This is an optimization exercise on Yosys and OpenROAD, whose aim is small area, not a production implementation. Only simulation tests tie the RTL to the original design; equivalence was not proved. Some runs may be left out. An edit can pass the tests and still lose a function that they never use. Power figures rest on the tool's default switching activity, not on a simulated workload.

File: flow/flow/run.sh
#!/bin/bash
# The standard layout, with a different synthesis of the same RTL:
#  - the standard synthesis is run first, for the names and cell types of its registers;
#  - then the whole flow runs with flow/synth.tcl as the synthesis script (Yosys's quick ABC pass
#    skipped, registers renamed to the standard names) and with flow/abc_area.script, an
#    area-oriented ABC script, in a copy of ORFS's scripts (ABC_AREA=1 in config.mk selects it);
#  - the input and output ports are buffered with sky130_fd_sc_hd__buf_1.
# Each step's full output: standard_synth.log, flow.log, and ORFS's logs under orfs/logs.
set -euo pipefail
W=$(pwd)
RES="$W/orfs/results/$FLOW_PLATFORM/sd_dac_top/base"

bash "$W/standard.sh" synth > "$W/standard_synth.log" 2>&1
python3 "$W/flow/regs.py" "$RES/1_2_yosys.v" > "$W/standard_regs.txt"
cp "$RES/1_2_yosys.v" "$W/standard_synth.v"
rm -rf "$W/orfs"

rm -rf "$W/scripts"
cp -r "$FLOW_HOME/scripts" "$W/scripts"
cp "$W/flow/abc_area.script" "$W/scripts/abc_area.script"
REF_REGS="$W/standard_regs.txt" bash "$W/standard.sh" SCRIPTS_DIR="$W/scripts" \
  SYNTH_SCRIPT="$W/flow/synth.tcl" BUFFER_PORTS_ARGS="-buffer_cell sky130_fd_sc_hd__buf_1" finish > "$W/flow.log" 2>&1
File: flow/flow/abc_area.script
strash
dch -f
map -a
mfs2
strash
dch -f
map -a
topo
File: flow/flow/regs.py
# Lists the flip-flops of a mapped netlist: "base type name" per line (name without the leading
# backslash; base is the name without Yosys's cell-type suffix).
import re, sys
net = open(sys.argv[1]).read()
for typ, name in re.findall(r'^\s*(sky130_fd_sc_hd__\w*df\w*)\s+(\S+)\s*\(', net, re.M):
    if name.startswith('\\'):
        name = name[1:]
    base = re.sub(r'\$_[A-Z0-9_]+_$', '', name)
    print('{%s} %s {%s}' % (base, typ, name))
File: flow/flow/synth.tcl
# synth_recipe.tcl with two changes: Yosys's synth skips its quick ABC pass (-noabc), so that the
# adders are extracted from the logic as written, and the registers are then given the names the
# standard synthesis gives them (the enable polarity Yosys puts in a register's name can differ).
proc synth {args} { yosys synth -nofsm -noshare -noabc {*}$args }
source $::env(SCRIPTS_DIR)/synth.tcl
# left out here: clear keep_hierarchy, flatten, clean up, hide names made inside functions

# reference registers: lines "base type name" from the standard synthesis
set ref [dict create]
set f [open $::env(REF_REGS) r]
while {[gets $f line] >= 0} {
  if {[llength $line] != 3} { continue }
  lassign $line base type name
  dict set ref $base [list $type $name]
}
close $f
set top $::env(DESIGN_NAME)
set types [lsort -unique [lmap v [dict values $ref] {lindex $v 0}]]
set seen 0
set renames {}
foreach type $types {
  set l [yosys tee -q -s result.string select -list t:$type]
  foreach c [split [string trim $l] "\n"] {
    if {$c eq ""} { continue }
    set name [string range $c [expr {[string length $top] + 1}] end]
    regsub {\$_[A-Z0-9_]+_$} $name {} base
    if {![dict exists $ref $base]} { error "register $name has no counterpart in the standard synthesis" }
    lassign [dict get $ref $base] rtype rname
    if {$rtype ne $type} { error "register $name is a $type, the standard synthesis has a $rtype" }
    incr seen
    if {$name ne $rname} { lappend renames $name $rname }
  }
}
# every flip-flop cell must be one of the reference registers
set all [yosys tee -q -s result.string select -list t:sky130_fd_sc_hd__*df*]
set nall [llength [lsearch -all -inline -not [split [string trim $all] "\n"] ""]]
if {$seen != [dict size $ref] || $nall != $seen} { error "register count differs: $seen of [dict size $ref], $nall flip-flops" }
yosys cd $top
foreach {old new} $renames { yosys rename $old $new }
yosys cd
puts "registers renamed: [expr {[llength $renames] / 2}] of $seen"
# left out here: write 1_2_yosys.v
File: flow/standard.sh
#!/bin/bash
# synth_recipe.tcl (not shown) runs the flow's synth.tcl, then flattens the netlist and writes it again
# the make line also repeats each setting of config.mk as NAME=value (left out here)
make -C /OpenROAD-flow-scripts/flow DESIGN_CONFIG=/design/flow/config.mk WORK_HOME=/design/flow/orfs CLKGATE_MAP_FILE= SYNTH_SCRIPT=/design/flow/synth_recipe.tcl "${@:-finish}"
File: flow/config.mk
export PLATFORM = sky130hd
export DESIGN_NAME = sd_dac_top
export DESIGN_NICKNAME = sd_dac_top
export VERILOG_FILES = /design/flow/design.v
export SDC_FILE = /design/flow/constraint.sdc
export NUM_CORES = 8
export LEC_CHECK = 0
export ABC_AREA = 1
export CAP_MARGIN = 10
export CORE_MARGIN = 2
export CORE_UTILIZATION = 40
export CTS_BUF_LIST = sky130_fd_sc_hd__clkbuf_8
export CTS_CLUSTER_DIAMETER = 100
export CTS_CLUSTER_SIZE = 15
export GPL_TIMING_DRIVEN = 0
export PLACE_DENSITY = 0.9
export SLEW_MARGIN = 10
File: flow/constraint.sdc
create_clock -name core_clock -period 15.0 [get_ports {clk}]
set_input_delay 3.0000 -clock core_clock [delete_from_list [all_inputs] [get_ports {clk}]]
set_output_delay 3.0000 -clock core_clock [all_outputs]
set_load 0.01 [all_outputs]
File: flow/design.v
module quarterwave_table #(
    parameter QLUT_DEPTH = 8,
    parameter DATA_WIDTH = 16
)(
    input  wire [QLUT_DEPTH-3:0] address,
    output wire [DATA_WIDTH-1:0] value
);
    assign value = (address[5] ? (address[4] ? (address[3] ? (address[2] ? (address[1] ? (address[0] ? 16'h7ffc : 16'h7fe8) : (address[0] ? 16'h7fc1 : 16'h7f86)) : (address[1] ? (address[0] ? 16'h7f37 : 16'h7ed4) : (address[0] ? 16'h7e5e : 16'h7dd5))) : (address[2] ? (address[1] ? (address[0] ? 16'h7d38 : 16'h7c88) : (address[0] ? 16'h7bc4 : 16'h7aee)) : (address[1] ? (address[0] ? 16'h7a04 : 16'h7908) : (address[0] ? 16'h77f9 : 16'h76d8)))) : (address[3] ? (address[2] ? (address[1] ? (address[0] ? 16'h75a4 : 16'h745e) : (address[0] ? 16'h7306 : 16'h719d)) : (address[1] ? (address[0] ? 16'h7022 : 16'h6e95) : (address[0] ? 16'h6cf8 : 16'h6b4a))) : (address[2] ? (address[1] ? (address[0] ? 16'h698b : 16'h67bc) : (address[0] ? 16'h65dd : 16'h63ee)) : (address[1] ? (address[0] ? 16'h61f0 : 16'h5fe2) : (address[0] ? 16'h5dc6 : 16'h5b9c))))) : (address[4] ? (address[3] ? (address[2] ? (address[1] ? (address[0] ? 16'h5963 : 16'h571d) : (address[0] ? 16'h54c9 : 16'h5268)) : (address[1] ? (address[0] ? 16'h4ffa : 16'h4d80) : (address[0] ? 16'h4afa : 16'h4869))) : (address[2] ? (address[1] ? (address[0] ? 16'h45cc : 16'h4325) : (address[0] ? 16'h4073 : 16'h3db7)) : (address[1] ? (address[0] ? 16'h3af2 : 16'h3824) : (address[0] ? 16'h354d : 16'h326d)))) : (address[3] ? (address[2] ? (address[1] ? (address[0] ? 16'h2f86 : 16'h2c98) : (address[0] ? 16'h29a3 : 16'h26a7)) : (address[1] ? (address[0] ? 16'h23a6 : 16'h209f) : (address[0] ? 16'h1d93 : 16'h1a82))) : (address[2] ? (address[1] ? (address[0] ? 16'h176d : 16'h1455) : (address[0] ? 16'h1139 : 16'he1b)) : (address[1] ? (address[0] ? 16'hafb : 16'h7d9) : (address[0] ? 16'h4b6 : 16'h192))))));
endmodule
module quarterwave_generator (
    input  wire        clk,
    input  wire        arst,
    input  wire        ce,
    input  wire [31:0] phase_increment,
    output wire [15:0] sinewave
);
  reg [31:0] phase_accumulator;
  reg [5:0]  sine_index;
  reg [1:0]  sine_negate;
  reg [5:0]  out_index;
  reg        out_negate;
  wire [15:0] sum_lo, sum_hi0, sum_hi1;
  wire        c16, c_unused0, c_unused1;
  rca #(16) add_lo  (.a(phase_accumulator[15:0]),  .b(phase_increment[15:0]),  .ci(1'b0), .s(sum_lo),  .co(c16));
  rca #(16) add_hi0 (.a(phase_accumulator[31:16]), .b(phase_increment[31:16]), .ci(1'b0), .s(sum_hi0), .co(c_unused0));
  rca #(16) add_hi1 (.a(phase_accumulator[31:16]), .b(phase_increment[31:16]), .ci(1'b1), .s(sum_hi1), .co(c_unused1));
  wire [31:0] next_phase = {c16 ? sum_hi1 : sum_hi0, sum_lo};
  always @(posedge clk or negedge arst) begin
    if (!arst) begin
      phase_accumulator <= 32'd0;
      sine_index        <= 6'd0;
      sine_negate       <= 2'b00;
    end else if (ce) begin
      phase_accumulator <= next_phase;
      sine_negate[0]    <= phase_accumulator[31];
      sine_negate[1]    <= sine_negate[0];
      sine_index        <= phase_accumulator[29:24] ^ {6{phase_accumulator[30]}};
    end
  end
  always @(posedge clk) begin
    if (ce) begin
      out_index  <= sine_index;
      out_negate <= sine_negate[1];
    end
  end
  wire [15:0] table_value;
  quarterwave_table sine_table (.address(out_index), .value(table_value));
  wire [15:0] neg_value;
  wire        c_unused2;
  rca #(16) negate (.a(table_value ^ {16{out_negate}}), .b(16'd0), .ci(out_negate), .s(neg_value), .co(c_unused2));
  assign sinewave = neg_value;
endmodule
module rca #(parameter W = 16) (
    input  wire [W-1:0] a,
    input  wire [W-1:0] b,
    input  wire         ci,
    output wire [W-1:0] s,
    output wire         co
);
    wire [W:0] c;
    assign c[0] = ci;
    genvar i;
    generate
        for (i = 0; i < W; i = i + 1) begin : bit_
            assign s[i]   = a[i] ^ b[i] ^ c[i];
            assign c[i+1] = (a[i] & b[i]) | (c[i] & (a[i] ^ b[i]));
        end
    endgenerate
    assign co = c[W];
endmodule
module csa3 #(parameter W = 16) (
    input  wire [W-1:0] a,
    input  wire [W-1:0] b,
    input  wire [W-1:0] c,
    input  wire         ci,
    output wire [W-1:0] s
);
    wire [W-1:0] ps = a ^ b ^ c;
    wire [W-1:0] pc = (a & b) | (c & (a ^ b));
    wire co;
    rca #(W) add (.a(ps), .b({pc[W-2:0], 1'b0}), .ci(ci), .s(s), .co(co));
endmodule
module sigma_delta_modulator (
    input  wire        clk,
    input  wire        rst_n,
    input  wire [15:0] in,
    output wire        out
);
    reg [20:0] s1, w1;
    reg        fb_valid, fb_neg;
    wire [20:0] sd_in = {{5{in[15]}}, in};
    wire [20:0] my1  = fb_valid ? (fb_neg ? 21'h00C000 : 21'h1F4000) : 21'd0;
    wire [20:0] my2  = fb_valid ? (fb_neg ? 21'h018000 : 21'h1E8000) : 21'd0;
    wire [20:0] s, w, t;
    csa3 #(21) add_s (.a(s1), .b(sd_in), .c(my1), .ci(1'b0), .s(s));
    wire [20:0] ps1 = w1 ^ s1 ^ sd_in;
    wire [20:0] pc1 = (w1 & s1) | (sd_in & (w1 ^ s1));
    csa3 #(21) add_w (.a(ps1), .b({pc1[19:0], 1'b0}), .c(my2), .ci(1'b0), .s(w));
    always @(posedge clk or negedge rst_n) begin
        if (!rst_n) begin
            s1 <= 21'd0; w1 <= 21'd0; fb_valid <= 1'b0; fb_neg <= 1'b0;
        end else begin
            s1 <= s; w1 <= w; fb_valid <= 1'b1; fb_neg <= w[20];
        end
    end
    assign out = fb_valid & ~fb_neg;
endmodule
module sched_rom (
    input  wire [6:0]  N,
    output wire [7:0]  xs,      
    output wire        x8,      
    output wire [1:0]  ms,      
    output wire        mf,      
    output wire        mt,      
    output wire        m2s,     
    output wire        swap,    
    output wire        first,   
    output wire [5:0]  cidx     
);
    wire [21:0] ctl;
    assign ctl = (N[6] ? (N[5] ? (N[4] ? (N[3] ? (N[2] ? (N[1] ? (N[0] ? 22'h2bc080 : 22'h85200) : (N[0] ? 22'h2d0001 : 22'h60040)) : (N[1] ? (N[0] ? 22'h2b0002 : 22'h234002) : (N[0] ? 22'h141200 : 22'h222000))) : (N[2] ? (N[1] ? (N[0] ? 22'h1ac020 : 22'h190020) : (N[0] ? 22'hf0080 : 22'h240002)) : (N[1] ? (N[0] ? 22'h154002 : 22'h115200) : (N[0] ? 22'h2a4001 : 22'ha1200)))) : (N[3] ? (N[2] ? (N[1] ? (N[0] ? 22'h224008 : 22'h234040) : (N[0] ? 22'h82000 : 22'h1a2000)) : (N[1] ? (N[0] ? 22'h14a000 : 22'h50a01) : (N[0] ? 22'h2c0c08 : 22'h170a02))) : (N[2] ? (N[1] ? (N[0] ? 22'h1e0c10 : 22'h250a04) : (N[0] ? 22'hecc20 : 22'h270001)) : (N[1] ? (N[0] ? 22'h124010 : 22'h224002) : (N[0] ? 22'h294100 : 22'h115400))))) : (N[4] ? (N[3] ? (N[2] ? (N[1] ? (N[0] ? 22'h260001 : 22'h280001) : (N[0] ? 22'h30004 : 22'h190080)) : (N[1] ? (N[0] ? 22'h294100 : 22'h142000) : (N[0] ? 22'h1a2000 : 22'h86000))) : (N[2] ? (N[1] ? (N[0] ? 22'h20004 : 22'h1f0008) : (N[0] ? 22'hf4008 : 22'had400)) : (N[1] ? (N[0] ? 22'h1d4004 : 22'ha2000) : (N[0] ? 22'h112000 : 22'h226000)))) : (N[3] ? (N[2] ? (N[1] ? (N[0] ? 22'h204004 : 22'h1a0080) : (N[0] ? 22'h85400 : 22'h1d4008)) : (N[1] ? (N[0] ? 22'h14d400 : 22'h1b0040) : (N[0] ? 22'hb0020 : 22'h100001))) : (N[2] ? (N[1] ? (N[0] ? 22'hc0008 : 22'h100004) : (N[0] ? 22'h10004 : 22'h130080)) : (N[1] ? (N[0] ? 22'h134008 : 22'ha6000) : (N[0] ? 22'h1c0080 : 22'h124004)))))) : (N[5] ? (N[4] ? (N[3] ? (N[2] ? (N[1] ? (N[0] ? 22'h1a5200 : 22'h60020) : (N[0] ? 22'h210080 : 22'h2d4080)) : (N[1] ? (N[0] ? 22'h222000 : 22'h84020) : (N[0] ? 22'h210001 : 22'h70020))) : (N[2] ? (N[1] ? (N[0] ? 22'h274010 : 22'h144040) : (N[0] ? 22'h34002 : 22'h11e000)) : (N[1] ? (N[0] ? 22'h44004 : 22'ha4008) : (N[0] ? 22'h1f4080 : 22'h110010)))) : (N[3] ? (N[2] ? (N[1] ? (N[0] ? 22'h221400 : 22'h142000) : (N[0] ? 22'h82000 : 22'h1ae000)) : (N[1] ? (N[0] ? 22'h184004 : 22'h254a10) : (N[0] ? 22'h1b4010 : 22'h170a20))) : (N[2] ? (N[1] ? (N[0] ? 22'he0c01 : 22'h0) : (N[0] ? 22'h1e0c02 : 22'h50c40)) : (N[1] ? (N[0] ? 22'h2c8c04 : 22'h1a2000) : (N[0] ? 22'h114001 : 22'h180001))))) : (N[4] ? (N[3] ? (N[2] ? (N[1] ? (N[0] ? 22'h150004 : 22'hc4008) : (N[0] ? 22'h146000 : 22'hd4010)) : (N[1] ? (N[0] ? 22'ha4001 : 22'h90080) : (N[0] ? 22'h0 : 22'h280080))) : (N[2] ? (N[1] ? (N[0] ? 22'h260080 : 22'h164080) : (N[0] ? 22'h86000 : 22'h74080)) : (N[1] ? (N[0] ? 22'h229400 : 22'ha2000) : (N[0] ? 22'h140080 : 22'h226000)))) : (N[3] ? (N[2] ? (N[1] ? (N[0] ? 22'h24040 : 22'h116000) : (N[0] ? 22'h164080 : 22'h1a1400)) : (N[1] ? (N[0] ? 22'h8c080 : 22'h10002) : (N[0] ? 22'h90080 : 22'h40080))) : (N[2] ? (N[1] ? (N[0] ? 22'h1c0010 : 22'h240080) : (N[0] ? 22'h2a0080 : 22'h200004)) : (N[1] ? (N[0] ? 22'hb4080 : 22'ha6000) : (N[0] ? 22'hd4004 : 22'h116000)))))));
    assign {cidx[5], cidx[4], cidx[3], cidx[2], cidx[1], cidx[0], first, swap, m2s, mt, mf, ms[1], ms[0], x8, xs[7], xs[6], xs[5], xs[4], xs[3], xs[2], xs[1], xs[0]} = ctl;
endmodule
module coef_rom (input wire [5:0] cidx, output wire [18:0] coef);
    assign coef = (cidx[5] ? (cidx[4] ? 19'h0 : (cidx[3] ? (cidx[2] ? (cidx[1] ? 19'h0 : (cidx[0] ? 19'h4a2a7 : 19'h279b5)) : (cidx[1] ? (cidx[0] ? 19'h1fc88 : 19'h69d79) : (cidx[0] ? 19'h1459f : 19'h10af0))) : (cidx[2] ? (cidx[1] ? (cidx[0] ? 19'h72e4f : 19'ha8ee) : (cidx[0] ? 19'h7580f : 19'h775c9)) : (cidx[1] ? (cidx[0] ? 19'h7223 : 19'h70db) : (cidx[0] ? 19'h7a143 : 19'h4ecd))))) : (cidx[4] ? (cidx[3] ? (cidx[2] ? (cidx[1] ? (cidx[0] ? 19'h7be77 : 19'h3e9e) : (cidx[0] ? 19'h3665 : 19'h7d303)) : (cidx[1] ? (cidx[0] ? 19'h2509 : 19'h2240) : (cidx[0] ? 19'h7e1b2 : 19'h18a0))) : (cidx[2] ? (cidx[1] ? (cidx[0] ? 19'h7eb2a : 19'h7ec27) : (cidx[0] ? 19'hfda : 19'h7f1ed)) : (cidx[1] ? (cidx[0] ? 19'h7f378 : 19'h9cb) : (cidx[0] ? 19'h7f807 : 19'h7f872)))) : (cidx[3] ? (cidx[2] ? (cidx[1] ? (cidx[0] ? 19'h5be : 19'h529) : (cidx[0] ? 19'h7fbb4 : 19'h328)) : (cidx[1] ? (cidx[0] ? 19'h7fdbb : 19'h1d9) : (cidx[0] ? 19'h198 : 19'h119))) : (cidx[2] ? (cidx[1] ? (cidx[0] ? 19'h7feea : 19'hb7) : (cidx[0] ? 19'h7ff49 : 19'h7ff8d)) : (cidx[1] ? (cidx[0] ? 19'h45 : 19'h7ffda) : (cidx[0] ? 19'h16 : 19'h0))))));
endmodule
module mac_unit (
    input  wire        clk,
    input  wire        swap,
    input  wire        first,
    input  wire [18:0] coef,
    input  wire [21:0] dat,
    output reg  [40:0] acc,
    output reg  [1:0]  cp
);
    reg  [40:0] sh;
    reg  [1:0]  shcp;
    wire [40:0] acc_in = first ? 41'd0 : swap ? sh : acc;
    wire [1:0]  cp_in  = first ? 2'd0 : swap ? shcp : cp;
    wire [20:0] cb = {coef[18], coef, 1'b0};    
    wire [23:0] d  = {{2{dat[21]}}, dat};
    wire [9:0] neg, one, two;
    genvar i;
    generate
        for (i = 0; i < 10; i = i + 1) begin : digit
            assign neg[i] = cb[2*i+2] & ~(cb[2*i+1] & cb[2*i]);
            assign one[i] = cb[2*i+1] ^ cb[2*i];
            assign two[i] = (cb[2*i+2] & ~cb[2*i+1] & ~cb[2*i]) | (~cb[2*i+2] & cb[2*i+1] & cb[2*i]);
        end
    endgenerate
    wire pp0_0 = (((one[0] & d[0]) | (two[0] & 1'b0)) ^ neg[0]);
    wire pp0_1 = (((one[0] & d[1]) | (two[0] & d[0])) ^ neg[0]);
    wire pp0_2 = (((one[0] & d[2]) | (two[0] & d[1])) ^ neg[0]);
    wire pp0_3 = (((one[0] & d[3]) | (two[0] & d[2])) ^ neg[0]);
    wire pp0_4 = (((one[0] & d[4]) | (two[0] & d[3])) ^ neg[0]);
    wire pp0_5 = (((one[0] & d[5]) | (two[0] & d[4])) ^ neg[0]);
    wire pp0_6 = (((one[0] & d[6]) | (two[0] & d[5])) ^ neg[0]);
    wire pp0_7 = (((one[0] & d[7]) | (two[0] & d[6])) ^ neg[0]);
    wire pp0_8 = (((one[0] & d[8]) | (two[0] & d[7])) ^ neg[0]);
    wire pp0_9 = (((one[0] & d[9]) | (two[0] & d[8])) ^ neg[0]);
    wire pp0_10 = (((one[0] & d[10]) | (two[0] & d[9])) ^ neg[0]);
    wire pp0_11 = (((one[0] & d[11]) | (two[0] & d[10])) ^ neg[0]);
    wire pp0_12 = (((one[0] & d[12]) | (two[0] & d[11])) ^ neg[0]);
    wire pp0_13 = (((one[0] & d[13]) | (two[0] & d[12])) ^ neg[0]);
    wire pp0_14 = (((one[0] & d[14]) | (two[0] & d[13])) ^ neg[0]);
    wire pp0_15 = (((one[0] & d[15]) | (two[0] & d[14])) ^ neg[0]);
    wire pp0_16 = (((one[0] & d[16]) | (two[0] & d[15])) ^ neg[0]);
    wire pp0_17 = (((one[0] & d[17]) | (two[0] & d[16])) ^ neg[0]);
    wire pp0_18 = (((one[0] & d[18]) | (two[0] & d[17])) ^ neg[0]);
    wire pp0_19 = (((one[0] & d[19]) | (two[0] & d[18])) ^ neg[0]);
    wire pp0_20 = (((one[0] & d[20]) | (two[0] & d[19])) ^ neg[0]);
    wire pp0_21 = (((one[0] & d[21]) | (two[0] & d[20])) ^ neg[0]);
    wire pp0_22 = (((one[0] & d[22]) | (two[0] & d[21])) ^ neg[0]);
    wire pp0_23 = ~(((one[0] & d[23]) | (two[0] & d[22])) ^ neg[0]);
    wire pp1_0 = (((one[1] & d[0]) | (two[1] & 1'b0)) ^ neg[1]);
    wire pp1_1 = (((one[1] & d[1]) | (two[1] & d[0])) ^ neg[1]);
    wire pp1_2 = (((one[1] & d[2]) | (two[1] & d[1])) ^ neg[1]);
    wire pp1_3 = (((one[1] & d[3]) | (two[1] & d[2])) ^ neg[1]);
    wire pp1_4 = (((one[1] & d[4]) | (two[1] & d[3])) ^ neg[1]);
    wire pp1_5 = (((one[1] & d[5]) | (two[1] & d[4])) ^ neg[1]);
    wire pp1_6 = (((one[1] & d[6]) | (two[1] & d[5])) ^ neg[1]);
    wire pp1_7 = (((one[1] & d[7]) | (two[1] & d[6])) ^ neg[1]);
    wire pp1_8 = (((one[1] & d[8]) | (two[1] & d[7])) ^ neg[1]);
    wire pp1_9 = (((one[1] & d[9]) | (two[1] & d[8])) ^ neg[1]);
    wire pp1_10 = (((one[1] & d[10]) | (two[1] & d[9])) ^ neg[1]);
    wire pp1_11 = (((one[1] & d[11]) | (two[1] & d[10])) ^ neg[1]);
    wire pp1_12 = (((one[1] & d[12]) | (two[1] & d[11])) ^ neg[1]);
    wire pp1_13 = (((one[1] & d[13]) | (two[1] & d[12])) ^ neg[1]);
    wire pp1_14 = (((one[1] & d[14]) | (two[1] & d[13])) ^ neg[1]);
    wire pp1_15 = (((one[1] & d[15]) | (two[1] & d[14])) ^ neg[1]);
    wire pp1_16 = (((one[1] & d[16]) | (two[1] & d[15])) ^ neg[1]);
    wire pp1_17 = (((one[1] & d[17]) | (two[1] & d[16])) ^ neg[1]);
    wire pp1_18 = (((one[1] & d[18]) | (two[1] & d[17])) ^ neg[1]);
    wire pp1_19 = (((one[1] & d[19]) | (two[1] & d[18])) ^ neg[1]);
    wire pp1_20 = (((one[1] & d[20]) | (two[1] & d[19])) ^ neg[1]);
    wire pp1_21 = (((one[1] & d[21]) | (two[1] & d[20])) ^ neg[1]);
    wire pp1_22 = (((one[1] & d[22]) | (two[1] & d[21])) ^ neg[1]);
    wire pp1_23 = ~(((one[1] & d[23]) | (two[1] & d[22])) ^ neg[1]);
    wire pp2_0 = (((one[2] & d[0]) | (two[2] & 1'b0)) ^ neg[2]);
    wire pp2_1 = (((one[2] & d[1]) | (two[2] & d[0])) ^ neg[2]);
    wire pp2_2 = (((one[2] & d[2]) | (two[2] & d[1])) ^ neg[2]);
    wire pp2_3 = (((one[2] & d[3]) | (two[2] & d[2])) ^ neg[2]);
    wire pp2_4 = (((one[2] & d[4]) | (two[2] & d[3])) ^ neg[2]);
    wire pp2_5 = (((one[2] & d[5]) | (two[2] & d[4])) ^ neg[2]);
    wire pp2_6 = (((one[2] & d[6]) | (two[2] & d[5])) ^ neg[2]);
    wire pp2_7 = (((one[2] & d[7]) | (two[2] & d[6])) ^ neg[2]);
    wire pp2_8 = (((one[2] & d[8]) | (two[2] & d[7])) ^ neg[2]);
    wire pp2_9 = (((one[2] & d[9]) | (two[2] & d[8])) ^ neg[2]);
    wire pp2_10 = (((one[2] & d[10]) | (two[2] & d[9])) ^ neg[2]);
    wire pp2_11 = (((one[2] & d[11]) | (two[2] & d[10])) ^ neg[2]);
    wire pp2_12 = (((one[2] & d[12]) | (two[2] & d[11])) ^ neg[2]);
    wire pp2_13 = (((one[2] & d[13]) | (two[2] & d[12])) ^ neg[2]);
    wire pp2_14 = (((one[2] & d[14]) | (two[2] & d[13])) ^ neg[2]);
    wire pp2_15 = (((one[2] & d[15]) | (two[2] & d[14])) ^ neg[2]);
    wire pp2_16 = (((one[2] & d[16]) | (two[2] & d[15])) ^ neg[2]);
    wire pp2_17 = (((one[2] & d[17]) | (two[2] & d[16])) ^ neg[2]);
    wire pp2_18 = (((one[2] & d[18]) | (two[2] & d[17])) ^ neg[2]);
    wire pp2_19 = (((one[2] & d[19]) | (two[2] & d[18])) ^ neg[2]);
    wire pp2_20 = (((one[2] & d[20]) | (two[2] & d[19])) ^ neg[2]);
    wire pp2_21 = (((one[2] & d[21]) | (two[2] & d[20])) ^ neg[2]);
    wire pp2_22 = (((one[2] & d[22]) | (two[2] & d[21])) ^ neg[2]);
    wire pp2_23 = ~(((one[2] & d[23]) | (two[2] & d[22])) ^ neg[2]);
    wire pp3_0 = (((one[3] & d[0]) | (two[3] & 1'b0)) ^ neg[3]);
    wire pp3_1 = (((one[3] & d[1]) | (two[3] & d[0])) ^ neg[3]);
    wire pp3_2 = (((one[3] & d[2]) | (two[3] & d[1])) ^ neg[3]);
    wire pp3_3 = (((one[3] & d[3]) | (two[3] & d[2])) ^ neg[3]);
    wire pp3_4 = (((one[3] & d[4]) | (two[3] & d[3])) ^ neg[3]);
    wire pp3_5 = (((one[3] & d[5]) | (two[3] & d[4])) ^ neg[3]);
    wire pp3_6 = (((one[3] & d[6]) | (two[3] & d[5])) ^ neg[3]);
    wire pp3_7 = (((one[3] & d[7]) | (two[3] & d[6])) ^ neg[3]);
    wire pp3_8 = (((one[3] & d[8]) | (two[3] & d[7])) ^ neg[3]);
    wire pp3_9 = (((one[3] & d[9]) | (two[3] & d[8])) ^ neg[3]);
    wire pp3_10 = (((one[3] & d[10]) | (two[3] & d[9])) ^ neg[3]);
    wire pp3_11 = (((one[3] & d[11]) | (two[3] & d[10])) ^ neg[3]);
    wire pp3_12 = (((one[3] & d[12]) | (two[3] & d[11])) ^ neg[3]);
    wire pp3_13 = (((one[3] & d[13]) | (two[3] & d[12])) ^ neg[3]);
    wire pp3_14 = (((one[3] & d[14]) | (two[3] & d[13])) ^ neg[3]);
    wire pp3_15 = (((one[3] & d[15]) | (two[3] & d[14])) ^ neg[3]);
    wire pp3_16 = (((one[3] & d[16]) | (two[3] & d[15])) ^ neg[3]);
    wire pp3_17 = (((one[3] & d[17]) | (two[3] & d[16])) ^ neg[3]);
    wire pp3_18 = (((one[3] & d[18]) | (two[3] & d[17])) ^ neg[3]);
    wire pp3_19 = (((one[3] & d[19]) | (two[3] & d[18])) ^ neg[3]);
    wire pp3_20 = (((one[3] & d[20]) | (two[3] & d[19])) ^ neg[3]);
    wire pp3_21 = (((one[3] & d[21]) | (two[3] & d[20])) ^ neg[3]);
    wire pp3_22 = (((one[3] & d[22]) | (two[3] & d[21])) ^ neg[3]);
    wire pp3_23 = ~(((one[3] & d[23]) | (two[3] & d[22])) ^ neg[3]);
    wire pp4_0 = (((one[4] & d[0]) | (two[4] & 1'b0)) ^ neg[4]);
    wire pp4_1 = (((one[4] & d[1]) | (two[4] & d[0])) ^ neg[4]);
    wire pp4_2 = (((one[4] & d[2]) | (two[4] & d[1])) ^ neg[4]);
    wire pp4_3 = (((one[4] & d[3]) | (two[4] & d[2])) ^ neg[4]);
    wire pp4_4 = (((one[4] & d[4]) | (two[4] & d[3])) ^ neg[4]);
    wire pp4_5 = (((one[4] & d[5]) | (two[4] & d[4])) ^ neg[4]);
    wire pp4_6 = (((one[4] & d[6]) | (two[4] & d[5])) ^ neg[4]);
    wire pp4_7 = (((one[4] & d[7]) | (two[4] & d[6])) ^ neg[4]);
    wire pp4_8 = (((one[4] & d[8]) | (two[4] & d[7])) ^ neg[4]);
    wire pp4_9 = (((one[4] & d[9]) | (two[4] & d[8])) ^ neg[4]);
    wire pp4_10 = (((one[4] & d[10]) | (two[4] & d[9])) ^ neg[4]);
    wire pp4_11 = (((one[4] & d[11]) | (two[4] & d[10])) ^ neg[4]);
    wire pp4_12 = (((one[4] & d[12]) | (two[4] & d[11])) ^ neg[4]);
    wire pp4_13 = (((one[4] & d[13]) | (two[4] & d[12])) ^ neg[4]);
    wire pp4_14 = (((one[4] & d[14]) | (two[4] & d[13])) ^ neg[4]);
    wire pp4_15 = (((one[4] & d[15]) | (two[4] & d[14])) ^ neg[4]);
    wire pp4_16 = (((one[4] & d[16]) | (two[4] & d[15])) ^ neg[4]);
    wire pp4_17 = (((one[4] & d[17]) | (two[4] & d[16])) ^ neg[4]);
    wire pp4_18 = (((one[4] & d[18]) | (two[4] & d[17])) ^ neg[4]);
    wire pp4_19 = (((one[4] & d[19]) | (two[4] & d[18])) ^ neg[4]);
    wire pp4_20 = (((one[4] & d[20]) | (two[4] & d[19])) ^ neg[4]);
    wire pp4_21 = (((one[4] & d[21]) | (two[4] & d[20])) ^ neg[4]);
    wire pp4_22 = (((one[4] & d[22]) | (two[4] & d[21])) ^ neg[4]);
    wire pp4_23 = ~(((one[4] & d[23]) | (two[4] & d[22])) ^ neg[4]);
    wire pp5_0 = (((one[5] & d[0]) | (two[5] & 1'b0)) ^ neg[5]);
    wire pp5_1 = (((one[5] & d[1]) | (two[5] & d[0])) ^ neg[5]);
    wire pp5_2 = (((one[5] & d[2]) | (two[5] & d[1])) ^ neg[5]);
    wire pp5_3 = (((one[5] & d[3]) | (two[5] & d[2])) ^ neg[5]);
    wire pp5_4 = (((one[5] & d[4]) | (two[5] & d[3])) ^ neg[5]);
    wire pp5_5 = (((one[5] & d[5]) | (two[5] & d[4])) ^ neg[5]);
    wire pp5_6 = (((one[5] & d[6]) | (two[5] & d[5])) ^ neg[5]);
    wire pp5_7 = (((one[5] & d[7]) | (two[5] & d[6])) ^ neg[5]);
    wire pp5_8 = (((one[5] & d[8]) | (two[5] & d[7])) ^ neg[5]);
    wire pp5_9 = (((one[5] & d[9]) | (two[5] & d[8])) ^ neg[5]);
    wire pp5_10 = (((one[5] & d[10]) | (two[5] & d[9])) ^ neg[5]);
    wire pp5_11 = (((one[5] & d[11]) | (two[5] & d[10])) ^ neg[5]);
    wire pp5_12 = (((one[5] & d[12]) | (two[5] & d[11])) ^ neg[5]);
    wire pp5_13 = (((one[5] & d[13]) | (two[5] & d[12])) ^ neg[5]);
    wire pp5_14 = (((one[5] & d[14]) | (two[5] & d[13])) ^ neg[5]);
    wire pp5_15 = (((one[5] & d[15]) | (two[5] & d[14])) ^ neg[5]);
    wire pp5_16 = (((one[5] & d[16]) | (two[5] & d[15])) ^ neg[5]);
    wire pp5_17 = (((one[5] & d[17]) | (two[5] & d[16])) ^ neg[5]);
    wire pp5_18 = (((one[5] & d[18]) | (two[5] & d[17])) ^ neg[5]);
    wire pp5_19 = (((one[5] & d[19]) | (two[5] & d[18])) ^ neg[5]);
    wire pp5_20 = (((one[5] & d[20]) | (two[5] & d[19])) ^ neg[5]);
    wire pp5_21 = (((one[5] & d[21]) | (two[5] & d[20])) ^ neg[5]);
    wire pp5_22 = (((one[5] & d[22]) | (two[5] & d[21])) ^ neg[5]);
    wire pp5_23 = ~(((one[5] & d[23]) | (two[5] & d[22])) ^ neg[5]);
    wire pp6_0 = (((one[6] & d[0]) | (two[6] & 1'b0)) ^ neg[6]);
    wire pp6_1 = (((one[6] & d[1]) | (two[6] & d[0])) ^ neg[6]);
    wire pp6_2 = (((one[6] & d[2]) | (two[6] & d[1])) ^ neg[6]);
    wire pp6_3 = (((one[6] & d[3]) | (two[6] & d[2])) ^ neg[6]);
    wire pp6_4 = (((one[6] & d[4]) | (two[6] & d[3])) ^ neg[6]);
    wire pp6_5 = (((one[6] & d[5]) | (two[6] & d[4])) ^ neg[6]);
    wire pp6_6 = (((one[6] & d[6]) | (two[6] & d[5])) ^ neg[6]);
    wire pp6_7 = (((one[6] & d[7]) | (two[6] & d[6])) ^ neg[6]);
    wire pp6_8 = (((one[6] & d[8]) | (two[6] & d[7])) ^ neg[6]);
    wire pp6_9 = (((one[6] & d[9]) | (two[6] & d[8])) ^ neg[6]);
    wire pp6_10 = (((one[6] & d[10]) | (two[6] & d[9])) ^ neg[6]);
    wire pp6_11 = (((one[6] & d[11]) | (two[6] & d[10])) ^ neg[6]);
    wire pp6_12 = (((one[6] & d[12]) | (two[6] & d[11])) ^ neg[6]);
    wire pp6_13 = (((one[6] & d[13]) | (two[6] & d[12])) ^ neg[6]);
    wire pp6_14 = (((one[6] & d[14]) | (two[6] & d[13])) ^ neg[6]);
    wire pp6_15 = (((one[6] & d[15]) | (two[6] & d[14])) ^ neg[6]);
    wire pp6_16 = (((one[6] & d[16]) | (two[6] & d[15])) ^ neg[6]);
    wire pp6_17 = (((one[6] & d[17]) | (two[6] & d[16])) ^ neg[6]);
    wire pp6_18 = (((one[6] & d[18]) | (two[6] & d[17])) ^ neg[6]);
    wire pp6_19 = (((one[6] & d[19]) | (two[6] & d[18])) ^ neg[6]);
    wire pp6_20 = (((one[6] & d[20]) | (two[6] & d[19])) ^ neg[6]);
    wire pp6_21 = (((one[6] & d[21]) | (two[6] & d[20])) ^ neg[6]);
    wire pp6_22 = (((one[6] & d[22]) | (two[6] & d[21])) ^ neg[6]);
    wire pp6_23 = ~(((one[6] & d[23]) | (two[6] & d[22])) ^ neg[6]);
    wire pp7_0 = (((one[7] & d[0]) | (two[7] & 1'b0)) ^ neg[7]);
    wire pp7_1 = (((one[7] & d[1]) | (two[7] & d[0])) ^ neg[7]);
    wire pp7_2 = (((one[7] & d[2]) | (two[7] & d[1])) ^ neg[7]);
    wire pp7_3 = (((one[7] & d[3]) | (two[7] & d[2])) ^ neg[7]);
    wire pp7_4 = (((one[7] & d[4]) | (two[7] & d[3])) ^ neg[7]);
    wire pp7_5 = (((one[7] & d[5]) | (two[7] & d[4])) ^ neg[7]);
    wire pp7_6 = (((one[7] & d[6]) | (two[7] & d[5])) ^ neg[7]);
    wire pp7_7 = (((one[7] & d[7]) | (two[7] & d[6])) ^ neg[7]);
    wire pp7_8 = (((one[7] & d[8]) | (two[7] & d[7])) ^ neg[7]);
    wire pp7_9 = (((one[7] & d[9]) | (two[7] & d[8])) ^ neg[7]);
    wire pp7_10 = (((one[7] & d[10]) | (two[7] & d[9])) ^ neg[7]);
    wire pp7_11 = (((one[7] & d[11]) | (two[7] & d[10])) ^ neg[7]);
    wire pp7_12 = (((one[7] & d[12]) | (two[7] & d[11])) ^ neg[7]);
    wire pp7_13 = (((one[7] & d[13]) | (two[7] & d[12])) ^ neg[7]);
    wire pp7_14 = (((one[7] & d[14]) | (two[7] & d[13])) ^ neg[7]);
    wire pp7_15 = (((one[7] & d[15]) | (two[7] & d[14])) ^ neg[7]);
    wire pp7_16 = (((one[7] & d[16]) | (two[7] & d[15])) ^ neg[7]);
    wire pp7_17 = (((one[7] & d[17]) | (two[7] & d[16])) ^ neg[7]);
    wire pp7_18 = (((one[7] & d[18]) | (two[7] & d[17])) ^ neg[7]);
    wire pp7_19 = (((one[7] & d[19]) | (two[7] & d[18])) ^ neg[7]);
    wire pp7_20 = (((one[7] & d[20]) | (two[7] & d[19])) ^ neg[7]);
    wire pp7_21 = (((one[7] & d[21]) | (two[7] & d[20])) ^ neg[7]);
    wire pp7_22 = (((one[7] & d[22]) | (two[7] & d[21])) ^ neg[7]);
    wire pp7_23 = ~(((one[7] & d[23]) | (two[7] & d[22])) ^ neg[7]);
    wire pp8_0 = (((one[8] & d[0]) | (two[8] & 1'b0)) ^ neg[8]);
    wire pp8_1 = (((one[8] & d[1]) | (two[8] & d[0])) ^ neg[8]);
    wire pp8_2 = (((one[8] & d[2]) | (two[8] & d[1])) ^ neg[8]);
    wire pp8_3 = (((one[8] & d[3]) | (two[8] & d[2])) ^ neg[8]);
    wire pp8_4 = (((one[8] & d[4]) | (two[8] & d[3])) ^ neg[8]);
    wire pp8_5 = (((one[8] & d[5]) | (two[8] & d[4])) ^ neg[8]);
    wire pp8_6 = (((one[8] & d[6]) | (two[8] & d[5])) ^ neg[8]);
    wire pp8_7 = (((one[8] & d[7]) | (two[8] & d[6])) ^ neg[8]);
    wire pp8_8 = (((one[8] & d[8]) | (two[8] & d[7])) ^ neg[8]);
    wire pp8_9 = (((one[8] & d[9]) | (two[8] & d[8])) ^ neg[8]);
    wire pp8_10 = (((one[8] & d[10]) | (two[8] & d[9])) ^ neg[8]);
    wire pp8_11 = (((one[8] & d[11]) | (two[8] & d[10])) ^ neg[8]);
    wire pp8_12 = (((one[8] & d[12]) | (two[8] & d[11])) ^ neg[8]);
    wire pp8_13 = (((one[8] & d[13]) | (two[8] & d[12])) ^ neg[8]);
    wire pp8_14 = (((one[8] & d[14]) | (two[8] & d[13])) ^ neg[8]);
    wire pp8_15 = (((one[8] & d[15]) | (two[8] & d[14])) ^ neg[8]);
    wire pp8_16 = (((one[8] & d[16]) | (two[8] & d[15])) ^ neg[8]);
    wire pp8_17 = (((one[8] & d[17]) | (two[8] & d[16])) ^ neg[8]);
    wire pp8_18 = (((one[8] & d[18]) | (two[8] & d[17])) ^ neg[8]);
    wire pp8_19 = (((one[8] & d[19]) | (two[8] & d[18])) ^ neg[8]);
    wire pp8_20 = (((one[8] & d[20]) | (two[8] & d[19])) ^ neg[8]);
    wire pp8_21 = (((one[8] & d[21]) | (two[8] & d[20])) ^ neg[8]);
    wire pp8_22 = (((one[8] & d[22]) | (two[8] & d[21])) ^ neg[8]);
    wire pp8_23 = ~(((one[8] & d[23]) | (two[8] & d[22])) ^ neg[8]);
    wire pp9_0 = (((one[9] & d[0]) | (two[9] & 1'b0)) ^ neg[9]);
    wire pp9_1 = (((one[9] & d[1]) | (two[9] & d[0])) ^ neg[9]);
    wire pp9_2 = (((one[9] & d[2]) | (two[9] & d[1])) ^ neg[9]);
    wire pp9_3 = (((one[9] & d[3]) | (two[9] & d[2])) ^ neg[9]);
    wire pp9_4 = (((one[9] & d[4]) | (two[9] & d[3])) ^ neg[9]);
    wire pp9_5 = (((one[9] & d[5]) | (two[9] & d[4])) ^ neg[9]);
    wire pp9_6 = (((one[9] & d[6]) | (two[9] & d[5])) ^ neg[9]);
    wire pp9_7 = (((one[9] & d[7]) | (two[9] & d[6])) ^ neg[9]);
    wire pp9_8 = (((one[9] & d[8]) | (two[9] & d[7])) ^ neg[9]);
    wire pp9_9 = (((one[9] & d[9]) | (two[9] & d[8])) ^ neg[9]);
    wire pp9_10 = (((one[9] & d[10]) | (two[9] & d[9])) ^ neg[9]);
    wire pp9_11 = (((one[9] & d[11]) | (two[9] & d[10])) ^ neg[9]);
    wire pp9_12 = (((one[9] & d[12]) | (two[9] & d[11])) ^ neg[9]);
    wire pp9_13 = (((one[9] & d[13]) | (two[9] & d[12])) ^ neg[9]);
    wire pp9_14 = (((one[9] & d[14]) | (two[9] & d[13])) ^ neg[9]);
    wire pp9_15 = (((one[9] & d[15]) | (two[9] & d[14])) ^ neg[9]);
    wire pp9_16 = (((one[9] & d[16]) | (two[9] & d[15])) ^ neg[9]);
    wire pp9_17 = (((one[9] & d[17]) | (two[9] & d[16])) ^ neg[9]);
    wire pp9_18 = (((one[9] & d[18]) | (two[9] & d[17])) ^ neg[9]);
    wire pp9_19 = (((one[9] & d[19]) | (two[9] & d[18])) ^ neg[9]);
    wire pp9_20 = (((one[9] & d[20]) | (two[9] & d[19])) ^ neg[9]);
    wire pp9_21 = (((one[9] & d[21]) | (two[9] & d[20])) ^ neg[9]);
    wire pp9_22 = (((one[9] & d[22]) | (two[9] & d[21])) ^ neg[9]);
    wire t1, t2, t3, t4, t5, t6, t7, t8, t9, t10, t11, t12, t13, t14, t15, t16, t17, t18, t19, t20, t21, t22, t23, t24, t25, t26, t27, t28, t29, t30, t31, t32, t33, t34, t35, t36, t37, t38, t39, t40, t41, t42, t43, t44, t45, t46, t47, t48, t49, t50, t51, t52, t53, t54, t55, t56, t57, t58, t59, t60, t61, t62, t63, t64, t65, t66, t67, t68, t69, t70, t71, t72, t73, t74, t75, t76, t77, t78, t79, t80, t81, t82, t83, t84, t85, t86, t87, t88, t89, t90, t91, t92, t93, t94, t95, t96, t97, t98, t99, t100, t101, t102, t103, t104, t105, t106, t107, t108, t109, t110, t111, t112, t113, t114, t115, t116, t117, t118, t119, t120, t121, t122, t123, t124, t125, t126, t127, t128, t129, t130, t131, t132, t133, t134, t135, t136, t137, t138, t139, t140, t141, t142, t143, t144, t145, t146, t147, t148, t149, t150, t151, t152, t153, t154, t155, t156, t157, t158, t159, t160, t161, t162, t163, t164, t165, t166, t167, t168, t169, t170, t171, t172, t173, t174, t175, t176, t177, t178, t179, t180, t181, t182, t183, t184, t185, t186, t187, t188, t189, t190, t191, t192, t193, t194, t195, t196, t197, t198, t199, t200, t201, t202, t203, t204, t205, t206, t207, t208, t209, t210, t211, t212, t213, t214, t215, t216, t217, t218, t219, t220, t221, t222, t223, t224, t225, t226, t227, t228, t229, t230, t231, t232, t233, t234, t235, t236, t237, t238, t239, t240, t241, t242, t243, t244, t245, t246, t247, t248, t249, t250, t251, t252, t253, t254, t255, t256, t257, t258, t259, t260, t261, t262, t263, t264, t265, t266, t267, t268, t269, t270, t271, t272, t273, t274, t275, t276, t277, t278, t279, t280, t281, t282, t283, t284, t285, t286, t287, t288, t289, t290, t291, t292, t293, t294, t295, t296, t297, t298, t299, t300, t301, t302, t303, t304, t305, t306, t307, t308, t309, t310, t311, t312, t313, t314, t315, t316, t317, t318, t319, t320, t321, t322, t323, t324, t325, t326, t327, t328, t329, t330, t331, t332, t333, t334, t335, t336, t337, t338, t339, t340, t341, t342, t343, t344, t345, t346, t347, t348, t349, t350, t351, t352, t353, t354, t355, t356, t357, t358, t359, t360, t361, t362, t363, t364, t365, t366, t367, t368, t369, t370, t371, t372, t373, t374, t375, t376, t377, t378, t379, t380, t381, t382, t383, t384, t385, t386, t387, t388, t389, t390, t391, t392, t393, t394, t395, t396, t397, t398, t399, t400, t401, t402, t403, t404, t405, t406, t407, t408, t409, t410, t411, t412, t413, t414, t415, t416, t417, t418, t419, t420, t421, t422, t423, t424, t425, t426, t427, t428, t429, t430, t431, t432, t433, t434, t435, t436, t437, t438, t439, t440, t441, t442, t443, t444, t445, t446, t447, t448, t449, t450, t451, t452, t453, t454, t455, t456, t457, t458, t459, t460, t461, t462, t463, t464, t465, t466, t467, t468, t469, t470, t471, t472, t473, t474, t475, t476, t477, t478, t479, t480, t481, t482, t483, t484, t485, t486, t487, t488, t489, t490, t491, t492, t493, t494, t495, t496;
    assign t1 = acc_in[14] ^ pp0_14;
    assign t2 = acc_in[14] & pp0_14;
    assign t3 = acc_in[15] ^ pp0_15;
    assign t4 = acc_in[15] & pp0_15;
    assign t5 = acc_in[16] ^ pp0_16 ^ pp1_14;
    assign t6 = (acc_in[16] & pp0_16) | (pp1_14 & (acc_in[16] ^ pp0_16));
    assign t7 = pp2_12 ^ pp3_10;
    assign t8 = pp2_12 & pp3_10;
    assign t9 = acc_in[17] ^ pp0_17 ^ pp1_15;
    assign t10 = (acc_in[17] & pp0_17) | (pp1_15 & (acc_in[17] ^ pp0_17));
    assign t11 = pp2_13 ^ pp3_11;
    assign t12 = pp2_13 & pp3_11;
    assign t13 = acc_in[18] ^ pp0_18 ^ pp1_16;
    assign t14 = (acc_in[18] & pp0_18) | (pp1_16 & (acc_in[18] ^ pp0_18));
    assign t15 = pp2_14 ^ pp3_12 ^ pp4_10;
    assign t16 = (pp2_14 & pp3_12) | (pp4_10 & (pp2_14 ^ pp3_12));
    assign t17 = pp5_8 ^ pp6_6;
    assign t18 = pp5_8 & pp6_6;
    assign t19 = acc_in[19] ^ pp0_19 ^ pp1_17;
    assign t20 = (acc_in[19] & pp0_19) | (pp1_17 & (acc_in[19] ^ pp0_19));
    assign t21 = pp2_15 ^ pp3_13 ^ pp4_11;
    assign t22 = (pp2_15 & pp3_13) | (pp4_11 & (pp2_15 ^ pp3_13));
    assign t23 = pp5_9 ^ pp6_7;
    assign t24 = pp5_9 & pp6_7;
    assign t25 = acc_in[20] ^ pp0_20 ^ pp1_18;
    assign t26 = (acc_in[20] & pp0_20) | (pp1_18 & (acc_in[20] ^ pp0_20));
    assign t27 = pp2_16 ^ pp3_14 ^ pp4_12;
    assign t28 = (pp2_16 & pp3_14) | (pp4_12 & (pp2_16 ^ pp3_14));
    assign t29 = pp5_10 ^ pp6_8;
    assign t30 = pp5_10 & pp6_8;
    assign t31 = acc_in[21] ^ pp0_21 ^ pp1_19;
    assign t32 = (acc_in[21] & pp0_21) | (pp1_19 & (acc_in[21] ^ pp0_21));
    assign t33 = pp2_17 ^ pp3_15 ^ pp4_13;
    assign t34 = (pp2_17 & pp3_15) | (pp4_13 & (pp2_17 ^ pp3_15));
    assign t35 = pp5_11 ^ pp6_9;
    assign t36 = pp5_11 & pp6_9;
    assign t37 = acc_in[22] ^ pp0_22 ^ pp1_20;
    assign t38 = (acc_in[22] & pp0_22) | (pp1_20 & (acc_in[22] ^ pp0_22));
    assign t39 = pp2_18 ^ pp3_16 ^ pp4_14;
    assign t40 = (pp2_18 & pp3_16) | (pp4_14 & (pp2_18 ^ pp3_16));
    assign t41 = pp5_12 ^ pp6_10;
    assign t42 = pp5_12 & pp6_10;
    assign t43 = acc_in[23] ^ pp0_23 ^ pp1_21;
    assign t44 = (acc_in[23] & pp0_23) | (pp1_21 & (acc_in[23] ^ pp0_23));
    assign t45 = pp2_19 ^ pp3_17 ^ pp4_15;
    assign t46 = (pp2_19 & pp3_17) | (pp4_15 & (pp2_19 ^ pp3_17));
    assign t47 = pp5_13 ^ pp6_11 ^ pp7_9;
    assign t48 = (pp5_13 & pp6_11) | (pp7_9 & (pp5_13 ^ pp6_11));
    assign t49 = acc_in[24] ^ pp1_22 ^ pp2_20;
    assign t50 = (acc_in[24] & pp1_22) | (pp2_20 & (acc_in[24] ^ pp1_22));
    assign t51 = pp3_18 ^ pp4_16 ^ pp5_14;
    assign t52 = (pp3_18 & pp4_16) | (pp5_14 & (pp3_18 ^ pp4_16));
    assign t53 = pp6_12 ^ pp7_10;
    assign t54 = pp6_12 & pp7_10;
    assign t55 = acc_in[25] ^ pp1_23 ^ pp2_21;
    assign t56 = (acc_in[25] & pp1_23) | (pp2_21 & (acc_in[25] ^ pp1_23));
    assign t57 = pp3_19 ^ pp4_17 ^ pp5_15;
    assign t58 = (pp3_19 & pp4_17) | (pp5_15 & (pp3_19 ^ pp4_17));
    assign t59 = acc_in[26] ^ pp2_22 ^ pp3_20;
    assign t60 = (acc_in[26] & pp2_22) | (pp3_20 & (acc_in[26] ^ pp2_22));
    assign t61 = pp4_18 ^ pp5_16;
    assign t62 = pp4_18 & pp5_16;
    assign t63 = acc_in[27] ^ pp2_23 ^ pp3_21;
    assign t64 = (acc_in[27] & pp2_23) | (pp3_21 & (acc_in[27] ^ pp2_23));
    assign t65 = acc_in[28] ^ pp3_22;
    assign t66 = acc_in[28] & pp3_22;
    assign t67 = acc_in[8] ^ pp0_8;
    assign t68 = acc_in[8] & pp0_8;
    assign t69 = acc_in[9] ^ pp0_9;
    assign t70 = acc_in[9] & pp0_9;
    assign t71 = acc_in[10] ^ pp0_10 ^ pp1_8;
    assign t72 = (acc_in[10] & pp0_10) | (pp1_8 & (acc_in[10] ^ pp0_10));
    assign t73 = pp2_6 ^ pp3_4;
    assign t74 = pp2_6 & pp3_4;
    assign t75 = acc_in[11] ^ pp0_11 ^ pp1_9;
    assign t76 = (acc_in[11] & pp0_11) | (pp1_9 & (acc_in[11] ^ pp0_11));
    assign t77 = pp2_7 ^ pp3_5;
    assign t78 = pp2_7 & pp3_5;
    assign t79 = acc_in[12] ^ pp0_12 ^ pp1_10;
    assign t80 = (acc_in[12] & pp0_12) | (pp1_10 & (acc_in[12] ^ pp0_12));
    assign t81 = pp2_8 ^ pp3_6 ^ pp4_4;
    assign t82 = (pp2_8 & pp3_6) | (pp4_4 & (pp2_8 ^ pp3_6));
    assign t83 = pp5_2 ^ pp6_0;
    assign t84 = pp5_2 & pp6_0;
    assign t85 = acc_in[13] ^ pp0_13 ^ pp1_11;
    assign t86 = (acc_in[13] & pp0_13) | (pp1_11 & (acc_in[13] ^ pp0_13));
    assign t87 = pp2_9 ^ pp3_7 ^ pp4_5;
    assign t88 = (pp2_9 & pp3_7) | (pp4_5 & (pp2_9 ^ pp3_7));
    assign t89 = pp5_3 ^ pp6_1;
    assign t90 = pp5_3 & pp6_1;
    assign t91 = t1 ^ pp1_12 ^ pp2_10;
    assign t92 = (t1 & pp1_12) | (pp2_10 & (t1 ^ pp1_12));
    assign t93 = pp3_8 ^ pp4_6 ^ pp5_4;
    assign t94 = (pp3_8 & pp4_6) | (pp5_4 & (pp3_8 ^ pp4_6));
    assign t95 = pp6_2 ^ pp7_0 ^ neg[7];
    assign t96 = (pp6_2 & pp7_0) | (neg[7] & (pp6_2 ^ pp7_0));
    assign t97 = t3 ^ pp1_13 ^ pp2_11;
    assign t98 = (t3 & pp1_13) | (pp2_11 & (t3 ^ pp1_13));
    assign t99 = pp3_9 ^ pp4_7 ^ pp5_5;
    assign t100 = (pp3_9 & pp4_7) | (pp5_5 & (pp3_9 ^ pp4_7));
    assign t101 = pp6_3 ^ pp7_1 ^ t2;
    assign t102 = (pp6_3 & pp7_1) | (t2 & (pp6_3 ^ pp7_1));
    assign t103 = t5 ^ t7 ^ pp4_8;
    assign t104 = (t5 & t7) | (pp4_8 & (t5 ^ t7));
    assign t105 = pp5_6 ^ pp6_4 ^ pp7_2;
    assign t106 = (pp5_6 & pp6_4) | (pp7_2 & (pp5_6 ^ pp6_4));
    assign t107 = pp8_0 ^ neg[8] ^ t4;
    assign t108 = (pp8_0 & neg[8]) | (t4 & (pp8_0 ^ neg[8]));
    assign t109 = t9 ^ t11 ^ pp4_9;
    assign t110 = (t9 & t11) | (pp4_9 & (t9 ^ t11));
    assign t111 = pp5_7 ^ pp6_5 ^ pp7_3;
    assign t112 = (pp5_7 & pp6_5) | (pp7_3 & (pp5_7 ^ pp6_5));
    assign t113 = pp8_1 ^ t6 ^ t8;
    assign t114 = (pp8_1 & t6) | (t8 & (pp8_1 ^ t6));
    assign t115 = t13 ^ t15 ^ t17;
    assign t116 = (t13 & t15) | (t17 & (t13 ^ t15));
    assign t117 = pp7_4 ^ pp8_2 ^ pp9_0;
    assign t118 = (pp7_4 & pp8_2) | (pp9_0 & (pp7_4 ^ pp8_2));
    assign t119 = neg[9] ^ t10 ^ t12;
    assign t120 = (neg[9] & t10) | (t12 & (neg[9] ^ t10));
    assign t121 = t19 ^ t21 ^ t23;
    assign t122 = (t19 & t21) | (t23 & (t19 ^ t21));
    assign t123 = pp7_5 ^ pp8_3 ^ pp9_1;
    assign t124 = (pp7_5 & pp8_3) | (pp9_1 & (pp7_5 ^ pp8_3));
    assign t125 = t14 ^ t16 ^ t18;
    assign t126 = (t14 & t16) | (t18 & (t14 ^ t16));
    assign t127 = t25 ^ t27 ^ t29;
    assign t128 = (t25 & t27) | (t29 & (t25 ^ t27));
    assign t129 = pp7_6 ^ pp8_4 ^ pp9_2;
    assign t130 = (pp7_6 & pp8_4) | (pp9_2 & (pp7_6 ^ pp8_4));
    assign t131 = t20 ^ t22 ^ t24;
    assign t132 = (t20 & t22) | (t24 & (t20 ^ t22));
    assign t133 = t31 ^ t33 ^ t35;
    assign t134 = (t31 & t33) | (t35 & (t31 ^ t33));
    assign t135 = pp7_7 ^ pp8_5 ^ pp9_3;
    assign t136 = (pp7_7 & pp8_5) | (pp9_3 & (pp7_7 ^ pp8_5));
    assign t137 = t26 ^ t28 ^ t30;
    assign t138 = (t26 & t28) | (t30 & (t26 ^ t28));
    assign t139 = t37 ^ t39 ^ t41;
    assign t140 = (t37 & t39) | (t41 & (t37 ^ t39));
    assign t141 = pp7_8 ^ pp8_6 ^ pp9_4;
    assign t142 = (pp7_8 & pp8_6) | (pp9_4 & (pp7_8 ^ pp8_6));
    assign t143 = t32 ^ t34 ^ t36;
    assign t144 = (t32 & t34) | (t36 & (t32 ^ t34));
    assign t145 = t43 ^ t45 ^ t47;
    assign t146 = (t43 & t45) | (t47 & (t43 ^ t45));
    assign t147 = pp8_7 ^ pp9_5 ^ 1'b1;
    assign t148 = (pp8_7 & pp9_5) | (1'b1 & (pp8_7 ^ pp9_5));
    assign t149 = t38 ^ t40 ^ t42;
    assign t150 = (t38 & t40) | (t42 & (t38 ^ t40));
    assign t151 = t49 ^ t51 ^ t53;
    assign t152 = (t49 & t51) | (t53 & (t49 ^ t51));
    assign t153 = pp8_8 ^ pp9_6 ^ 1'b1;
    assign t154 = (pp8_8 & pp9_6) | (1'b1 & (pp8_8 ^ pp9_6));
    assign t155 = t44 ^ t46 ^ t48;
    assign t156 = (t44 & t46) | (t48 & (t44 ^ t46));
    assign t157 = t55 ^ t57 ^ pp6_13;
    assign t158 = (t55 & t57) | (pp6_13 & (t55 ^ t57));
    assign t159 = pp7_11 ^ pp8_9 ^ pp9_7;
    assign t160 = (pp7_11 & pp8_9) | (pp9_7 & (pp7_11 ^ pp8_9));
    assign t161 = t50 ^ t52 ^ t54;
    assign t162 = (t50 & t52) | (t54 & (t50 ^ t52));
    assign t163 = t59 ^ t61 ^ pp6_14;
    assign t164 = (t59 & t61) | (pp6_14 & (t59 ^ t61));
    assign t165 = pp7_12 ^ pp8_10 ^ pp9_8;
    assign t166 = (pp7_12 & pp8_10) | (pp9_8 & (pp7_12 ^ pp8_10));
    assign t167 = 1'b1 ^ t56 ^ t58;
    assign t168 = (1'b1 & t56) | (t58 & (1'b1 ^ t56));
    assign t169 = t63 ^ pp4_19 ^ pp5_17;
    assign t170 = (t63 & pp4_19) | (pp5_17 & (t63 ^ pp4_19));
    assign t171 = pp6_15 ^ pp7_13 ^ pp8_11;
    assign t172 = (pp6_15 & pp7_13) | (pp8_11 & (pp6_15 ^ pp7_13));
    assign t173 = pp9_9 ^ t60 ^ t62;
    assign t174 = (pp9_9 & t60) | (t62 & (pp9_9 ^ t60));
    assign t175 = t65 ^ pp4_20 ^ pp5_18;
    assign t176 = (t65 & pp4_20) | (pp5_18 & (t65 ^ pp4_20));
    assign t177 = pp6_16 ^ pp7_14 ^ pp8_12;
    assign t178 = (pp6_16 & pp7_14) | (pp8_12 & (pp6_16 ^ pp7_14));
    assign t179 = pp9_10 ^ 1'b1 ^ t64;
    assign t180 = (pp9_10 & 1'b1) | (t64 & (pp9_10 ^ 1'b1));
    assign t181 = acc_in[29] ^ pp3_23 ^ pp4_21;
    assign t182 = (acc_in[29] & pp3_23) | (pp4_21 & (acc_in[29] ^ pp3_23));
    assign t183 = pp5_19 ^ pp6_17 ^ pp7_15;
    assign t184 = (pp5_19 & pp6_17) | (pp7_15 & (pp5_19 ^ pp6_17));
    assign t185 = pp8_13 ^ pp9_11 ^ t66;
    assign t186 = (pp8_13 & pp9_11) | (t66 & (pp8_13 ^ pp9_11));
    assign t187 = acc_in[30] ^ pp4_22 ^ pp5_20;
    assign t188 = (acc_in[30] & pp4_22) | (pp5_20 & (acc_in[30] ^ pp4_22));
    assign t189 = pp6_18 ^ pp7_16 ^ pp8_14;
    assign t190 = (pp6_18 & pp7_16) | (pp8_14 & (pp6_18 ^ pp7_16));
    assign t191 = pp9_12 ^ 1'b1;
    assign t192 = pp9_12 & 1'b1;
    assign t193 = acc_in[31] ^ pp4_23 ^ pp5_21;
    assign t194 = (acc_in[31] & pp4_23) | (pp5_21 & (acc_in[31] ^ pp4_23));
    assign t195 = pp6_19 ^ pp7_17 ^ pp8_15;
    assign t196 = (pp6_19 & pp7_17) | (pp8_15 & (pp6_19 ^ pp7_17));
    assign t197 = acc_in[32] ^ pp5_22 ^ pp6_20;
    assign t198 = (acc_in[32] & pp5_22) | (pp6_20 & (acc_in[32] ^ pp5_22));
    assign t199 = pp7_18 ^ pp8_16;
    assign t200 = pp7_18 & pp8_16;
    assign t201 = acc_in[33] ^ pp5_23 ^ pp6_21;
    assign t202 = (acc_in[33] & pp5_23) | (pp6_21 & (acc_in[33] ^ pp5_23));
    assign t203 = acc_in[34] ^ pp6_22;
    assign t204 = acc_in[34] & pp6_22;
    assign t205 = acc_in[4] ^ pp0_4;
    assign t206 = acc_in[4] & pp0_4;
    assign t207 = acc_in[5] ^ pp0_5;
    assign t208 = acc_in[5] & pp0_5;
    assign t209 = acc_in[6] ^ pp0_6 ^ pp1_4;
    assign t210 = (acc_in[6] & pp0_6) | (pp1_4 & (acc_in[6] ^ pp0_6));
    assign t211 = pp2_2 ^ pp3_0;
    assign t212 = pp2_2 & pp3_0;
    assign t213 = acc_in[7] ^ pp0_7 ^ pp1_5;
    assign t214 = (acc_in[7] & pp0_7) | (pp1_5 & (acc_in[7] ^ pp0_7));
    assign t215 = pp2_3 ^ pp3_1;
    assign t216 = pp2_3 & pp3_1;
    assign t217 = t67 ^ pp1_6 ^ pp2_4;
    assign t218 = (t67 & pp1_6) | (pp2_4 & (t67 ^ pp1_6));
    assign t219 = pp3_2 ^ pp4_0 ^ neg[4];
    assign t220 = (pp3_2 & pp4_0) | (neg[4] & (pp3_2 ^ pp4_0));
    assign t221 = t69 ^ pp1_7 ^ pp2_5;
    assign t222 = (t69 & pp1_7) | (pp2_5 & (t69 ^ pp1_7));
    assign t223 = pp3_3 ^ pp4_1 ^ t68;
    assign t224 = (pp3_3 & pp4_1) | (t68 & (pp3_3 ^ pp4_1));
    assign t225 = t71 ^ t73 ^ pp4_2;
    assign t226 = (t71 & t73) | (pp4_2 & (t71 ^ t73));
    assign t227 = pp5_0 ^ neg[5] ^ t70;
    assign t228 = (pp5_0 & neg[5]) | (t70 & (pp5_0 ^ neg[5]));
    assign t229 = t75 ^ t77 ^ pp4_3;
    assign t230 = (t75 & t77) | (pp4_3 & (t75 ^ t77));
    assign t231 = pp5_1 ^ t72 ^ t74;
    assign t232 = (pp5_1 & t72) | (t74 & (pp5_1 ^ t72));
    assign t233 = t79 ^ t81 ^ t83;
    assign t234 = (t79 & t81) | (t83 & (t79 ^ t81));
    assign t235 = neg[6] ^ t76 ^ t78;
    assign t236 = (neg[6] & t76) | (t78 & (neg[6] ^ t76));
    assign t237 = t85 ^ t87 ^ t89;
    assign t238 = (t85 & t87) | (t89 & (t85 ^ t87));
    assign t239 = t80 ^ t82 ^ t84;
    assign t240 = (t80 & t82) | (t84 & (t80 ^ t82));
    assign t241 = t91 ^ t93 ^ t95;
    assign t242 = (t91 & t93) | (t95 & (t91 ^ t93));
    assign t243 = t86 ^ t88 ^ t90;
    assign t244 = (t86 & t88) | (t90 & (t86 ^ t88));
    assign t245 = t97 ^ t99 ^ t101;
    assign t246 = (t97 & t99) | (t101 & (t97 ^ t99));
    assign t247 = t92 ^ t94 ^ t96;
    assign t248 = (t92 & t94) | (t96 & (t92 ^ t94));
    assign t249 = t103 ^ t105 ^ t107;
    assign t250 = (t103 & t105) | (t107 & (t103 ^ t105));
    assign t251 = t98 ^ t100 ^ t102;
    assign t252 = (t98 & t100) | (t102 & (t98 ^ t100));
    assign t253 = t109 ^ t111 ^ t113;
    assign t254 = (t109 & t111) | (t113 & (t109 ^ t111));
    assign t255 = t104 ^ t106 ^ t108;
    assign t256 = (t104 & t106) | (t108 & (t104 ^ t106));
    assign t257 = t115 ^ t117 ^ t119;
    assign t258 = (t115 & t117) | (t119 & (t115 ^ t117));
    assign t259 = t110 ^ t112 ^ t114;
    assign t260 = (t110 & t112) | (t114 & (t110 ^ t112));
    assign t261 = t121 ^ t123 ^ t125;
    assign t262 = (t121 & t123) | (t125 & (t121 ^ t123));
    assign t263 = t116 ^ t118 ^ t120;
    assign t264 = (t116 & t118) | (t120 & (t116 ^ t118));
    assign t265 = t127 ^ t129 ^ t131;
    assign t266 = (t127 & t129) | (t131 & (t127 ^ t129));
    assign t267 = t122 ^ t124 ^ t126;
    assign t268 = (t122 & t124) | (t126 & (t122 ^ t124));
    assign t269 = t133 ^ t135 ^ t137;
    assign t270 = (t133 & t135) | (t137 & (t133 ^ t135));
    assign t271 = t128 ^ t130 ^ t132;
    assign t272 = (t128 & t130) | (t132 & (t128 ^ t130));
    assign t273 = t139 ^ t141 ^ t143;
    assign t274 = (t139 & t141) | (t143 & (t139 ^ t141));
    assign t275 = t134 ^ t136 ^ t138;
    assign t276 = (t134 & t136) | (t138 & (t134 ^ t136));
    assign t277 = t145 ^ t147 ^ t149;
    assign t278 = (t145 & t147) | (t149 & (t145 ^ t147));
    assign t279 = t140 ^ t142 ^ t144;
    assign t280 = (t140 & t142) | (t144 & (t140 ^ t142));
    assign t281 = t151 ^ t153 ^ t155;
    assign t282 = (t151 & t153) | (t155 & (t151 ^ t153));
    assign t283 = t146 ^ t148 ^ t150;
    assign t284 = (t146 & t148) | (t150 & (t146 ^ t148));
    assign t285 = t157 ^ t159 ^ t161;
    assign t286 = (t157 & t159) | (t161 & (t157 ^ t159));
    assign t287 = t152 ^ t154 ^ t156;
    assign t288 = (t152 & t154) | (t156 & (t152 ^ t154));
    assign t289 = t163 ^ t165 ^ t167;
    assign t290 = (t163 & t165) | (t167 & (t163 ^ t165));
    assign t291 = t158 ^ t160 ^ t162;
    assign t292 = (t158 & t160) | (t162 & (t158 ^ t160));
    assign t293 = t169 ^ t171 ^ t173;
    assign t294 = (t169 & t171) | (t173 & (t169 ^ t171));
    assign t295 = t164 ^ t166 ^ t168;
    assign t296 = (t164 & t166) | (t168 & (t164 ^ t166));
    assign t297 = t175 ^ t177 ^ t179;
    assign t298 = (t175 & t177) | (t179 & (t175 ^ t177));
    assign t299 = t170 ^ t172 ^ t174;
    assign t300 = (t170 & t172) | (t174 & (t170 ^ t172));
    assign t301 = t181 ^ t183 ^ t185;
    assign t302 = (t181 & t183) | (t185 & (t181 ^ t183));
    assign t303 = t176 ^ t178 ^ t180;
    assign t304 = (t176 & t178) | (t180 & (t176 ^ t178));
    assign t305 = t187 ^ t189 ^ t191;
    assign t306 = (t187 & t189) | (t191 & (t187 ^ t189));
    assign t307 = t182 ^ t184 ^ t186;
    assign t308 = (t182 & t184) | (t186 & (t182 ^ t184));
    assign t309 = t193 ^ t195 ^ pp9_13;
    assign t310 = (t193 & t195) | (pp9_13 & (t193 ^ t195));
    assign t311 = t188 ^ t190 ^ t192;
    assign t312 = (t188 & t190) | (t192 & (t188 ^ t190));
    assign t313 = t197 ^ t199 ^ pp9_14;
    assign t314 = (t197 & t199) | (pp9_14 & (t197 ^ t199));
    assign t315 = 1'b1 ^ t194 ^ t196;
    assign t316 = (1'b1 & t194) | (t196 & (1'b1 ^ t194));
    assign t317 = t201 ^ pp7_19 ^ pp8_17;
    assign t318 = (t201 & pp7_19) | (pp8_17 & (t201 ^ pp7_19));
    assign t319 = pp9_15 ^ t198 ^ t200;
    assign t320 = (pp9_15 & t198) | (t200 & (pp9_15 ^ t198));
    assign t321 = t203 ^ pp7_20 ^ pp8_18;
    assign t322 = (t203 & pp7_20) | (pp8_18 & (t203 ^ pp7_20));
    assign t323 = pp9_16 ^ 1'b1 ^ t202;
    assign t324 = (pp9_16 & 1'b1) | (t202 & (pp9_16 ^ 1'b1));
    assign t325 = acc_in[35] ^ pp6_23 ^ pp7_21;
    assign t326 = (acc_in[35] & pp6_23) | (pp7_21 & (acc_in[35] ^ pp6_23));
    assign t327 = pp8_19 ^ pp9_17 ^ t204;
    assign t328 = (pp8_19 & pp9_17) | (t204 & (pp8_19 ^ pp9_17));
    assign t329 = acc_in[36] ^ pp7_22 ^ pp8_20;
    assign t330 = (acc_in[36] & pp7_22) | (pp8_20 & (acc_in[36] ^ pp7_22));
    assign t331 = pp9_18 ^ 1'b1;
    assign t332 = pp9_18 & 1'b1;
    assign t333 = acc_in[37] ^ pp7_23 ^ pp8_21;
    assign t334 = (acc_in[37] & pp7_23) | (pp8_21 & (acc_in[37] ^ pp7_23));
    assign t335 = acc_in[38] ^ pp8_22;
    assign t336 = acc_in[38] & pp8_22;
    assign t337 = acc_in[2] ^ pp0_2;
    assign t338 = acc_in[2] & pp0_2;
    assign t339 = acc_in[3] ^ pp0_3;
    assign t340 = acc_in[3] & pp0_3;
    assign t341 = t205 ^ pp1_2 ^ pp2_0;
    assign t342 = (t205 & pp1_2) | (pp2_0 & (t205 ^ pp1_2));
    assign t343 = t207 ^ pp1_3 ^ pp2_1;
    assign t344 = (t207 & pp1_3) | (pp2_1 & (t207 ^ pp1_3));
    assign t345 = t209 ^ t211 ^ neg[3];
    assign t346 = (t209 & t211) | (neg[3] & (t209 ^ t211));
    assign t347 = t213 ^ t215 ^ t210;
    assign t348 = (t213 & t215) | (t210 & (t213 ^ t215));
    assign t349 = t217 ^ t219 ^ t214;
    assign t350 = (t217 & t219) | (t214 & (t217 ^ t219));
    assign t351 = t221 ^ t223 ^ t218;
    assign t352 = (t221 & t223) | (t218 & (t221 ^ t223));
    assign t353 = t225 ^ t227 ^ t222;
    assign t354 = (t225 & t227) | (t222 & (t225 ^ t227));
    assign t355 = t229 ^ t231 ^ t226;
    assign t356 = (t229 & t231) | (t226 & (t229 ^ t231));
    assign t357 = t233 ^ t235 ^ t230;
    assign t358 = (t233 & t235) | (t230 & (t233 ^ t235));
    assign t359 = t237 ^ t239 ^ t234;
    assign t360 = (t237 & t239) | (t234 & (t237 ^ t239));
    assign t361 = t241 ^ t243 ^ t238;
    assign t362 = (t241 & t243) | (t238 & (t241 ^ t243));
    assign t363 = t245 ^ t247 ^ t242;
    assign t364 = (t245 & t247) | (t242 & (t245 ^ t247));
    assign t365 = t249 ^ t251 ^ t246;
    assign t366 = (t249 & t251) | (t246 & (t249 ^ t251));
    assign t367 = t253 ^ t255 ^ t250;
    assign t368 = (t253 & t255) | (t250 & (t253 ^ t255));
    assign t369 = t257 ^ t259 ^ t254;
    assign t370 = (t257 & t259) | (t254 & (t257 ^ t259));
    assign t371 = t261 ^ t263 ^ t258;
    assign t372 = (t261 & t263) | (t258 & (t261 ^ t263));
    assign t373 = t265 ^ t267 ^ t262;
    assign t374 = (t265 & t267) | (t262 & (t265 ^ t267));
    assign t375 = t269 ^ t271 ^ t266;
    assign t376 = (t269 & t271) | (t266 & (t269 ^ t271));
    assign t377 = t273 ^ t275 ^ t270;
    assign t378 = (t273 & t275) | (t270 & (t273 ^ t275));
    assign t379 = t277 ^ t279 ^ t274;
    assign t380 = (t277 & t279) | (t274 & (t277 ^ t279));
    assign t381 = t281 ^ t283 ^ t278;
    assign t382 = (t281 & t283) | (t278 & (t281 ^ t283));
    assign t383 = t285 ^ t287 ^ t282;
    assign t384 = (t285 & t287) | (t282 & (t285 ^ t287));
    assign t385 = t289 ^ t291 ^ t286;
    assign t386 = (t289 & t291) | (t286 & (t289 ^ t291));
    assign t387 = t293 ^ t295 ^ t290;
    assign t388 = (t293 & t295) | (t290 & (t293 ^ t295));
    assign t389 = t297 ^ t299 ^ t294;
    assign t390 = (t297 & t299) | (t294 & (t297 ^ t299));
    assign t391 = t301 ^ t303 ^ t298;
    assign t392 = (t301 & t303) | (t298 & (t301 ^ t303));
    assign t393 = t305 ^ t307 ^ t302;
    assign t394 = (t305 & t307) | (t302 & (t305 ^ t307));
    assign t395 = t309 ^ t311 ^ t306;
    assign t396 = (t309 & t311) | (t306 & (t309 ^ t311));
    assign t397 = t313 ^ t315 ^ t310;
    assign t398 = (t313 & t315) | (t310 & (t313 ^ t315));
    assign t399 = t317 ^ t319 ^ t314;
    assign t400 = (t317 & t319) | (t314 & (t317 ^ t319));
    assign t401 = t321 ^ t323 ^ t318;
    assign t402 = (t321 & t323) | (t318 & (t321 ^ t323));
    assign t403 = t325 ^ t327 ^ t322;
    assign t404 = (t325 & t327) | (t322 & (t325 ^ t327));
    assign t405 = t329 ^ t331 ^ t326;
    assign t406 = (t329 & t331) | (t326 & (t329 ^ t331));
    assign t407 = t333 ^ pp9_19 ^ t330;
    assign t408 = (t333 & pp9_19) | (t330 & (t333 ^ pp9_19));
    assign t409 = t335 ^ pp9_20 ^ 1'b1;
    assign t410 = (t335 & pp9_20) | (1'b1 & (t335 ^ pp9_20));
    assign t411 = acc_in[39] ^ pp8_23 ^ pp9_21;
    assign t412 = (acc_in[39] & pp8_23) | (pp9_21 & (acc_in[39] ^ pp8_23));
    assign t413 = acc_in[40] ^ pp9_22;
    assign t414 = acc_in[40] & pp9_22;
    assign t415 = acc_in[0] ^ pp0_0;
    assign t416 = acc_in[0] & pp0_0;
    assign t417 = acc_in[1] ^ pp0_1;
    assign t418 = acc_in[1] & pp0_1;
    assign t419 = t337 ^ pp1_0 ^ neg[1];
    assign t420 = (t337 & pp1_0) | (neg[1] & (t337 ^ pp1_0));
    assign t421 = t339 ^ pp1_1 ^ t338;
    assign t422 = (t339 & pp1_1) | (t338 & (t339 ^ pp1_1));
    assign t423 = t341 ^ neg[2] ^ t340;
    assign t424 = (t341 & neg[2]) | (t340 & (t341 ^ neg[2]));
    assign t425 = t343 ^ t206 ^ t342;
    assign t426 = (t343 & t206) | (t342 & (t343 ^ t206));
    assign t427 = t345 ^ t208 ^ t344;
    assign t428 = (t345 & t208) | (t344 & (t345 ^ t208));
    assign t429 = t347 ^ t212 ^ t346;
    assign t430 = (t347 & t212) | (t346 & (t347 ^ t212));
    assign t431 = t349 ^ t216 ^ t348;
    assign t432 = (t349 & t216) | (t348 & (t349 ^ t216));
    assign t433 = t351 ^ t220 ^ t350;
    assign t434 = (t351 & t220) | (t350 & (t351 ^ t220));
    assign t435 = t353 ^ t224 ^ t352;
    assign t436 = (t353 & t224) | (t352 & (t353 ^ t224));
    assign t437 = t355 ^ t228 ^ t354;
    assign t438 = (t355 & t228) | (t354 & (t355 ^ t228));
    assign t439 = t357 ^ t232 ^ t356;
    assign t440 = (t357 & t232) | (t356 & (t357 ^ t232));
    assign t441 = t359 ^ t236 ^ t358;
    assign t442 = (t359 & t236) | (t358 & (t359 ^ t236));
    assign t443 = t361 ^ t240 ^ t360;
    assign t444 = (t361 & t240) | (t360 & (t361 ^ t240));
    assign t445 = t363 ^ t244 ^ t362;
    assign t446 = (t363 & t244) | (t362 & (t363 ^ t244));
    assign t447 = t365 ^ t248 ^ t364;
    assign t448 = (t365 & t248) | (t364 & (t365 ^ t248));
    assign t449 = t367 ^ t252 ^ t366;
    assign t450 = (t367 & t252) | (t366 & (t367 ^ t252));
    assign t451 = t369 ^ t256 ^ t368;
    assign t452 = (t369 & t256) | (t368 & (t369 ^ t256));
    assign t453 = t371 ^ t260 ^ t370;
    assign t454 = (t371 & t260) | (t370 & (t371 ^ t260));
    assign t455 = t373 ^ t264 ^ t372;
    assign t456 = (t373 & t264) | (t372 & (t373 ^ t264));
    assign t457 = t375 ^ t268 ^ t374;
    assign t458 = (t375 & t268) | (t374 & (t375 ^ t268));
    assign t459 = t377 ^ t272 ^ t376;
    assign t460 = (t377 & t272) | (t376 & (t377 ^ t272));
    assign t461 = t379 ^ t276 ^ t378;
    assign t462 = (t379 & t276) | (t378 & (t379 ^ t276));
    assign t463 = t381 ^ t280 ^ t380;
    assign t464 = (t381 & t280) | (t380 & (t381 ^ t280));
    assign t465 = t383 ^ t284 ^ t382;
    assign t466 = (t383 & t284) | (t382 & (t383 ^ t284));
    assign t467 = t385 ^ t288 ^ t384;
    assign t468 = (t385 & t288) | (t384 & (t385 ^ t288));
    assign t469 = t387 ^ t292 ^ t386;
    assign t470 = (t387 & t292) | (t386 & (t387 ^ t292));
    assign t471 = t389 ^ t296 ^ t388;
    assign t472 = (t389 & t296) | (t388 & (t389 ^ t296));
    assign t473 = t391 ^ t300 ^ t390;
    assign t474 = (t391 & t300) | (t390 & (t391 ^ t300));
    assign t475 = t393 ^ t304 ^ t392;
    assign t476 = (t393 & t304) | (t392 & (t393 ^ t304));
    assign t477 = t395 ^ t308 ^ t394;
    assign t478 = (t395 & t308) | (t394 & (t395 ^ t308));
    assign t479 = t397 ^ t312 ^ t396;
    assign t480 = (t397 & t312) | (t396 & (t397 ^ t312));
    assign t481 = t399 ^ t316 ^ t398;
    assign t482 = (t399 & t316) | (t398 & (t399 ^ t316));
    assign t483 = t401 ^ t320 ^ t400;
    assign t484 = (t401 & t320) | (t400 & (t401 ^ t320));
    assign t485 = t403 ^ t324 ^ t402;
    assign t486 = (t403 & t324) | (t402 & (t403 ^ t324));
    assign t487 = t405 ^ t328 ^ t404;
    assign t488 = (t405 & t328) | (t404 & (t405 ^ t328));
    assign t489 = t407 ^ t332 ^ t406;
    assign t490 = (t407 & t332) | (t406 & (t407 ^ t332));
    assign t491 = t409 ^ t334 ^ t408;
    assign t492 = (t409 & t334) | (t408 & (t409 ^ t334));
    assign t493 = t411 ^ t336 ^ t410;
    assign t494 = (t411 & t336) | (t410 & (t411 ^ t336));
    assign t495 = t413 ^ 1'b1 ^ t412;
    assign t496 = (t413 & 1'b1) | (t412 & (t413 ^ 1'b1));
    wire [40:0] ra = {t495, t493, t491, t489, t487, t485, t483, t481, t479, t477, t475, t473, t471, t469, t467, t465, t463, t461, t459, t457, t455, t453, t451, t449, t447, t445, t443, t441, t439, t437, t435, t433, t431, t429, t427, t425, t423, t421, t419, t417, t415};
    wire [40:0] rb = {t494, t492, t490, t488, t486, t484, t482, t480, t478, t476, t474, t472, t470, t468, t466, t464, t462, t460, t458, t456, t454, t452, t450, t448, t446, t444, t442, t440, t438, t436, t434, t432, t430, t428, t426, t424, t422, t420, t418, t416, neg[0]};
    wire [19:0] lo;
    wire [9:0]  mid;
    wire [10:0] hi;
    wire        c20, c30, c_unused;
    rca #(20) add_lo  (.a(ra[19:0]),  .b(rb[19:0]),  .ci(1'b0),     .s(lo),  .co(c20));
    rca #(10) add_mid (.a(ra[29:20]), .b(rb[29:20]), .ci(cp_in[0]), .s(mid), .co(c30));
    rca #(11) add_hi  (.a(ra[40:30]), .b(rb[40:30]), .ci(cp_in[1]), .s(hi),  .co(c_unused));
    always @(posedge clk) begin
        acc <= {hi, mid, lo};
        cp  <= {c30, c20};
        if (swap) begin sh <= acc; shcp <= cp; end
    end
endmodule
module sd_dac_top (
    input               clk,
    input               rst_n,
    input               tone_en,
    input        [31:0] phase_increment,
    input signed [15:0] sample_in,
    output              sample_strobe,
    output              output_pdm_p,
    output              output_pdm_n
);
    reg [6:0] N;
    reg clr;    
    wire [6:0] N_next;
    wire c_unused0;
    rca #(7) count (.a(N), .b(7'd0), .ci(1'b1), .s(N_next), .co(c_unused0));
    always @(posedge clk or negedge rst_n) begin
        if (!rst_n) begin N <= 7'd0; clr <= 1'b1; end
        else begin N <= N_next; if (N == 7'd127) clr <= 1'b0; end
    end
    assign sample_strobe = (N == 7'd127);
    wire [15:0] sine;
    quarterwave_generator nco (.clk(clk), .arst(rst_n), .ce(N == 7'd63), .phase_increment(phase_increment), .sinewave(sine));
    wire [15:0] xin = tone_en ? sine : sample_in;
    wire [7:0] xs;
    wire [1:0] ms;
    wire x8, mf, mt, m2s, swap, first;
    wire [18:0] coef;
    wire swap_a, first_a;
    wire [5:0] cidx_a;
    sched_rom ctl (.N(N), .xs(xs), .x8(x8), .ms(ms), .mf(mf), .mt(mt), .m2s(m2s),
                   .swap(swap_a), .first(first_a), .cidx(cidx_a));
    reg swap_r, first_r;
    reg [5:0] cidx_r;
    always @(posedge clk) begin swap_r <= swap_a; first_r <= first_a; cidx_r <= cidx_a; end
    assign swap = swap_r; assign first = first_r;
    coef_rom crom (.cidx(cidx_r), .coef(coef));
    wire [20:0] rndH;     
    wire [19:0] rndM2;    
    wire [15:0] rndV;     
    reg [67*16-1:0] r1;
    always @(posedge clk) r1 <= {r1[66*16-1:0], (N == 7'd127) ? xin : (clr ? 16'd0 : r1[67*16-1:66*16])};
    reg [7*21-1:0] rm;
    always @(posedge clk) rm <= {rm[6*21-1:0], clr ? 21'd0 : (N == 7'd127) ? rndH : rm[7*21-1:6*21]};
    reg [3*20-1:0] rm2;
    always @(posedge clk) rm2 <= {rm2[2*20-1:0], clr ? 20'd0 : (N == 7'd44 || N == 7'd108) ? rndM2 : rm2[3*20-1:2*20]};
    wire [15:0] xr = ({16{xs[0]}} & r1[0*16 +: 16]) | ({16{xs[1]}} & r1[4*16 +: 16]) | ({16{xs[2]}} & r1[8*16 +: 16]) | ({16{xs[3]}} & r1[17*16 +: 16]) | ({16{xs[4]}} & r1[21*16 +: 16]) | ({16{xs[5]}} & r1[25*16 +: 16]) | ({16{xs[6]}} & r1[27*16 +: 16]) | ({16{xs[7]}} & r1[51*16 +: 16]);
    wire [15:0] xr8 = {16{x8}} & r1[27*16 +: 16];
    wire [20:0] mr = ({21{ms[0]}} & rm[1*21 +: 21]) | ({21{ms[1]}} & rm[6*21 +: 21]);
    wire [19:0] m2r = rm2[0*20 +: 20];
    wire [21:0] opx = {{6{xr[15]}}, xr} | {{3{xr8[15]}}, xr8, 3'b000};
    wire [21:0] opy = ({22{mf}} & {mr[20], mr}) | ({22{mt}} & {{2{mr[19]}}, mr[19:0]}) | ({22{m2s}} & {{2{m2r[19]}}, m2r});
    wire [21:0] dsum;
    wire c_unused1;
    rca #(22) preadd (.a(opx), .b(opy), .ci(1'b0), .s(dsum), .co(c_unused1));
    reg [21:0] dat;
    always @(posedge clk) dat <= dsum;
    wire [40:0] acc;
    wire [1:0] cp;
    mac_unit mac (.clk(clk), .swap(swap), .first(first), .coef(coef), .dat(dat), .acc(acc), .cp(cp));
    wire [40:0] accH = acc, accS = acc;
    wire [1:0] cpH = cp, cpS = cp;
    wire rcH = accH[19] & ((accH[20] ^ cpH[0]) | (|accH[18:0]));
    wire c_unused2, c_unused3, c_unused4;
    rca #(21) roundH (.a(accH[40:20]), .b({10'd0, cpH[1], 9'd0, cpH[0]}), .ci(rcH), .s(rndH), .co(c_unused2));
    wire rcS2 = accS[17] & (accS[18] | (|accS[16:0]));
    rca #(20) roundM2 (.a(accS[37:18]), .b({7'd0, cpS[1], 9'd0, cpS[0], 2'b00}), .ci(rcS2), .s(rndM2), .co(c_unused3));
    wire rcS1 = accS[14] & (accS[15] | (|accS[13:0]));
    wire [16:0] rv;
    rca #(17) roundV (.a(accS[31:15]), .b({1'b0, cpS[1], 9'd0, cpS[0], 5'd0}), .ci(rcS1), .s(rv), .co(c_unused4));
    assign rndV = rv[16:1];
    reg [15:0] va, vb;
    always @(posedge clk) begin
        if (N[3:0] == 4'd4) begin va <= clr ? 16'd0 : rndV; vb <= va; end
    end
    reg [15:0] cic;
    wire g_new = (N[3:0] == 4'd4);      
    wire g_abs = (N[3:0] == 4'd8);      
    wire [15:0] va2 = {va[14:0], 1'b0};
    wire [15:0] vb2 = {vb[14:0], 1'b0};
    wire [15:0] opa = g_abs ? va2 : cic;
    wire [15:0] opb = g_new ? rndV : g_abs ? {vb[13:0], 2'b00} : va2;
    wire [15:0] opc = g_new ? ~vb : g_abs ? vb2 : ~vb2;
    wire [15:0] cic_next;
    csa3 #(16) cic_add (.a(opa), .b(opb), .c(opc), .ci(~g_abs), .s(cic_next));
    always @(posedge clk or negedge rst_n) begin
        if (!rst_n) cic <= 16'd0;
        else if (N[1:0] == 2'd0 && !clr) cic <= cic_next;
    end
    sigma_delta_modulator sdm (.clk(clk), .rst_n(rst_n), .in(cic), .out(output_pdm_p));
    assign output_pdm_n = ~output_pdm_p;
endmodule
Fig. 1: run 1, IR drop over the die
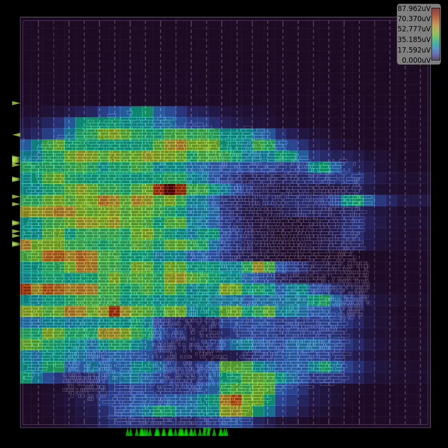
P_int: 5.00 mW
net switching power: 1.41 mW

Fig. 2: run 1, sizing map
(1.5 px per micron)
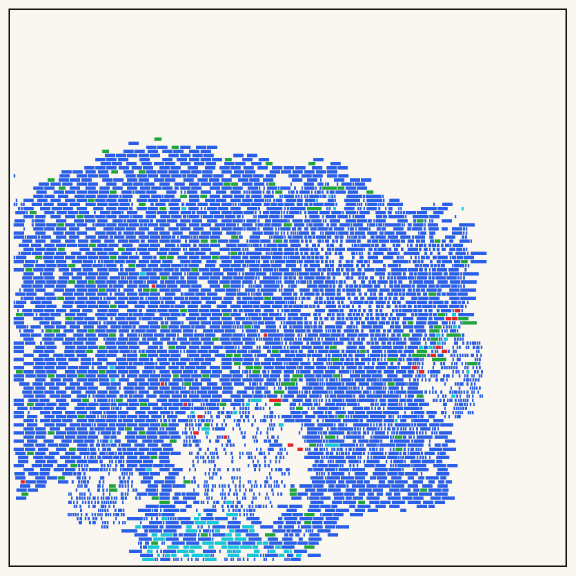
legend:
  red:
    size: drive 3 to 4
    cells: 19
    share: 0.43%
    most_used: nor2_4
  blue:
    size: drive 1 or less
    cells: 4204
    share: 94%
    most_used: dfxtp_1
  cyan:
    size: drive 2
    cells: 84
    share: 1.9%
    most_used: mux2_2
  green:
    size: drive 6 and up
    cells: 152
    share: 3.4%
    most_used: clkbuf_8

==> impl_metrics.ini, run 1 <==
[logic_synthesis]
synthTopCellsByArea = dfxtp_1, fa_1, dfrtp_1, edfxtp_1, xor2_1
synth_xor_area_frac = 0.0436
yosys_warnings = 4
synth.most_common_cell = dfxtp_1
ys.flop_type = dfxtp_1
syn-instance-count = 4225
syn-cell-area_sq_mm = 0.0537
synth_common_cells = dfxtp_1, fa_1, nor2_1
synth_top_family_by_area = adder cells

[clock_tree]
cts_buffers = 113
clk_pin_slew_ps = 100
postCtsHoldBufs = 0
clk_latency_ps = 810
postCtsSetupBuffers = 0
cts-resized-gates = 0
clock_path_buffers = 3

[power_and_ir_drop]
pg_clk_mw = 1.96
power-top-group = registers
vdd.ir_drop.worst_v = 0.000117
p_total_mw = 6.40

[routing]
ant_nets = 0
route.met3.wl_microns = 9610
highest_layer = met4
met2WireLength_microns = 61100
first_iter_violations = 3571

[global_route]
grt-ovfl-total = 0
grt_use_met1 = 0.231
track_usage = 0.185
grt_max_degree = 65
grt.busiest_layer = met2
antenna_found_initial = 6
grt_pass1_vias = 35500

[final_layout]
seqCellArea_sq_mm = 0.0322
seq_share = 0.548
clkbuf_count = 116
buffer_area_frac = 0.0144
reg_top3 = r1 x1072, rm x147, rm2 x60
fin_area_sq_mm = 0.0587
utilization = 0.441
multi_input_area_share = 0.349
layout.cells.non_filler = 6231

[outcome]
status = timing/DRC/antenna clean

[critical_path]
worstSetupStartpointType = primary input
crit_end = nco.phase_accumulator[31]$_DFFE_PN0N_
crit_top_cell = fa_2
crit_type = primary input to flop
path_buf_inv = 1
reg2reg_from = N[1]$_DFF_PN0_
required_ps = 15720

[sta]
fmax_ghz = 0.0683
fin_ws_ps = 352
fin_crit_sh = 0.977
worstMarginPinSlew_ps = 1220
finalSetupViolations = 0
min_period_ps = 14650

[die]
rows = 134
core_sq_mm = 0.133
io_pins = 54
fp.dieArea_sq_mm = 0.137

[worst_hold_path]
min_from = rm[0]$_SDFF_PP0_
min_to = rm[21]$_DFF_P_
min_path_cells = 0

[place]
dp_hpwl_microns = 87600
Fig. 3: run 1, sequential cells colored by netlist name
(1 px per micron)
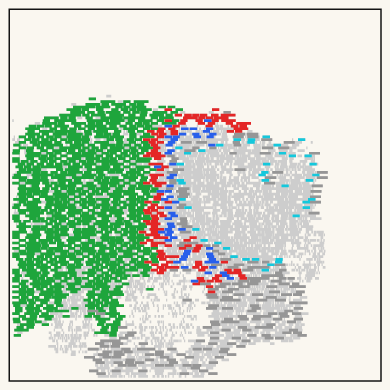
legend:
  cyan:
    name_in_the_netlist: mac.acc
    placed_flops: 41
  green:
    name_in_the_netlist: r1
    placed_flops: 1072
  blue:
    name_in_the_netlist: rm2
    placed_flops: 60
    where: center
  red:
    name_in_the_netlist: rm
    placed_flops: 147
    where: center

Fig. 4: run 1, signal wires by layer
(1 px per micron) Only two layers are drawn.
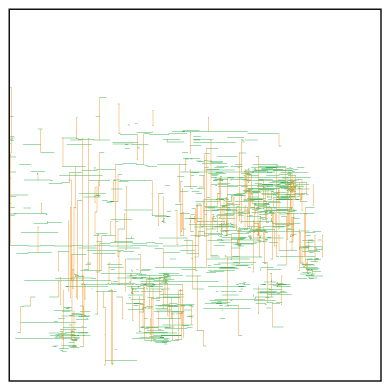

==> run 2, diff against run 1 <==
--- a/flow/config.mk
+++ b/flow/config.mk
@@ -13,5 +13,5 @@
 export CTS_CLUSTER_DIAMETER = 100
 export CTS_CLUSTER_SIZE = 15
 export GPL_TIMING_DRIVEN = 0
-export PLACE_DENSITY = 0.9
+export PLACE_DENSITY = 0.75
 export SLEW_MARGIN = 10
Fig. 5: run 2, signal wires by layer
(1 px per micron) Only two layers are drawn.
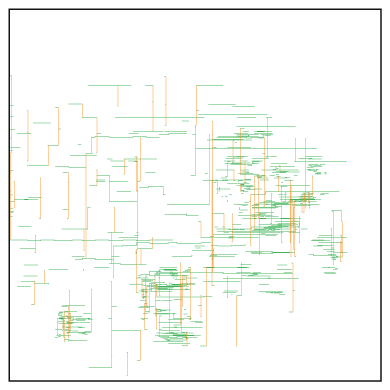
legend:
  green:
    layer: met3
    wire_length: 7330 microns
  orange:
    layer: met4
    wire_length: 3980 microns

Fig. 6: run 2, sizing map
(1.5 px per micron)
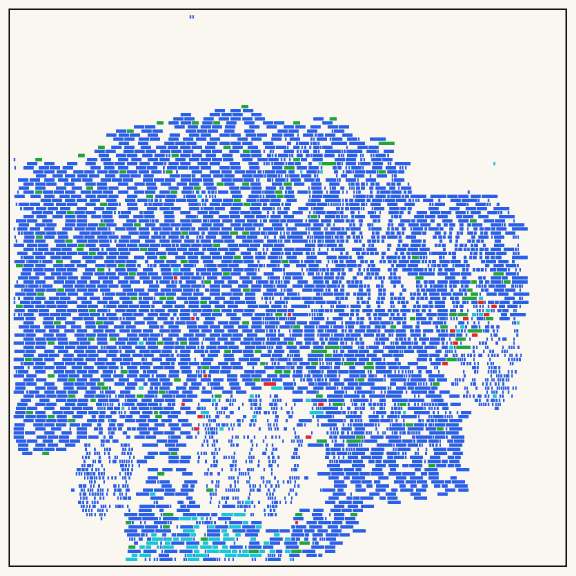
legend:
  green:
    size: drive 6 and up
    cells: 154
    share: 3.5%
    most_used: clkbuf_8
  blue:
    size: drive 1 or less
    cells: 4203
    share: 94%
    most_used: dfxtp_1
  red:
    size: drive 3 to 4
    cells: 19
    share: 0.43%
    most_used: nor2_4
  cyan:
    size: drive 2
    cells: 84
    share: 1.9%
    most_used: mux2_2

==> impl_metrics.ini, run 2 <==
[outcome]
status = timing/DRC/antenna clean

[worst_hold_path]
min_path_cells = 0
min_path_type = flop to flop
min_from = rm2[33]$_DFF_P_
min_to = rm2[53]$_DFF_P_

[critical_path]
crit_end = nco.phase_accumulator[31]$_DFFE_PN0N_
required_ps = 15720
cpLargestDelayFamily = adder cells
r2r_setup_slack_ps = 1480
worstSetupStartpointType = primary input
startpoint = phase_increment[0]
crit_fanout = 4
r2r_end = mac.acc[19]$_DFF_P_
crit_path_end_kind = flop
slowest_delay_ps = 440
reg2reg_from = cidx_r[0]$_DFF_P_
crit_top_cell = fa_2
path_buf_inv = 1
critical_path_depth = 36
crit_type = primary input to flop
worstRegToRegCells = 31
crit_slowest_cell = fa_1

[sta]
fmax_ghz = 0.0686
setup-tns-final_ps = 0
worstMarginPinSlew_ps = 1350
fin_skew_ps = 64.6
report.final.slew_viol_count = 0
grt_setup_unrepaired = no
finalHoldViolCount = 0
finalSetupViolations = 0
fin_ws_ps = 431
fin_crit_sh = 0.971
min_period_ps = 14570

[logic_synthesis]
syn-instance-count = 4225
syn_nets = 4828
synth.top_cell.area_share = 0.504
ys.flop_type = dfxtp_1
synth_compound_area_frac = 0.0913
yosys_warnings = 4
synthTopCellsByArea = dfxtp_1, fa_1, dfrtp_1, edfxtp_1, xor2_1
synth_fa_ha_area_frac = 0.184
synth-simple-area-share = 0.0520
yosysSeqAreaShare = 0.600
synth.most_common_cell = dfxtp_1
async_flop_share = 0.0694
synth_top_family_by_area = adder cells
synth_top_area_cell = dfxtp_1
synth-edff-count = 82
syn-cell-area_sq_mm = 0.0537
synth_common_cells = dfxtp_1, fa_1, nor2_1
synth_xor_area_frac = 0.0436

[power_and_ir_drop]
p_clk_frac = 0.306
power_density_mw_per_mm2 = 109
p_seq_frac = 0.651
p_comb_mw = 0.274
power-top-group = registers
vdd.ir_drop.worst_v = 0.000122
switchingPower_mw = 1.39
sw_frac_of_total = 0.217
internal_power_mw = 5.01
seq-power_mw = 4.17
p_leak_nw = 23.8
p_total_mw = 6.40
p_comb_frac = 0.043
pg_clk_mw = 1.96

[final_layout]
final_common_cell = dfxtp_1
diodes = 5
seq_share = 0.548
layout.cells.non_filler = 6233
buffer_area_frac = 0.0137
fillers = 11800
area_growth_pct = 9.45
multi_input_area_share = 0.349
multi_input_area_sq_mm = 0.0205
fin_area_sq_mm = 0.0588
top_register = r1
largest_cell_class = sequential cells
seq_cells = 1541
largest_reg_flops = 1072
seqCellArea_sq_mm = 0.0322
layout.comb_gates.multi_input = 2368
final_nets = 5032
final_cell_mix = dfxtp_1, fa_1, nor2_1
reg_top3 = r1 x1072, rm x147, rm2 x60
clkbuf_count = 115

[die]
io_pins = 54
fp.dieArea_sq_mm = 0.137
core_sq_mm = 0.133
tap_cells = 1768
start_util = 0.403

[clock_tree]
cts_buffers = 114
postCtsHoldBufs = 0
htreeDepth = 3
cts-resized-gates = 0
clk_latency_ps = 800
cts_root_buf = clkbuf_8
clock-sinks = 1541
cts_tree = done
clk_pin_slew_ps = 100
clock_path_buffers = 3
postCtsSetupBuffers = 0

[global_route]
grt_pass1_wl_microns = 186000
grt_max_degree = 57
track_usage = 0.172
antenna_found_initial = 10
grt_use_met1 = 0.234
grt_use_met3 = 0.0283
grt-ovfl-total = 0
grt.busiest_layer = met2
grt_pass1_vias = 33400

[routing]
vias = 31800
routedWlPerCell_microns = 18.7
met1Wirelength_microns = 51100
routed_wl_microns = 117000
met2WireLength_microns = 54200
route.met3.wl_microns = 7330
ant_nets = 0
highest_layer = met4
first_iter_violations = 2646
drc = 0

[place]
dp_hpwl_microns = 81800
place_area_sq_mm = 0.0569
dp_cells = 6081
place.gp.congestion = 0.914

[flow_run]
cap_violations = 0
Fig. 7: run 2, finished layout with every layer on
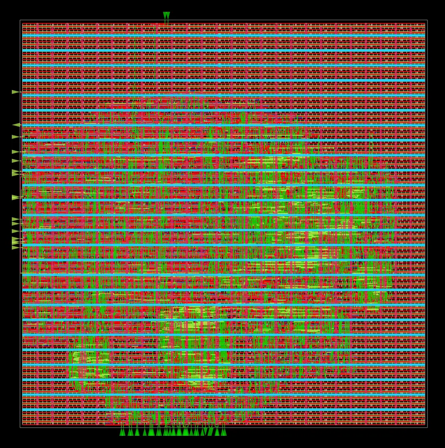
DIE WIDTH: 370 microns
fin util: 0.441
row count: 134

Fig. 8: run 2, IR drop over the die
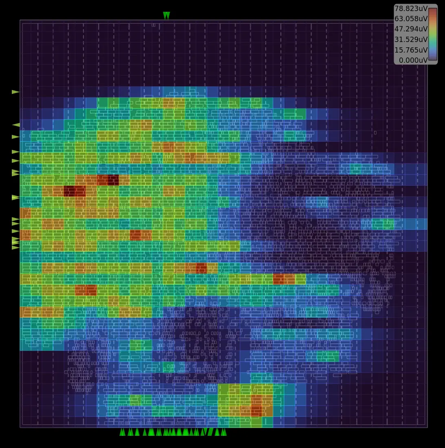

==> run 3, diff against run 2 <==
--- a/flow/config.mk
+++ b/flow/config.mk
@@ -13,5 +13,4 @@
 export CTS_CLUSTER_DIAMETER = 100
 export CTS_CLUSTER_SIZE = 15
 export GPL_TIMING_DRIVEN = 0
-export PLACE_DENSITY = 0.75
 export SLEW_MARGIN = 10
Fig. 9: run 3, IR drop over the die
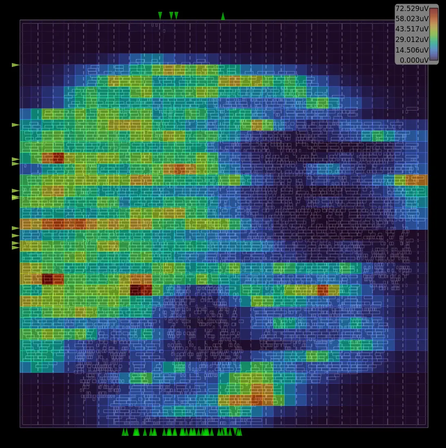
Total Power: 6.40 mW
net switching power: 1.39 mW
Pwr Density: 109 mW/mm^2
P_int: 5.00 mW

Fig. 10: run 3, sizing map
(1.5 px per micron)
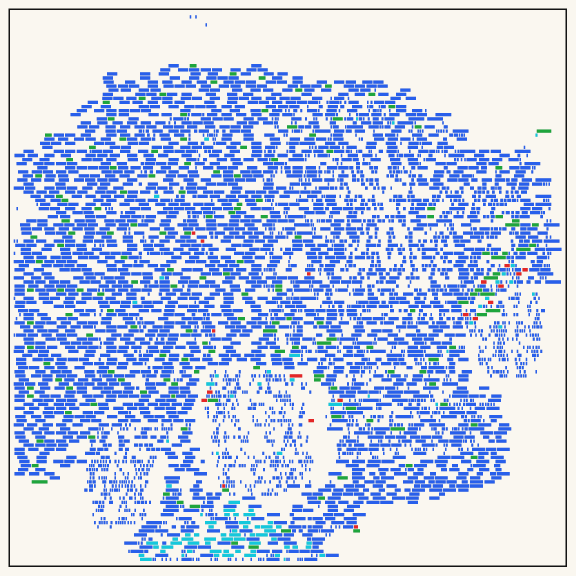
setup ws final: 465 ps
Area growth syn-to-layout: 9.64%
Buffers, non-clock: 93

Fig. 11: run 3, finished layout with every layer on
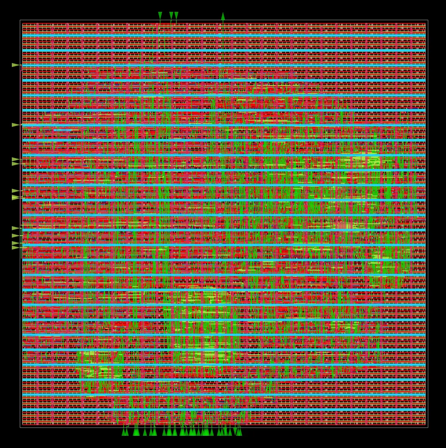
IO Pins: 54
fin util: 0.442
Die ar.: 0.137 sq mm

==> impl_metrics.ini, run 3 <==
[outcome]
status = timing/DRC/antenna clean

[critical_path]
path_buf_inv = 1
critical_path_depth = 36
crit_fanout = 4
r2r_end = dat[20]$_DFF_P_
crit_type = primary input to flop
crit_end = nco.phase_accumulator[31]$_DFFE_PN0N_
r2r_setup_slack_ps = 1430
slowest_delay_ps = 430
required_ps = 15760
crit_top_cell = fa_2
startpoint = phase_increment[0]

[final_layout]
reg_top3 = r1 x1072, rm x147, rm2 x60
multi_input_area_share = 0.348
fillers = 12400
final_cell_mix = dfxtp_1, fa_1, nor2_1
multi_input_area_sq_mm = 0.0205
top_register = r1
layout.comb_gates.multi_input = 2368
largest_cell_class = sequential cells
seq_cells = 1541
final_common_cell = dfxtp_1
seq_share = 0.547

[worst_hold_path]
min_from = r1[308]$_DFF_P_
min_path_type = flop to flop
min_to = r1[324]$_DFF_P_

[routing]
highest_layer = met5
met2WireLength_microns = 53600
drc = 0
met1Wirelength_microns = 54200
routed_wl_microns = 117000

[clock_tree]
postCtsHoldBufs = 0
cts_tree = done
clk_pin_slew_ps = 100
cts_buffers = 114
htreeDepth = 3
postCtsSetupBuffers = 0
clock-sinks = 1541
clk_latency_ps = 830

[die]
rows = 134
start_util = 0.403
core_sq_mm = 0.133
die_w_microns = 370

[logic_synthesis]
synth_compound_area_frac = 0.0913
yosys_warnings = 4
synth_fa_ha_area_frac = 0.184
ys.flop_type = dfxtp_1
synth.most_common_cell = dfxtp_1
async_flop_share = 0.0694
synth_xor_area_frac = 0.0436
syn_nets = 4828
yosysSeqAreaShare = 0.600
syn-cell-area_sq_mm = 0.0537
synth_common_cells = dfxtp_1, fa_1, nor2_1
synthTopCellsByArea = dfxtp_1, fa_1, dfrtp_1, edfxtp_1, xor2_1
synth_top_area_cell = dfxtp_1

[global_route]
grt_pass1_wl_microns = 188000
track_usage = 0.175
grt-ovfl-total = 0
grt_use_met3 = 0.0273
grt_max_degree = 51
grt.busiest_layer = met2
grt_pass1_vias = 32400

[place]
dp_cells = 6085
dp_hpwl_microns = 82900
place_area_sq_mm = 0.0570

[sta]
finalSetupViolations = 0
min_period_ps = 14540
grt_setup_unrepaired = no

[power_and_ir_drop]
p_comb_mw = 0.259
p_comb_frac = 0.040
sw_frac_of_total = 0.218
power-top-group = registers
p_clk_frac = 0.308

[flow_run]
cap_violations = 0
Fig. 12: run 3, sequential cells colored by netlist name
(1 px per micron)
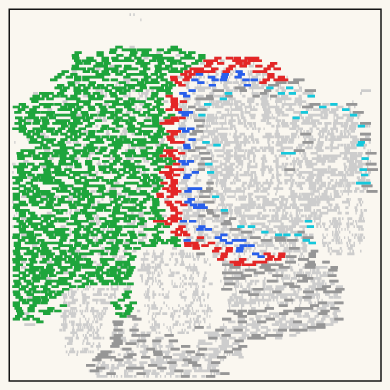

==> run 4, diff against run 3 <==
--- a/flow/design.v
+++ b/flow/design.v
@@ -91,7 +91,7 @@
     wire [20:0] sd_in = {{5{in[15]}}, in};
     wire [20:0] my1  = fb_valid ? (fb_neg ? 21'h00C000 : 21'h1F4000) : 21'd0;
     wire [20:0] my2  = fb_valid ? (fb_neg ? 21'h018000 : 21'h1E8000) : 21'd0;
-    wire [20:0] s, w, t;
+    wire [20:0] s, w;
     csa3 #(21) add_s (.a(s1), .b(sd_in), .c(my1), .ci(1'b0), .s(s));
     wire [20:0] ps1 = w1 ^ s1 ^ sd_in;
     wire [20:0] pc1 = (w1 & s1) | (sd_in & (w1 ^ s1));
@@ -117,9 +117,9 @@
     output wire        first,   
     output wire [5:0]  cidx     
 );
-    wire [21:0] ctl;
-    assign ctl = (N[6] ? (N[5] ? (N[4] ? (N[3] ? (N[2] ? (N[1] ? (N[0] ? 22'h2bc080 : 22'h85200) : (N[0] ? 22'h2d0001 : 22'h60040)) : (N[1] ? (N[0] ? 22'h2b0002 : 22'h234002) : (N[0] ? 22'h141200 : 22'h222000))) : (N[2] ? (N[1] ? (N[0] ? 22'h1ac020 : 22'h190020) : (N[0] ? 22'hf0080 : 22'h240002)) : (N[1] ? (N[0] ? 22'h154002 : 22'h115200) : (N[0] ? 22'h2a4001 : 22'ha1200)))) : (N[3] ? (N[2] ? (N[1] ? (N[0] ? 22'h224008 : 22'h234040) : (N[0] ? 22'h82000 : 22'h1a2000)) : (N[1] ? (N[0] ? 22'h14a000 : 22'h50a01) : (N[0] ? 22'h2c0c08 : 22'h170a02))) : (N[2] ? (N[1] ? (N[0] ? 22'h1e0c10 : 22'h250a04) : (N[0] ? 22'hecc20 : 22'h270001)) : (N[1] ? (N[0] ? 22'h124010 : 22'h224002) : (N[0] ? 22'h294100 : 22'h115400))))) : (N[4] ? (N[3] ? (N[2] ? (N[1] ? (N[0] ? 22'h260001 : 22'h280001) : (N[0] ? 22'h30004 : 22'h190080)) : (N[1] ? (N[0] ? 22'h294100 : 22'h142000) : (N[0] ? 22'h1a2000 : 22'h86000))) : (N[2] ? (N[1] ? (N[0] ? 22'h20004 : 22'h1f0008) : (N[0] ? 22'hf4008 : 22'had400)) : (N[1] ? (N[0] ? 22'h1d4004 : 22'ha2000) : (N[0] ? 22'h112000 : 22'h226000)))) : (N[3] ? (N[2] ? (N[1] ? (N[0] ? 22'h204004 : 22'h1a0080) : (N[0] ? 22'h85400 : 22'h1d4008)) : (N[1] ? (N[0] ? 22'h14d400 : 22'h1b0040) : (N[0] ? 22'hb0020 : 22'h100001))) : (N[2] ? (N[1] ? (N[0] ? 22'hc0008 : 22'h100004) : (N[0] ? 22'h10004 : 22'h130080)) : (N[1] ? (N[0] ? 22'h134008 : 22'ha6000) : (N[0] ? 22'h1c0080 : 22'h124004)))))) : (N[5] ? (N[4] ? (N[3] ? (N[2] ? (N[1] ? (N[0] ? 22'h1a5200 : 22'h60020) : (N[0] ? 22'h210080 : 22'h2d4080)) : (N[1] ? (N[0] ? 22'h222000 : 22'h84020) : (N[0] ? 22'h210001 : 22'h70020))) : (N[2] ? (N[1] ? (N[0] ? 22'h274010 : 22'h144040) : (N[0] ? 22'h34002 : 22'h11e000)) : (N[1] ? (N[0] ? 22'h44004 : 22'ha4008) : (N[0] ? 22'h1f4080 : 22'h110010)))) : (N[3] ? (N[2] ? (N[1] ? (N[0] ? 22'h221400 : 22'h142000) : (N[0] ? 22'h82000 : 22'h1ae000)) : (N[1] ? (N[0] ? 22'h184004 : 22'h254a10) : (N[0] ? 22'h1b4010 : 22'h170a20))) : (N[2] ? (N[1] ? (N[0] ? 22'he0c01 : 22'h0) : (N[0] ? 22'h1e0c02 : 22'h50c40)) : (N[1] ? (N[0] ? 22'h2c8c04 : 22'h1a2000) : (N[0] ? 22'h114001 : 22'h180001))))) : (N[4] ? (N[3] ? (N[2] ? (N[1] ? (N[0] ? 22'h150004 : 22'hc4008) : (N[0] ? 22'h146000 : 22'hd4010)) : (N[1] ? (N[0] ? 22'ha4001 : 22'h90080) : (N[0] ? 22'h0 : 22'h280080))) : (N[2] ? (N[1] ? (N[0] ? 22'h260080 : 22'h164080) : (N[0] ? 22'h86000 : 22'h74080)) : (N[1] ? (N[0] ? 22'h229400 : 22'ha2000) : (N[0] ? 22'h140080 : 22'h226000)))) : (N[3] ? (N[2] ? (N[1] ? (N[0] ? 22'h24040 : 22'h116000) : (N[0] ? 22'h164080 : 22'h1a1400)) : (N[1] ? (N[0] ? 22'h8c080 : 22'h10002) : (N[0] ? 22'h90080 : 22'h40080))) : (N[2] ? (N[1] ? (N[0] ? 22'h1c0010 : 22'h240080) : (N[0] ? 22'h2a0080 : 22'h200004)) : (N[1] ? (N[0] ? 22'hb4080 : 22'ha6000) : (N[0] ? 22'hd4004 : 22'h116000)))))));
-    assign {cidx[5], cidx[4], cidx[3], cidx[2], cidx[1], cidx[0], first, swap, m2s, mt, mf, ms[1], ms[0], x8, xs[7], xs[6], xs[5], xs[4], xs[3], xs[2], xs[1], xs[0]} = ctl;
+    wire [21:0] word;
+    assign word = (N[6] ? (N[5] ? (N[4] ? (N[3] ? (N[2] ? (N[1] ? (N[0] ? 22'h2bc080 : 22'h85200) : (N[0] ? 22'h2d0001 : 22'h60040)) : (N[1] ? (N[0] ? 22'h2b0002 : 22'h234002) : (N[0] ? 22'h141200 : 22'h222000))) : (N[2] ? (N[1] ? (N[0] ? 22'h1ac020 : 22'h190020) : (N[0] ? 22'hf0080 : 22'h240002)) : (N[1] ? (N[0] ? 22'h154002 : 22'h115200) : (N[0] ? 22'h2a4001 : 22'ha1200)))) : (N[3] ? (N[2] ? (N[1] ? (N[0] ? 22'h224008 : 22'h234040) : (N[0] ? 22'h82000 : 22'h1a2000)) : (N[1] ? (N[0] ? 22'h14a000 : 22'h50a01) : (N[0] ? 22'h2c0c08 : 22'h170a02))) : (N[2] ? (N[1] ? (N[0] ? 22'h1e0c10 : 22'h250a04) : (N[0] ? 22'hecc20 : 22'h270001)) : (N[1] ? (N[0] ? 22'h124010 : 22'h224002) : (N[0] ? 22'h294100 : 22'h115400))))) : (N[4] ? (N[3] ? (N[2] ? (N[1] ? (N[0] ? 22'h260001 : 22'h280001) : (N[0] ? 22'h30004 : 22'h190080)) : (N[1] ? (N[0] ? 22'h294100 : 22'h142000) : (N[0] ? 22'h1a2000 : 22'h86000))) : (N[2] ? (N[1] ? (N[0] ? 22'h20004 : 22'h1f0008) : (N[0] ? 22'hf4008 : 22'had400)) : (N[1] ? (N[0] ? 22'h1d4004 : 22'ha2000) : (N[0] ? 22'h112000 : 22'h226000)))) : (N[3] ? (N[2] ? (N[1] ? (N[0] ? 22'h204004 : 22'h1a0080) : (N[0] ? 22'h85400 : 22'h1d4008)) : (N[1] ? (N[0] ? 22'h14d400 : 22'h1b0040) : (N[0] ? 22'hb0020 : 22'h100001))) : (N[2] ? (N[1] ? (N[0] ? 22'hc0008 : 22'h100004) : (N[0] ? 22'h10004 : 22'h130080)) : (N[1] ? (N[0] ? 22'h134008 : 22'ha6000) : (N[0] ? 22'h1c0080 : 22'h124004)))))) : (N[5] ? (N[4] ? (N[3] ? (N[2] ? (N[1] ? (N[0] ? 22'h1a5200 : 22'h60020) : (N[0] ? 22'h210080 : 22'h2d4080)) : (N[1] ? (N[0] ? 22'h222000 : 22'h84020) : (N[0] ? 22'h210001 : 22'h70020))) : (N[2] ? (N[1] ? (N[0] ? 22'h274010 : 22'h144040) : (N[0] ? 22'h34002 : 22'h11e000)) : (N[1] ? (N[0] ? 22'h44004 : 22'ha4008) : (N[0] ? 22'h1f4080 : 22'h110010)))) : (N[3] ? (N[2] ? (N[1] ? (N[0] ? 22'h221400 : 22'h142000) : (N[0] ? 22'h82000 : 22'h1ae000)) : (N[1] ? (N[0] ? 22'h184004 : 22'h254a10) : (N[0] ? 22'h1b4010 : 22'h170a20))) : (N[2] ? (N[1] ? (N[0] ? 22'he0c01 : 22'h0) : (N[0] ? 22'h1e0c02 : 22'h50c40)) : (N[1] ? (N[0] ? 22'h2c8c04 : 22'h1a2000) : (N[0] ? 22'h114001 : 22'h180001))))) : (N[4] ? (N[3] ? (N[2] ? (N[1] ? (N[0] ? 22'h150004 : 22'hc4008) : (N[0] ? 22'h146000 : 22'hd4010)) : (N[1] ? (N[0] ? 22'ha4001 : 22'h90080) : (N[0] ? 22'h0 : 22'h280080))) : (N[2] ? (N[1] ? (N[0] ? 22'h260080 : 22'h164080) : (N[0] ? 22'h86000 : 22'h74080)) : (N[1] ? (N[0] ? 22'h229400 : 22'ha2000) : (N[0] ? 22'h140080 : 22'h226000)))) : (N[3] ? (N[2] ? (N[1] ? (N[0] ? 22'h24040 : 22'h116000) : (N[0] ? 22'h164080 : 22'h1a1400)) : (N[1] ? (N[0] ? 22'h8c080 : 22'h10002) : (N[0] ? 22'h90080 : 22'h40080))) : (N[2] ? (N[1] ? (N[0] ? 22'h1c0010 : 22'h240080) : (N[0] ? 22'h2a0080 : 22'h200004)) : (N[1] ? (N[0] ? 22'hb4080 : 22'ha6000) : (N[0] ? 22'hd4004 : 22'h116000)))))));
+    assign {cidx[5], cidx[4], cidx[3], cidx[2], cidx[1], cidx[0], first, swap, m2s, mt, mf, ms[1], ms[0], x8, xs[7], xs[6], xs[5], xs[4], xs[3], xs[2], xs[1], xs[0]} = word;
 endmodule
 module coef_rom (input wire [5:0] cidx, output wire [18:0] coef);
     assign coef = (cidx[5] ? (cidx[4] ? 19'h0 : (cidx[3] ? (cidx[2] ? (cidx[1] ? 19'h0 : (cidx[0] ? 19'h4a2a7 : 19'h279b5)) : (cidx[1] ? (cidx[0] ? 19'h1fc88 : 19'h69d79) : (cidx[0] ? 19'h1459f : 19'h10af0))) : (cidx[2] ? (cidx[1] ? (cidx[0] ? 19'h72e4f : 19'ha8ee) : (cidx[0] ? 19'h7580f : 19'h775c9)) : (cidx[1] ? (cidx[0] ? 19'h7223 : 19'h70db) : (cidx[0] ? 19'h7a143 : 19'h4ecd))))) : (cidx[4] ? (cidx[3] ? (cidx[2] ? (cidx[1] ? (cidx[0] ? 19'h7be77 : 19'h3e9e) : (cidx[0] ? 19'h3665 : 19'h7d303)) : (cidx[1] ? (cidx[0] ? 19'h2509 : 19'h2240) : (cidx[0] ? 19'h7e1b2 : 19'h18a0))) : (cidx[2] ? (cidx[1] ? (cidx[0] ? 19'h7eb2a : 19'h7ec27) : (cidx[0] ? 19'hfda : 19'h7f1ed)) : (cidx[1] ? (cidx[0] ? 19'h7f378 : 19'h9cb) : (cidx[0] ? 19'h7f807 : 19'h7f872)))) : (cidx[3] ? (cidx[2] ? (cidx[1] ? (cidx[0] ? 19'h5be : 19'h529) : (cidx[0] ? 19'h7fbb4 : 19'h328)) : (cidx[1] ? (cidx[0] ? 19'h7fdbb : 19'h1d9) : (cidx[0] ? 19'h198 : 19'h119))) : (cidx[2] ? (cidx[1] ? (cidx[0] ? 19'h7feea : 19'hb7) : (cidx[0] ? 19'h7ff49 : 19'h7ff8d)) : (cidx[1] ? (cidx[0] ? 19'h45 : 19'h7ffda) : (cidx[0] ? 19'h16 : 19'h0))))));
Fig. 13: run 4, sequential cells colored by netlist name
(1 px per micron)
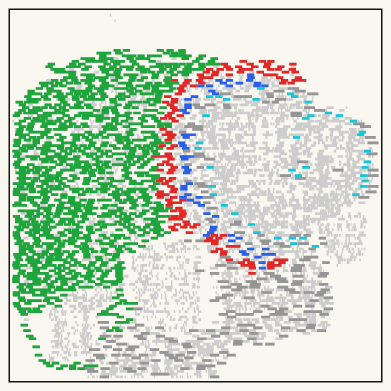
legend:
  blue:
    name_in_the_netlist: rm2
    placed_flops: 60
  green:
    name_in_the_netlist: r1
    placed_flops: 1072
  red:
    name_in_the_netlist: rm
    placed_flops: 147
  cyan:
    name_in_the_netlist: mac.acc
    placed_flops: 41

Fig. 14: run 4, IR drop over the die
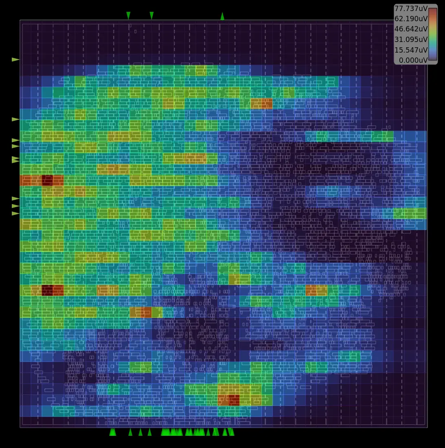
net switching power: 1.40 mW
Pwr Density: 108 mW/mm^2

==> impl_metrics.ini, run 4 <==
[logic_synthesis]
syn-instance-count = 4287
ys.flop_type = dfxtp_1
synth_common_cells = dfxtp_1, fa_1, nor2_1
synth.top_cell.area_share = 0.503
synthTopCellsByArea = dfxtp_1, fa_1, dfrtp_1, edfxtp_1, xor2_1
synth.most_common_cell = dfxtp_1
synth-edff-count = 82
synth-simple-area-share = 0.0568
synth_fa_ha_area_frac = 0.184
yosysSeqAreaShare = 0.598
syn-cell-area_sq_mm = 0.0538
syn_nets = 4890
yosys_warnings = 4
synth_xor_area_frac = 0.0434

[final_layout]
reg_top3 = r1 x1072, rm x147, rm2 x60
fillers = 12400
top_register = r1
seqCellArea_sq_mm = 0.0322
final_common_cell = dfxtp_1
seq_share = 0.545
layout.comb_gates.multi_input = 2402
buffer_area_frac = 0.0157
largest_reg_flops = 1072
multi_input_area_sq_mm = 0.0206
multi_input_area_share = 0.348
largest_cell_class = sequential cells
clkbuf_count = 116

[sta]
min_period_ps = 14490
report.final.slew_viol_count = 0
fin_ws_ps = 515
fin_crit_sh = 0.966
grt_setup_unrepaired = no
fin_skew_ps = 56.9
finalHoldViolCount = 0
fmax_ghz = 0.0690
finalSetupViolations = 0
worstMarginPinSlew_ps = 1230

[routing]
drc = 0
routed_wl_microns = 119000
route.met3.wl_microns = 6210
ant_nets = 0
met2WireLength_microns = 53900
met1Wirelength_microns = 55000
first_iter_violations = 2521
vias = 31500
routedWlPerCell_microns = 18.9

[worst_hold_path]
min_path_cells = 0
min_to = r1[241]$_DFF_P_
min_path_type = flop to flop
min_from = r1[225]$_DFF_P_

[critical_path]
crit_end = nco.phase_accumulator[31]$_DFFE_PN0N_
slowest_delay_ps = 430
r2r_end = mac.acc[19]$_DFF_P_
r2r_setup_slack_ps = 1100
worstRegToRegCells = 31
startpoint = phase_increment[0]
path_buf_inv = 1
crit_path_end_kind = flop
required_ps = 15780
crit_fanout = 4
worstSetupStartpointType = primary input
critical_path_depth = 36
crit_type = primary input to flop
crit_top_cell = fa_2

[clock_tree]
postCtsSetupBuffers = 0
cts-resized-gates = 0
postCtsHoldBufs = 0
clock-sinks = 1541
clock_path_buffers = 3
cts_root_buf = clkbuf_8
cts_buffers = 114

[power_and_ir_drop]
p_seq_frac = 0.651
vdd.ir_drop.worst_v = 0.0000987
sw_frac_of_total = 0.219
p_clk_frac = 0.308
seq-power_mw = 4.17
internal_power_mw = 4.99
p_leak_nw = 23.8
pg_clk_mw = 1.97
power-top-group = registers
p_total_mw = 6.40
p_comb_mw = 0.259

[place]
dp_cells = 6149
place.gp.congestion = 0.906
place_area_sq_mm = 0.0572
dp_hpwl_microns = 84200

[flow_run]
cap_violations = 0

[global_route]
grt_use_met1 = 0.247
grt-ovfl-total = 0
antenna_found_initial = 7
grt_pass1_vias = 32900
grt_pass1_wl_microns = 190000
track_usage = 0.177
grt_max_degree = 43
grt.busiest_layer = met2

[die]
rows = 134
fp.dieArea_sq_mm = 0.138
tap_cells = 1768
core_sq_mm = 0.133
die_w_microns = 371

[outcome]
status = timing/DRC/antenna clean
Fig. 15: run 4, I/O nets highlighted
(1 px per micron)
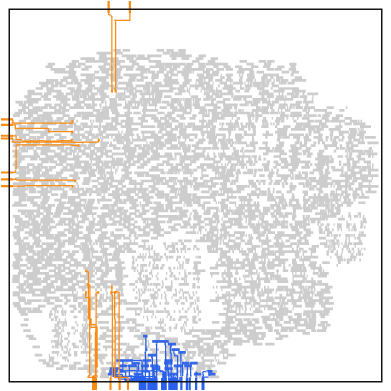
legend:
  orange:
    port: sample_in
    bits: 16
    direction: input
    end_cells: 16
    buffers: 16
    wire: 1420 microns
  blue:
    port: phase_increment
    bits: 32
    direction: input
    end_cells: 34
    buffers: 32
    wire: 871 microns

what the ideal ports hide:
Ports are ideal in the flow. The routed layouts listed here were re-timed in OpenROAD. Step 1 assumes that a clkbuf_16 drives the clock port and a buf_2 every other input. Step 2, shift: input delay + t, output delay - t, t = (earliest + latest rising clock arrival at the registers) / 2. This alone moves slack from input paths to output paths. Three values: ideal, step 1, step 2; two values: the first two.
| run | t, ns | setup WS [ns] | clock arrival spread, ns | pins driven straight from the clock port |
|---|---|---|---|---|
| run 1 | 0.836 | 0.352 / 0.397 / -0.439 | 0.081 / 0.081 | 1 |
| run 2 | 0.837 | 0.431 / 0.475 / -0.362 | 0.066 / 0.066 | 1 |
| run 3 | 0.871 | 0.465 / 0.506 / -0.366 | 0.062 / 0.063 | 1 |
| run 4 | 0.887 | 0.515 / 0.556 / -0.331 | 0.061 / 0.061 | 1 |
Met with ideal ports but missed after step 2: setup timing in every run listed. The setup slack of run 4, which loses most, moves by +0.041 ns with the drivers and by -0.846 ns with both steps.
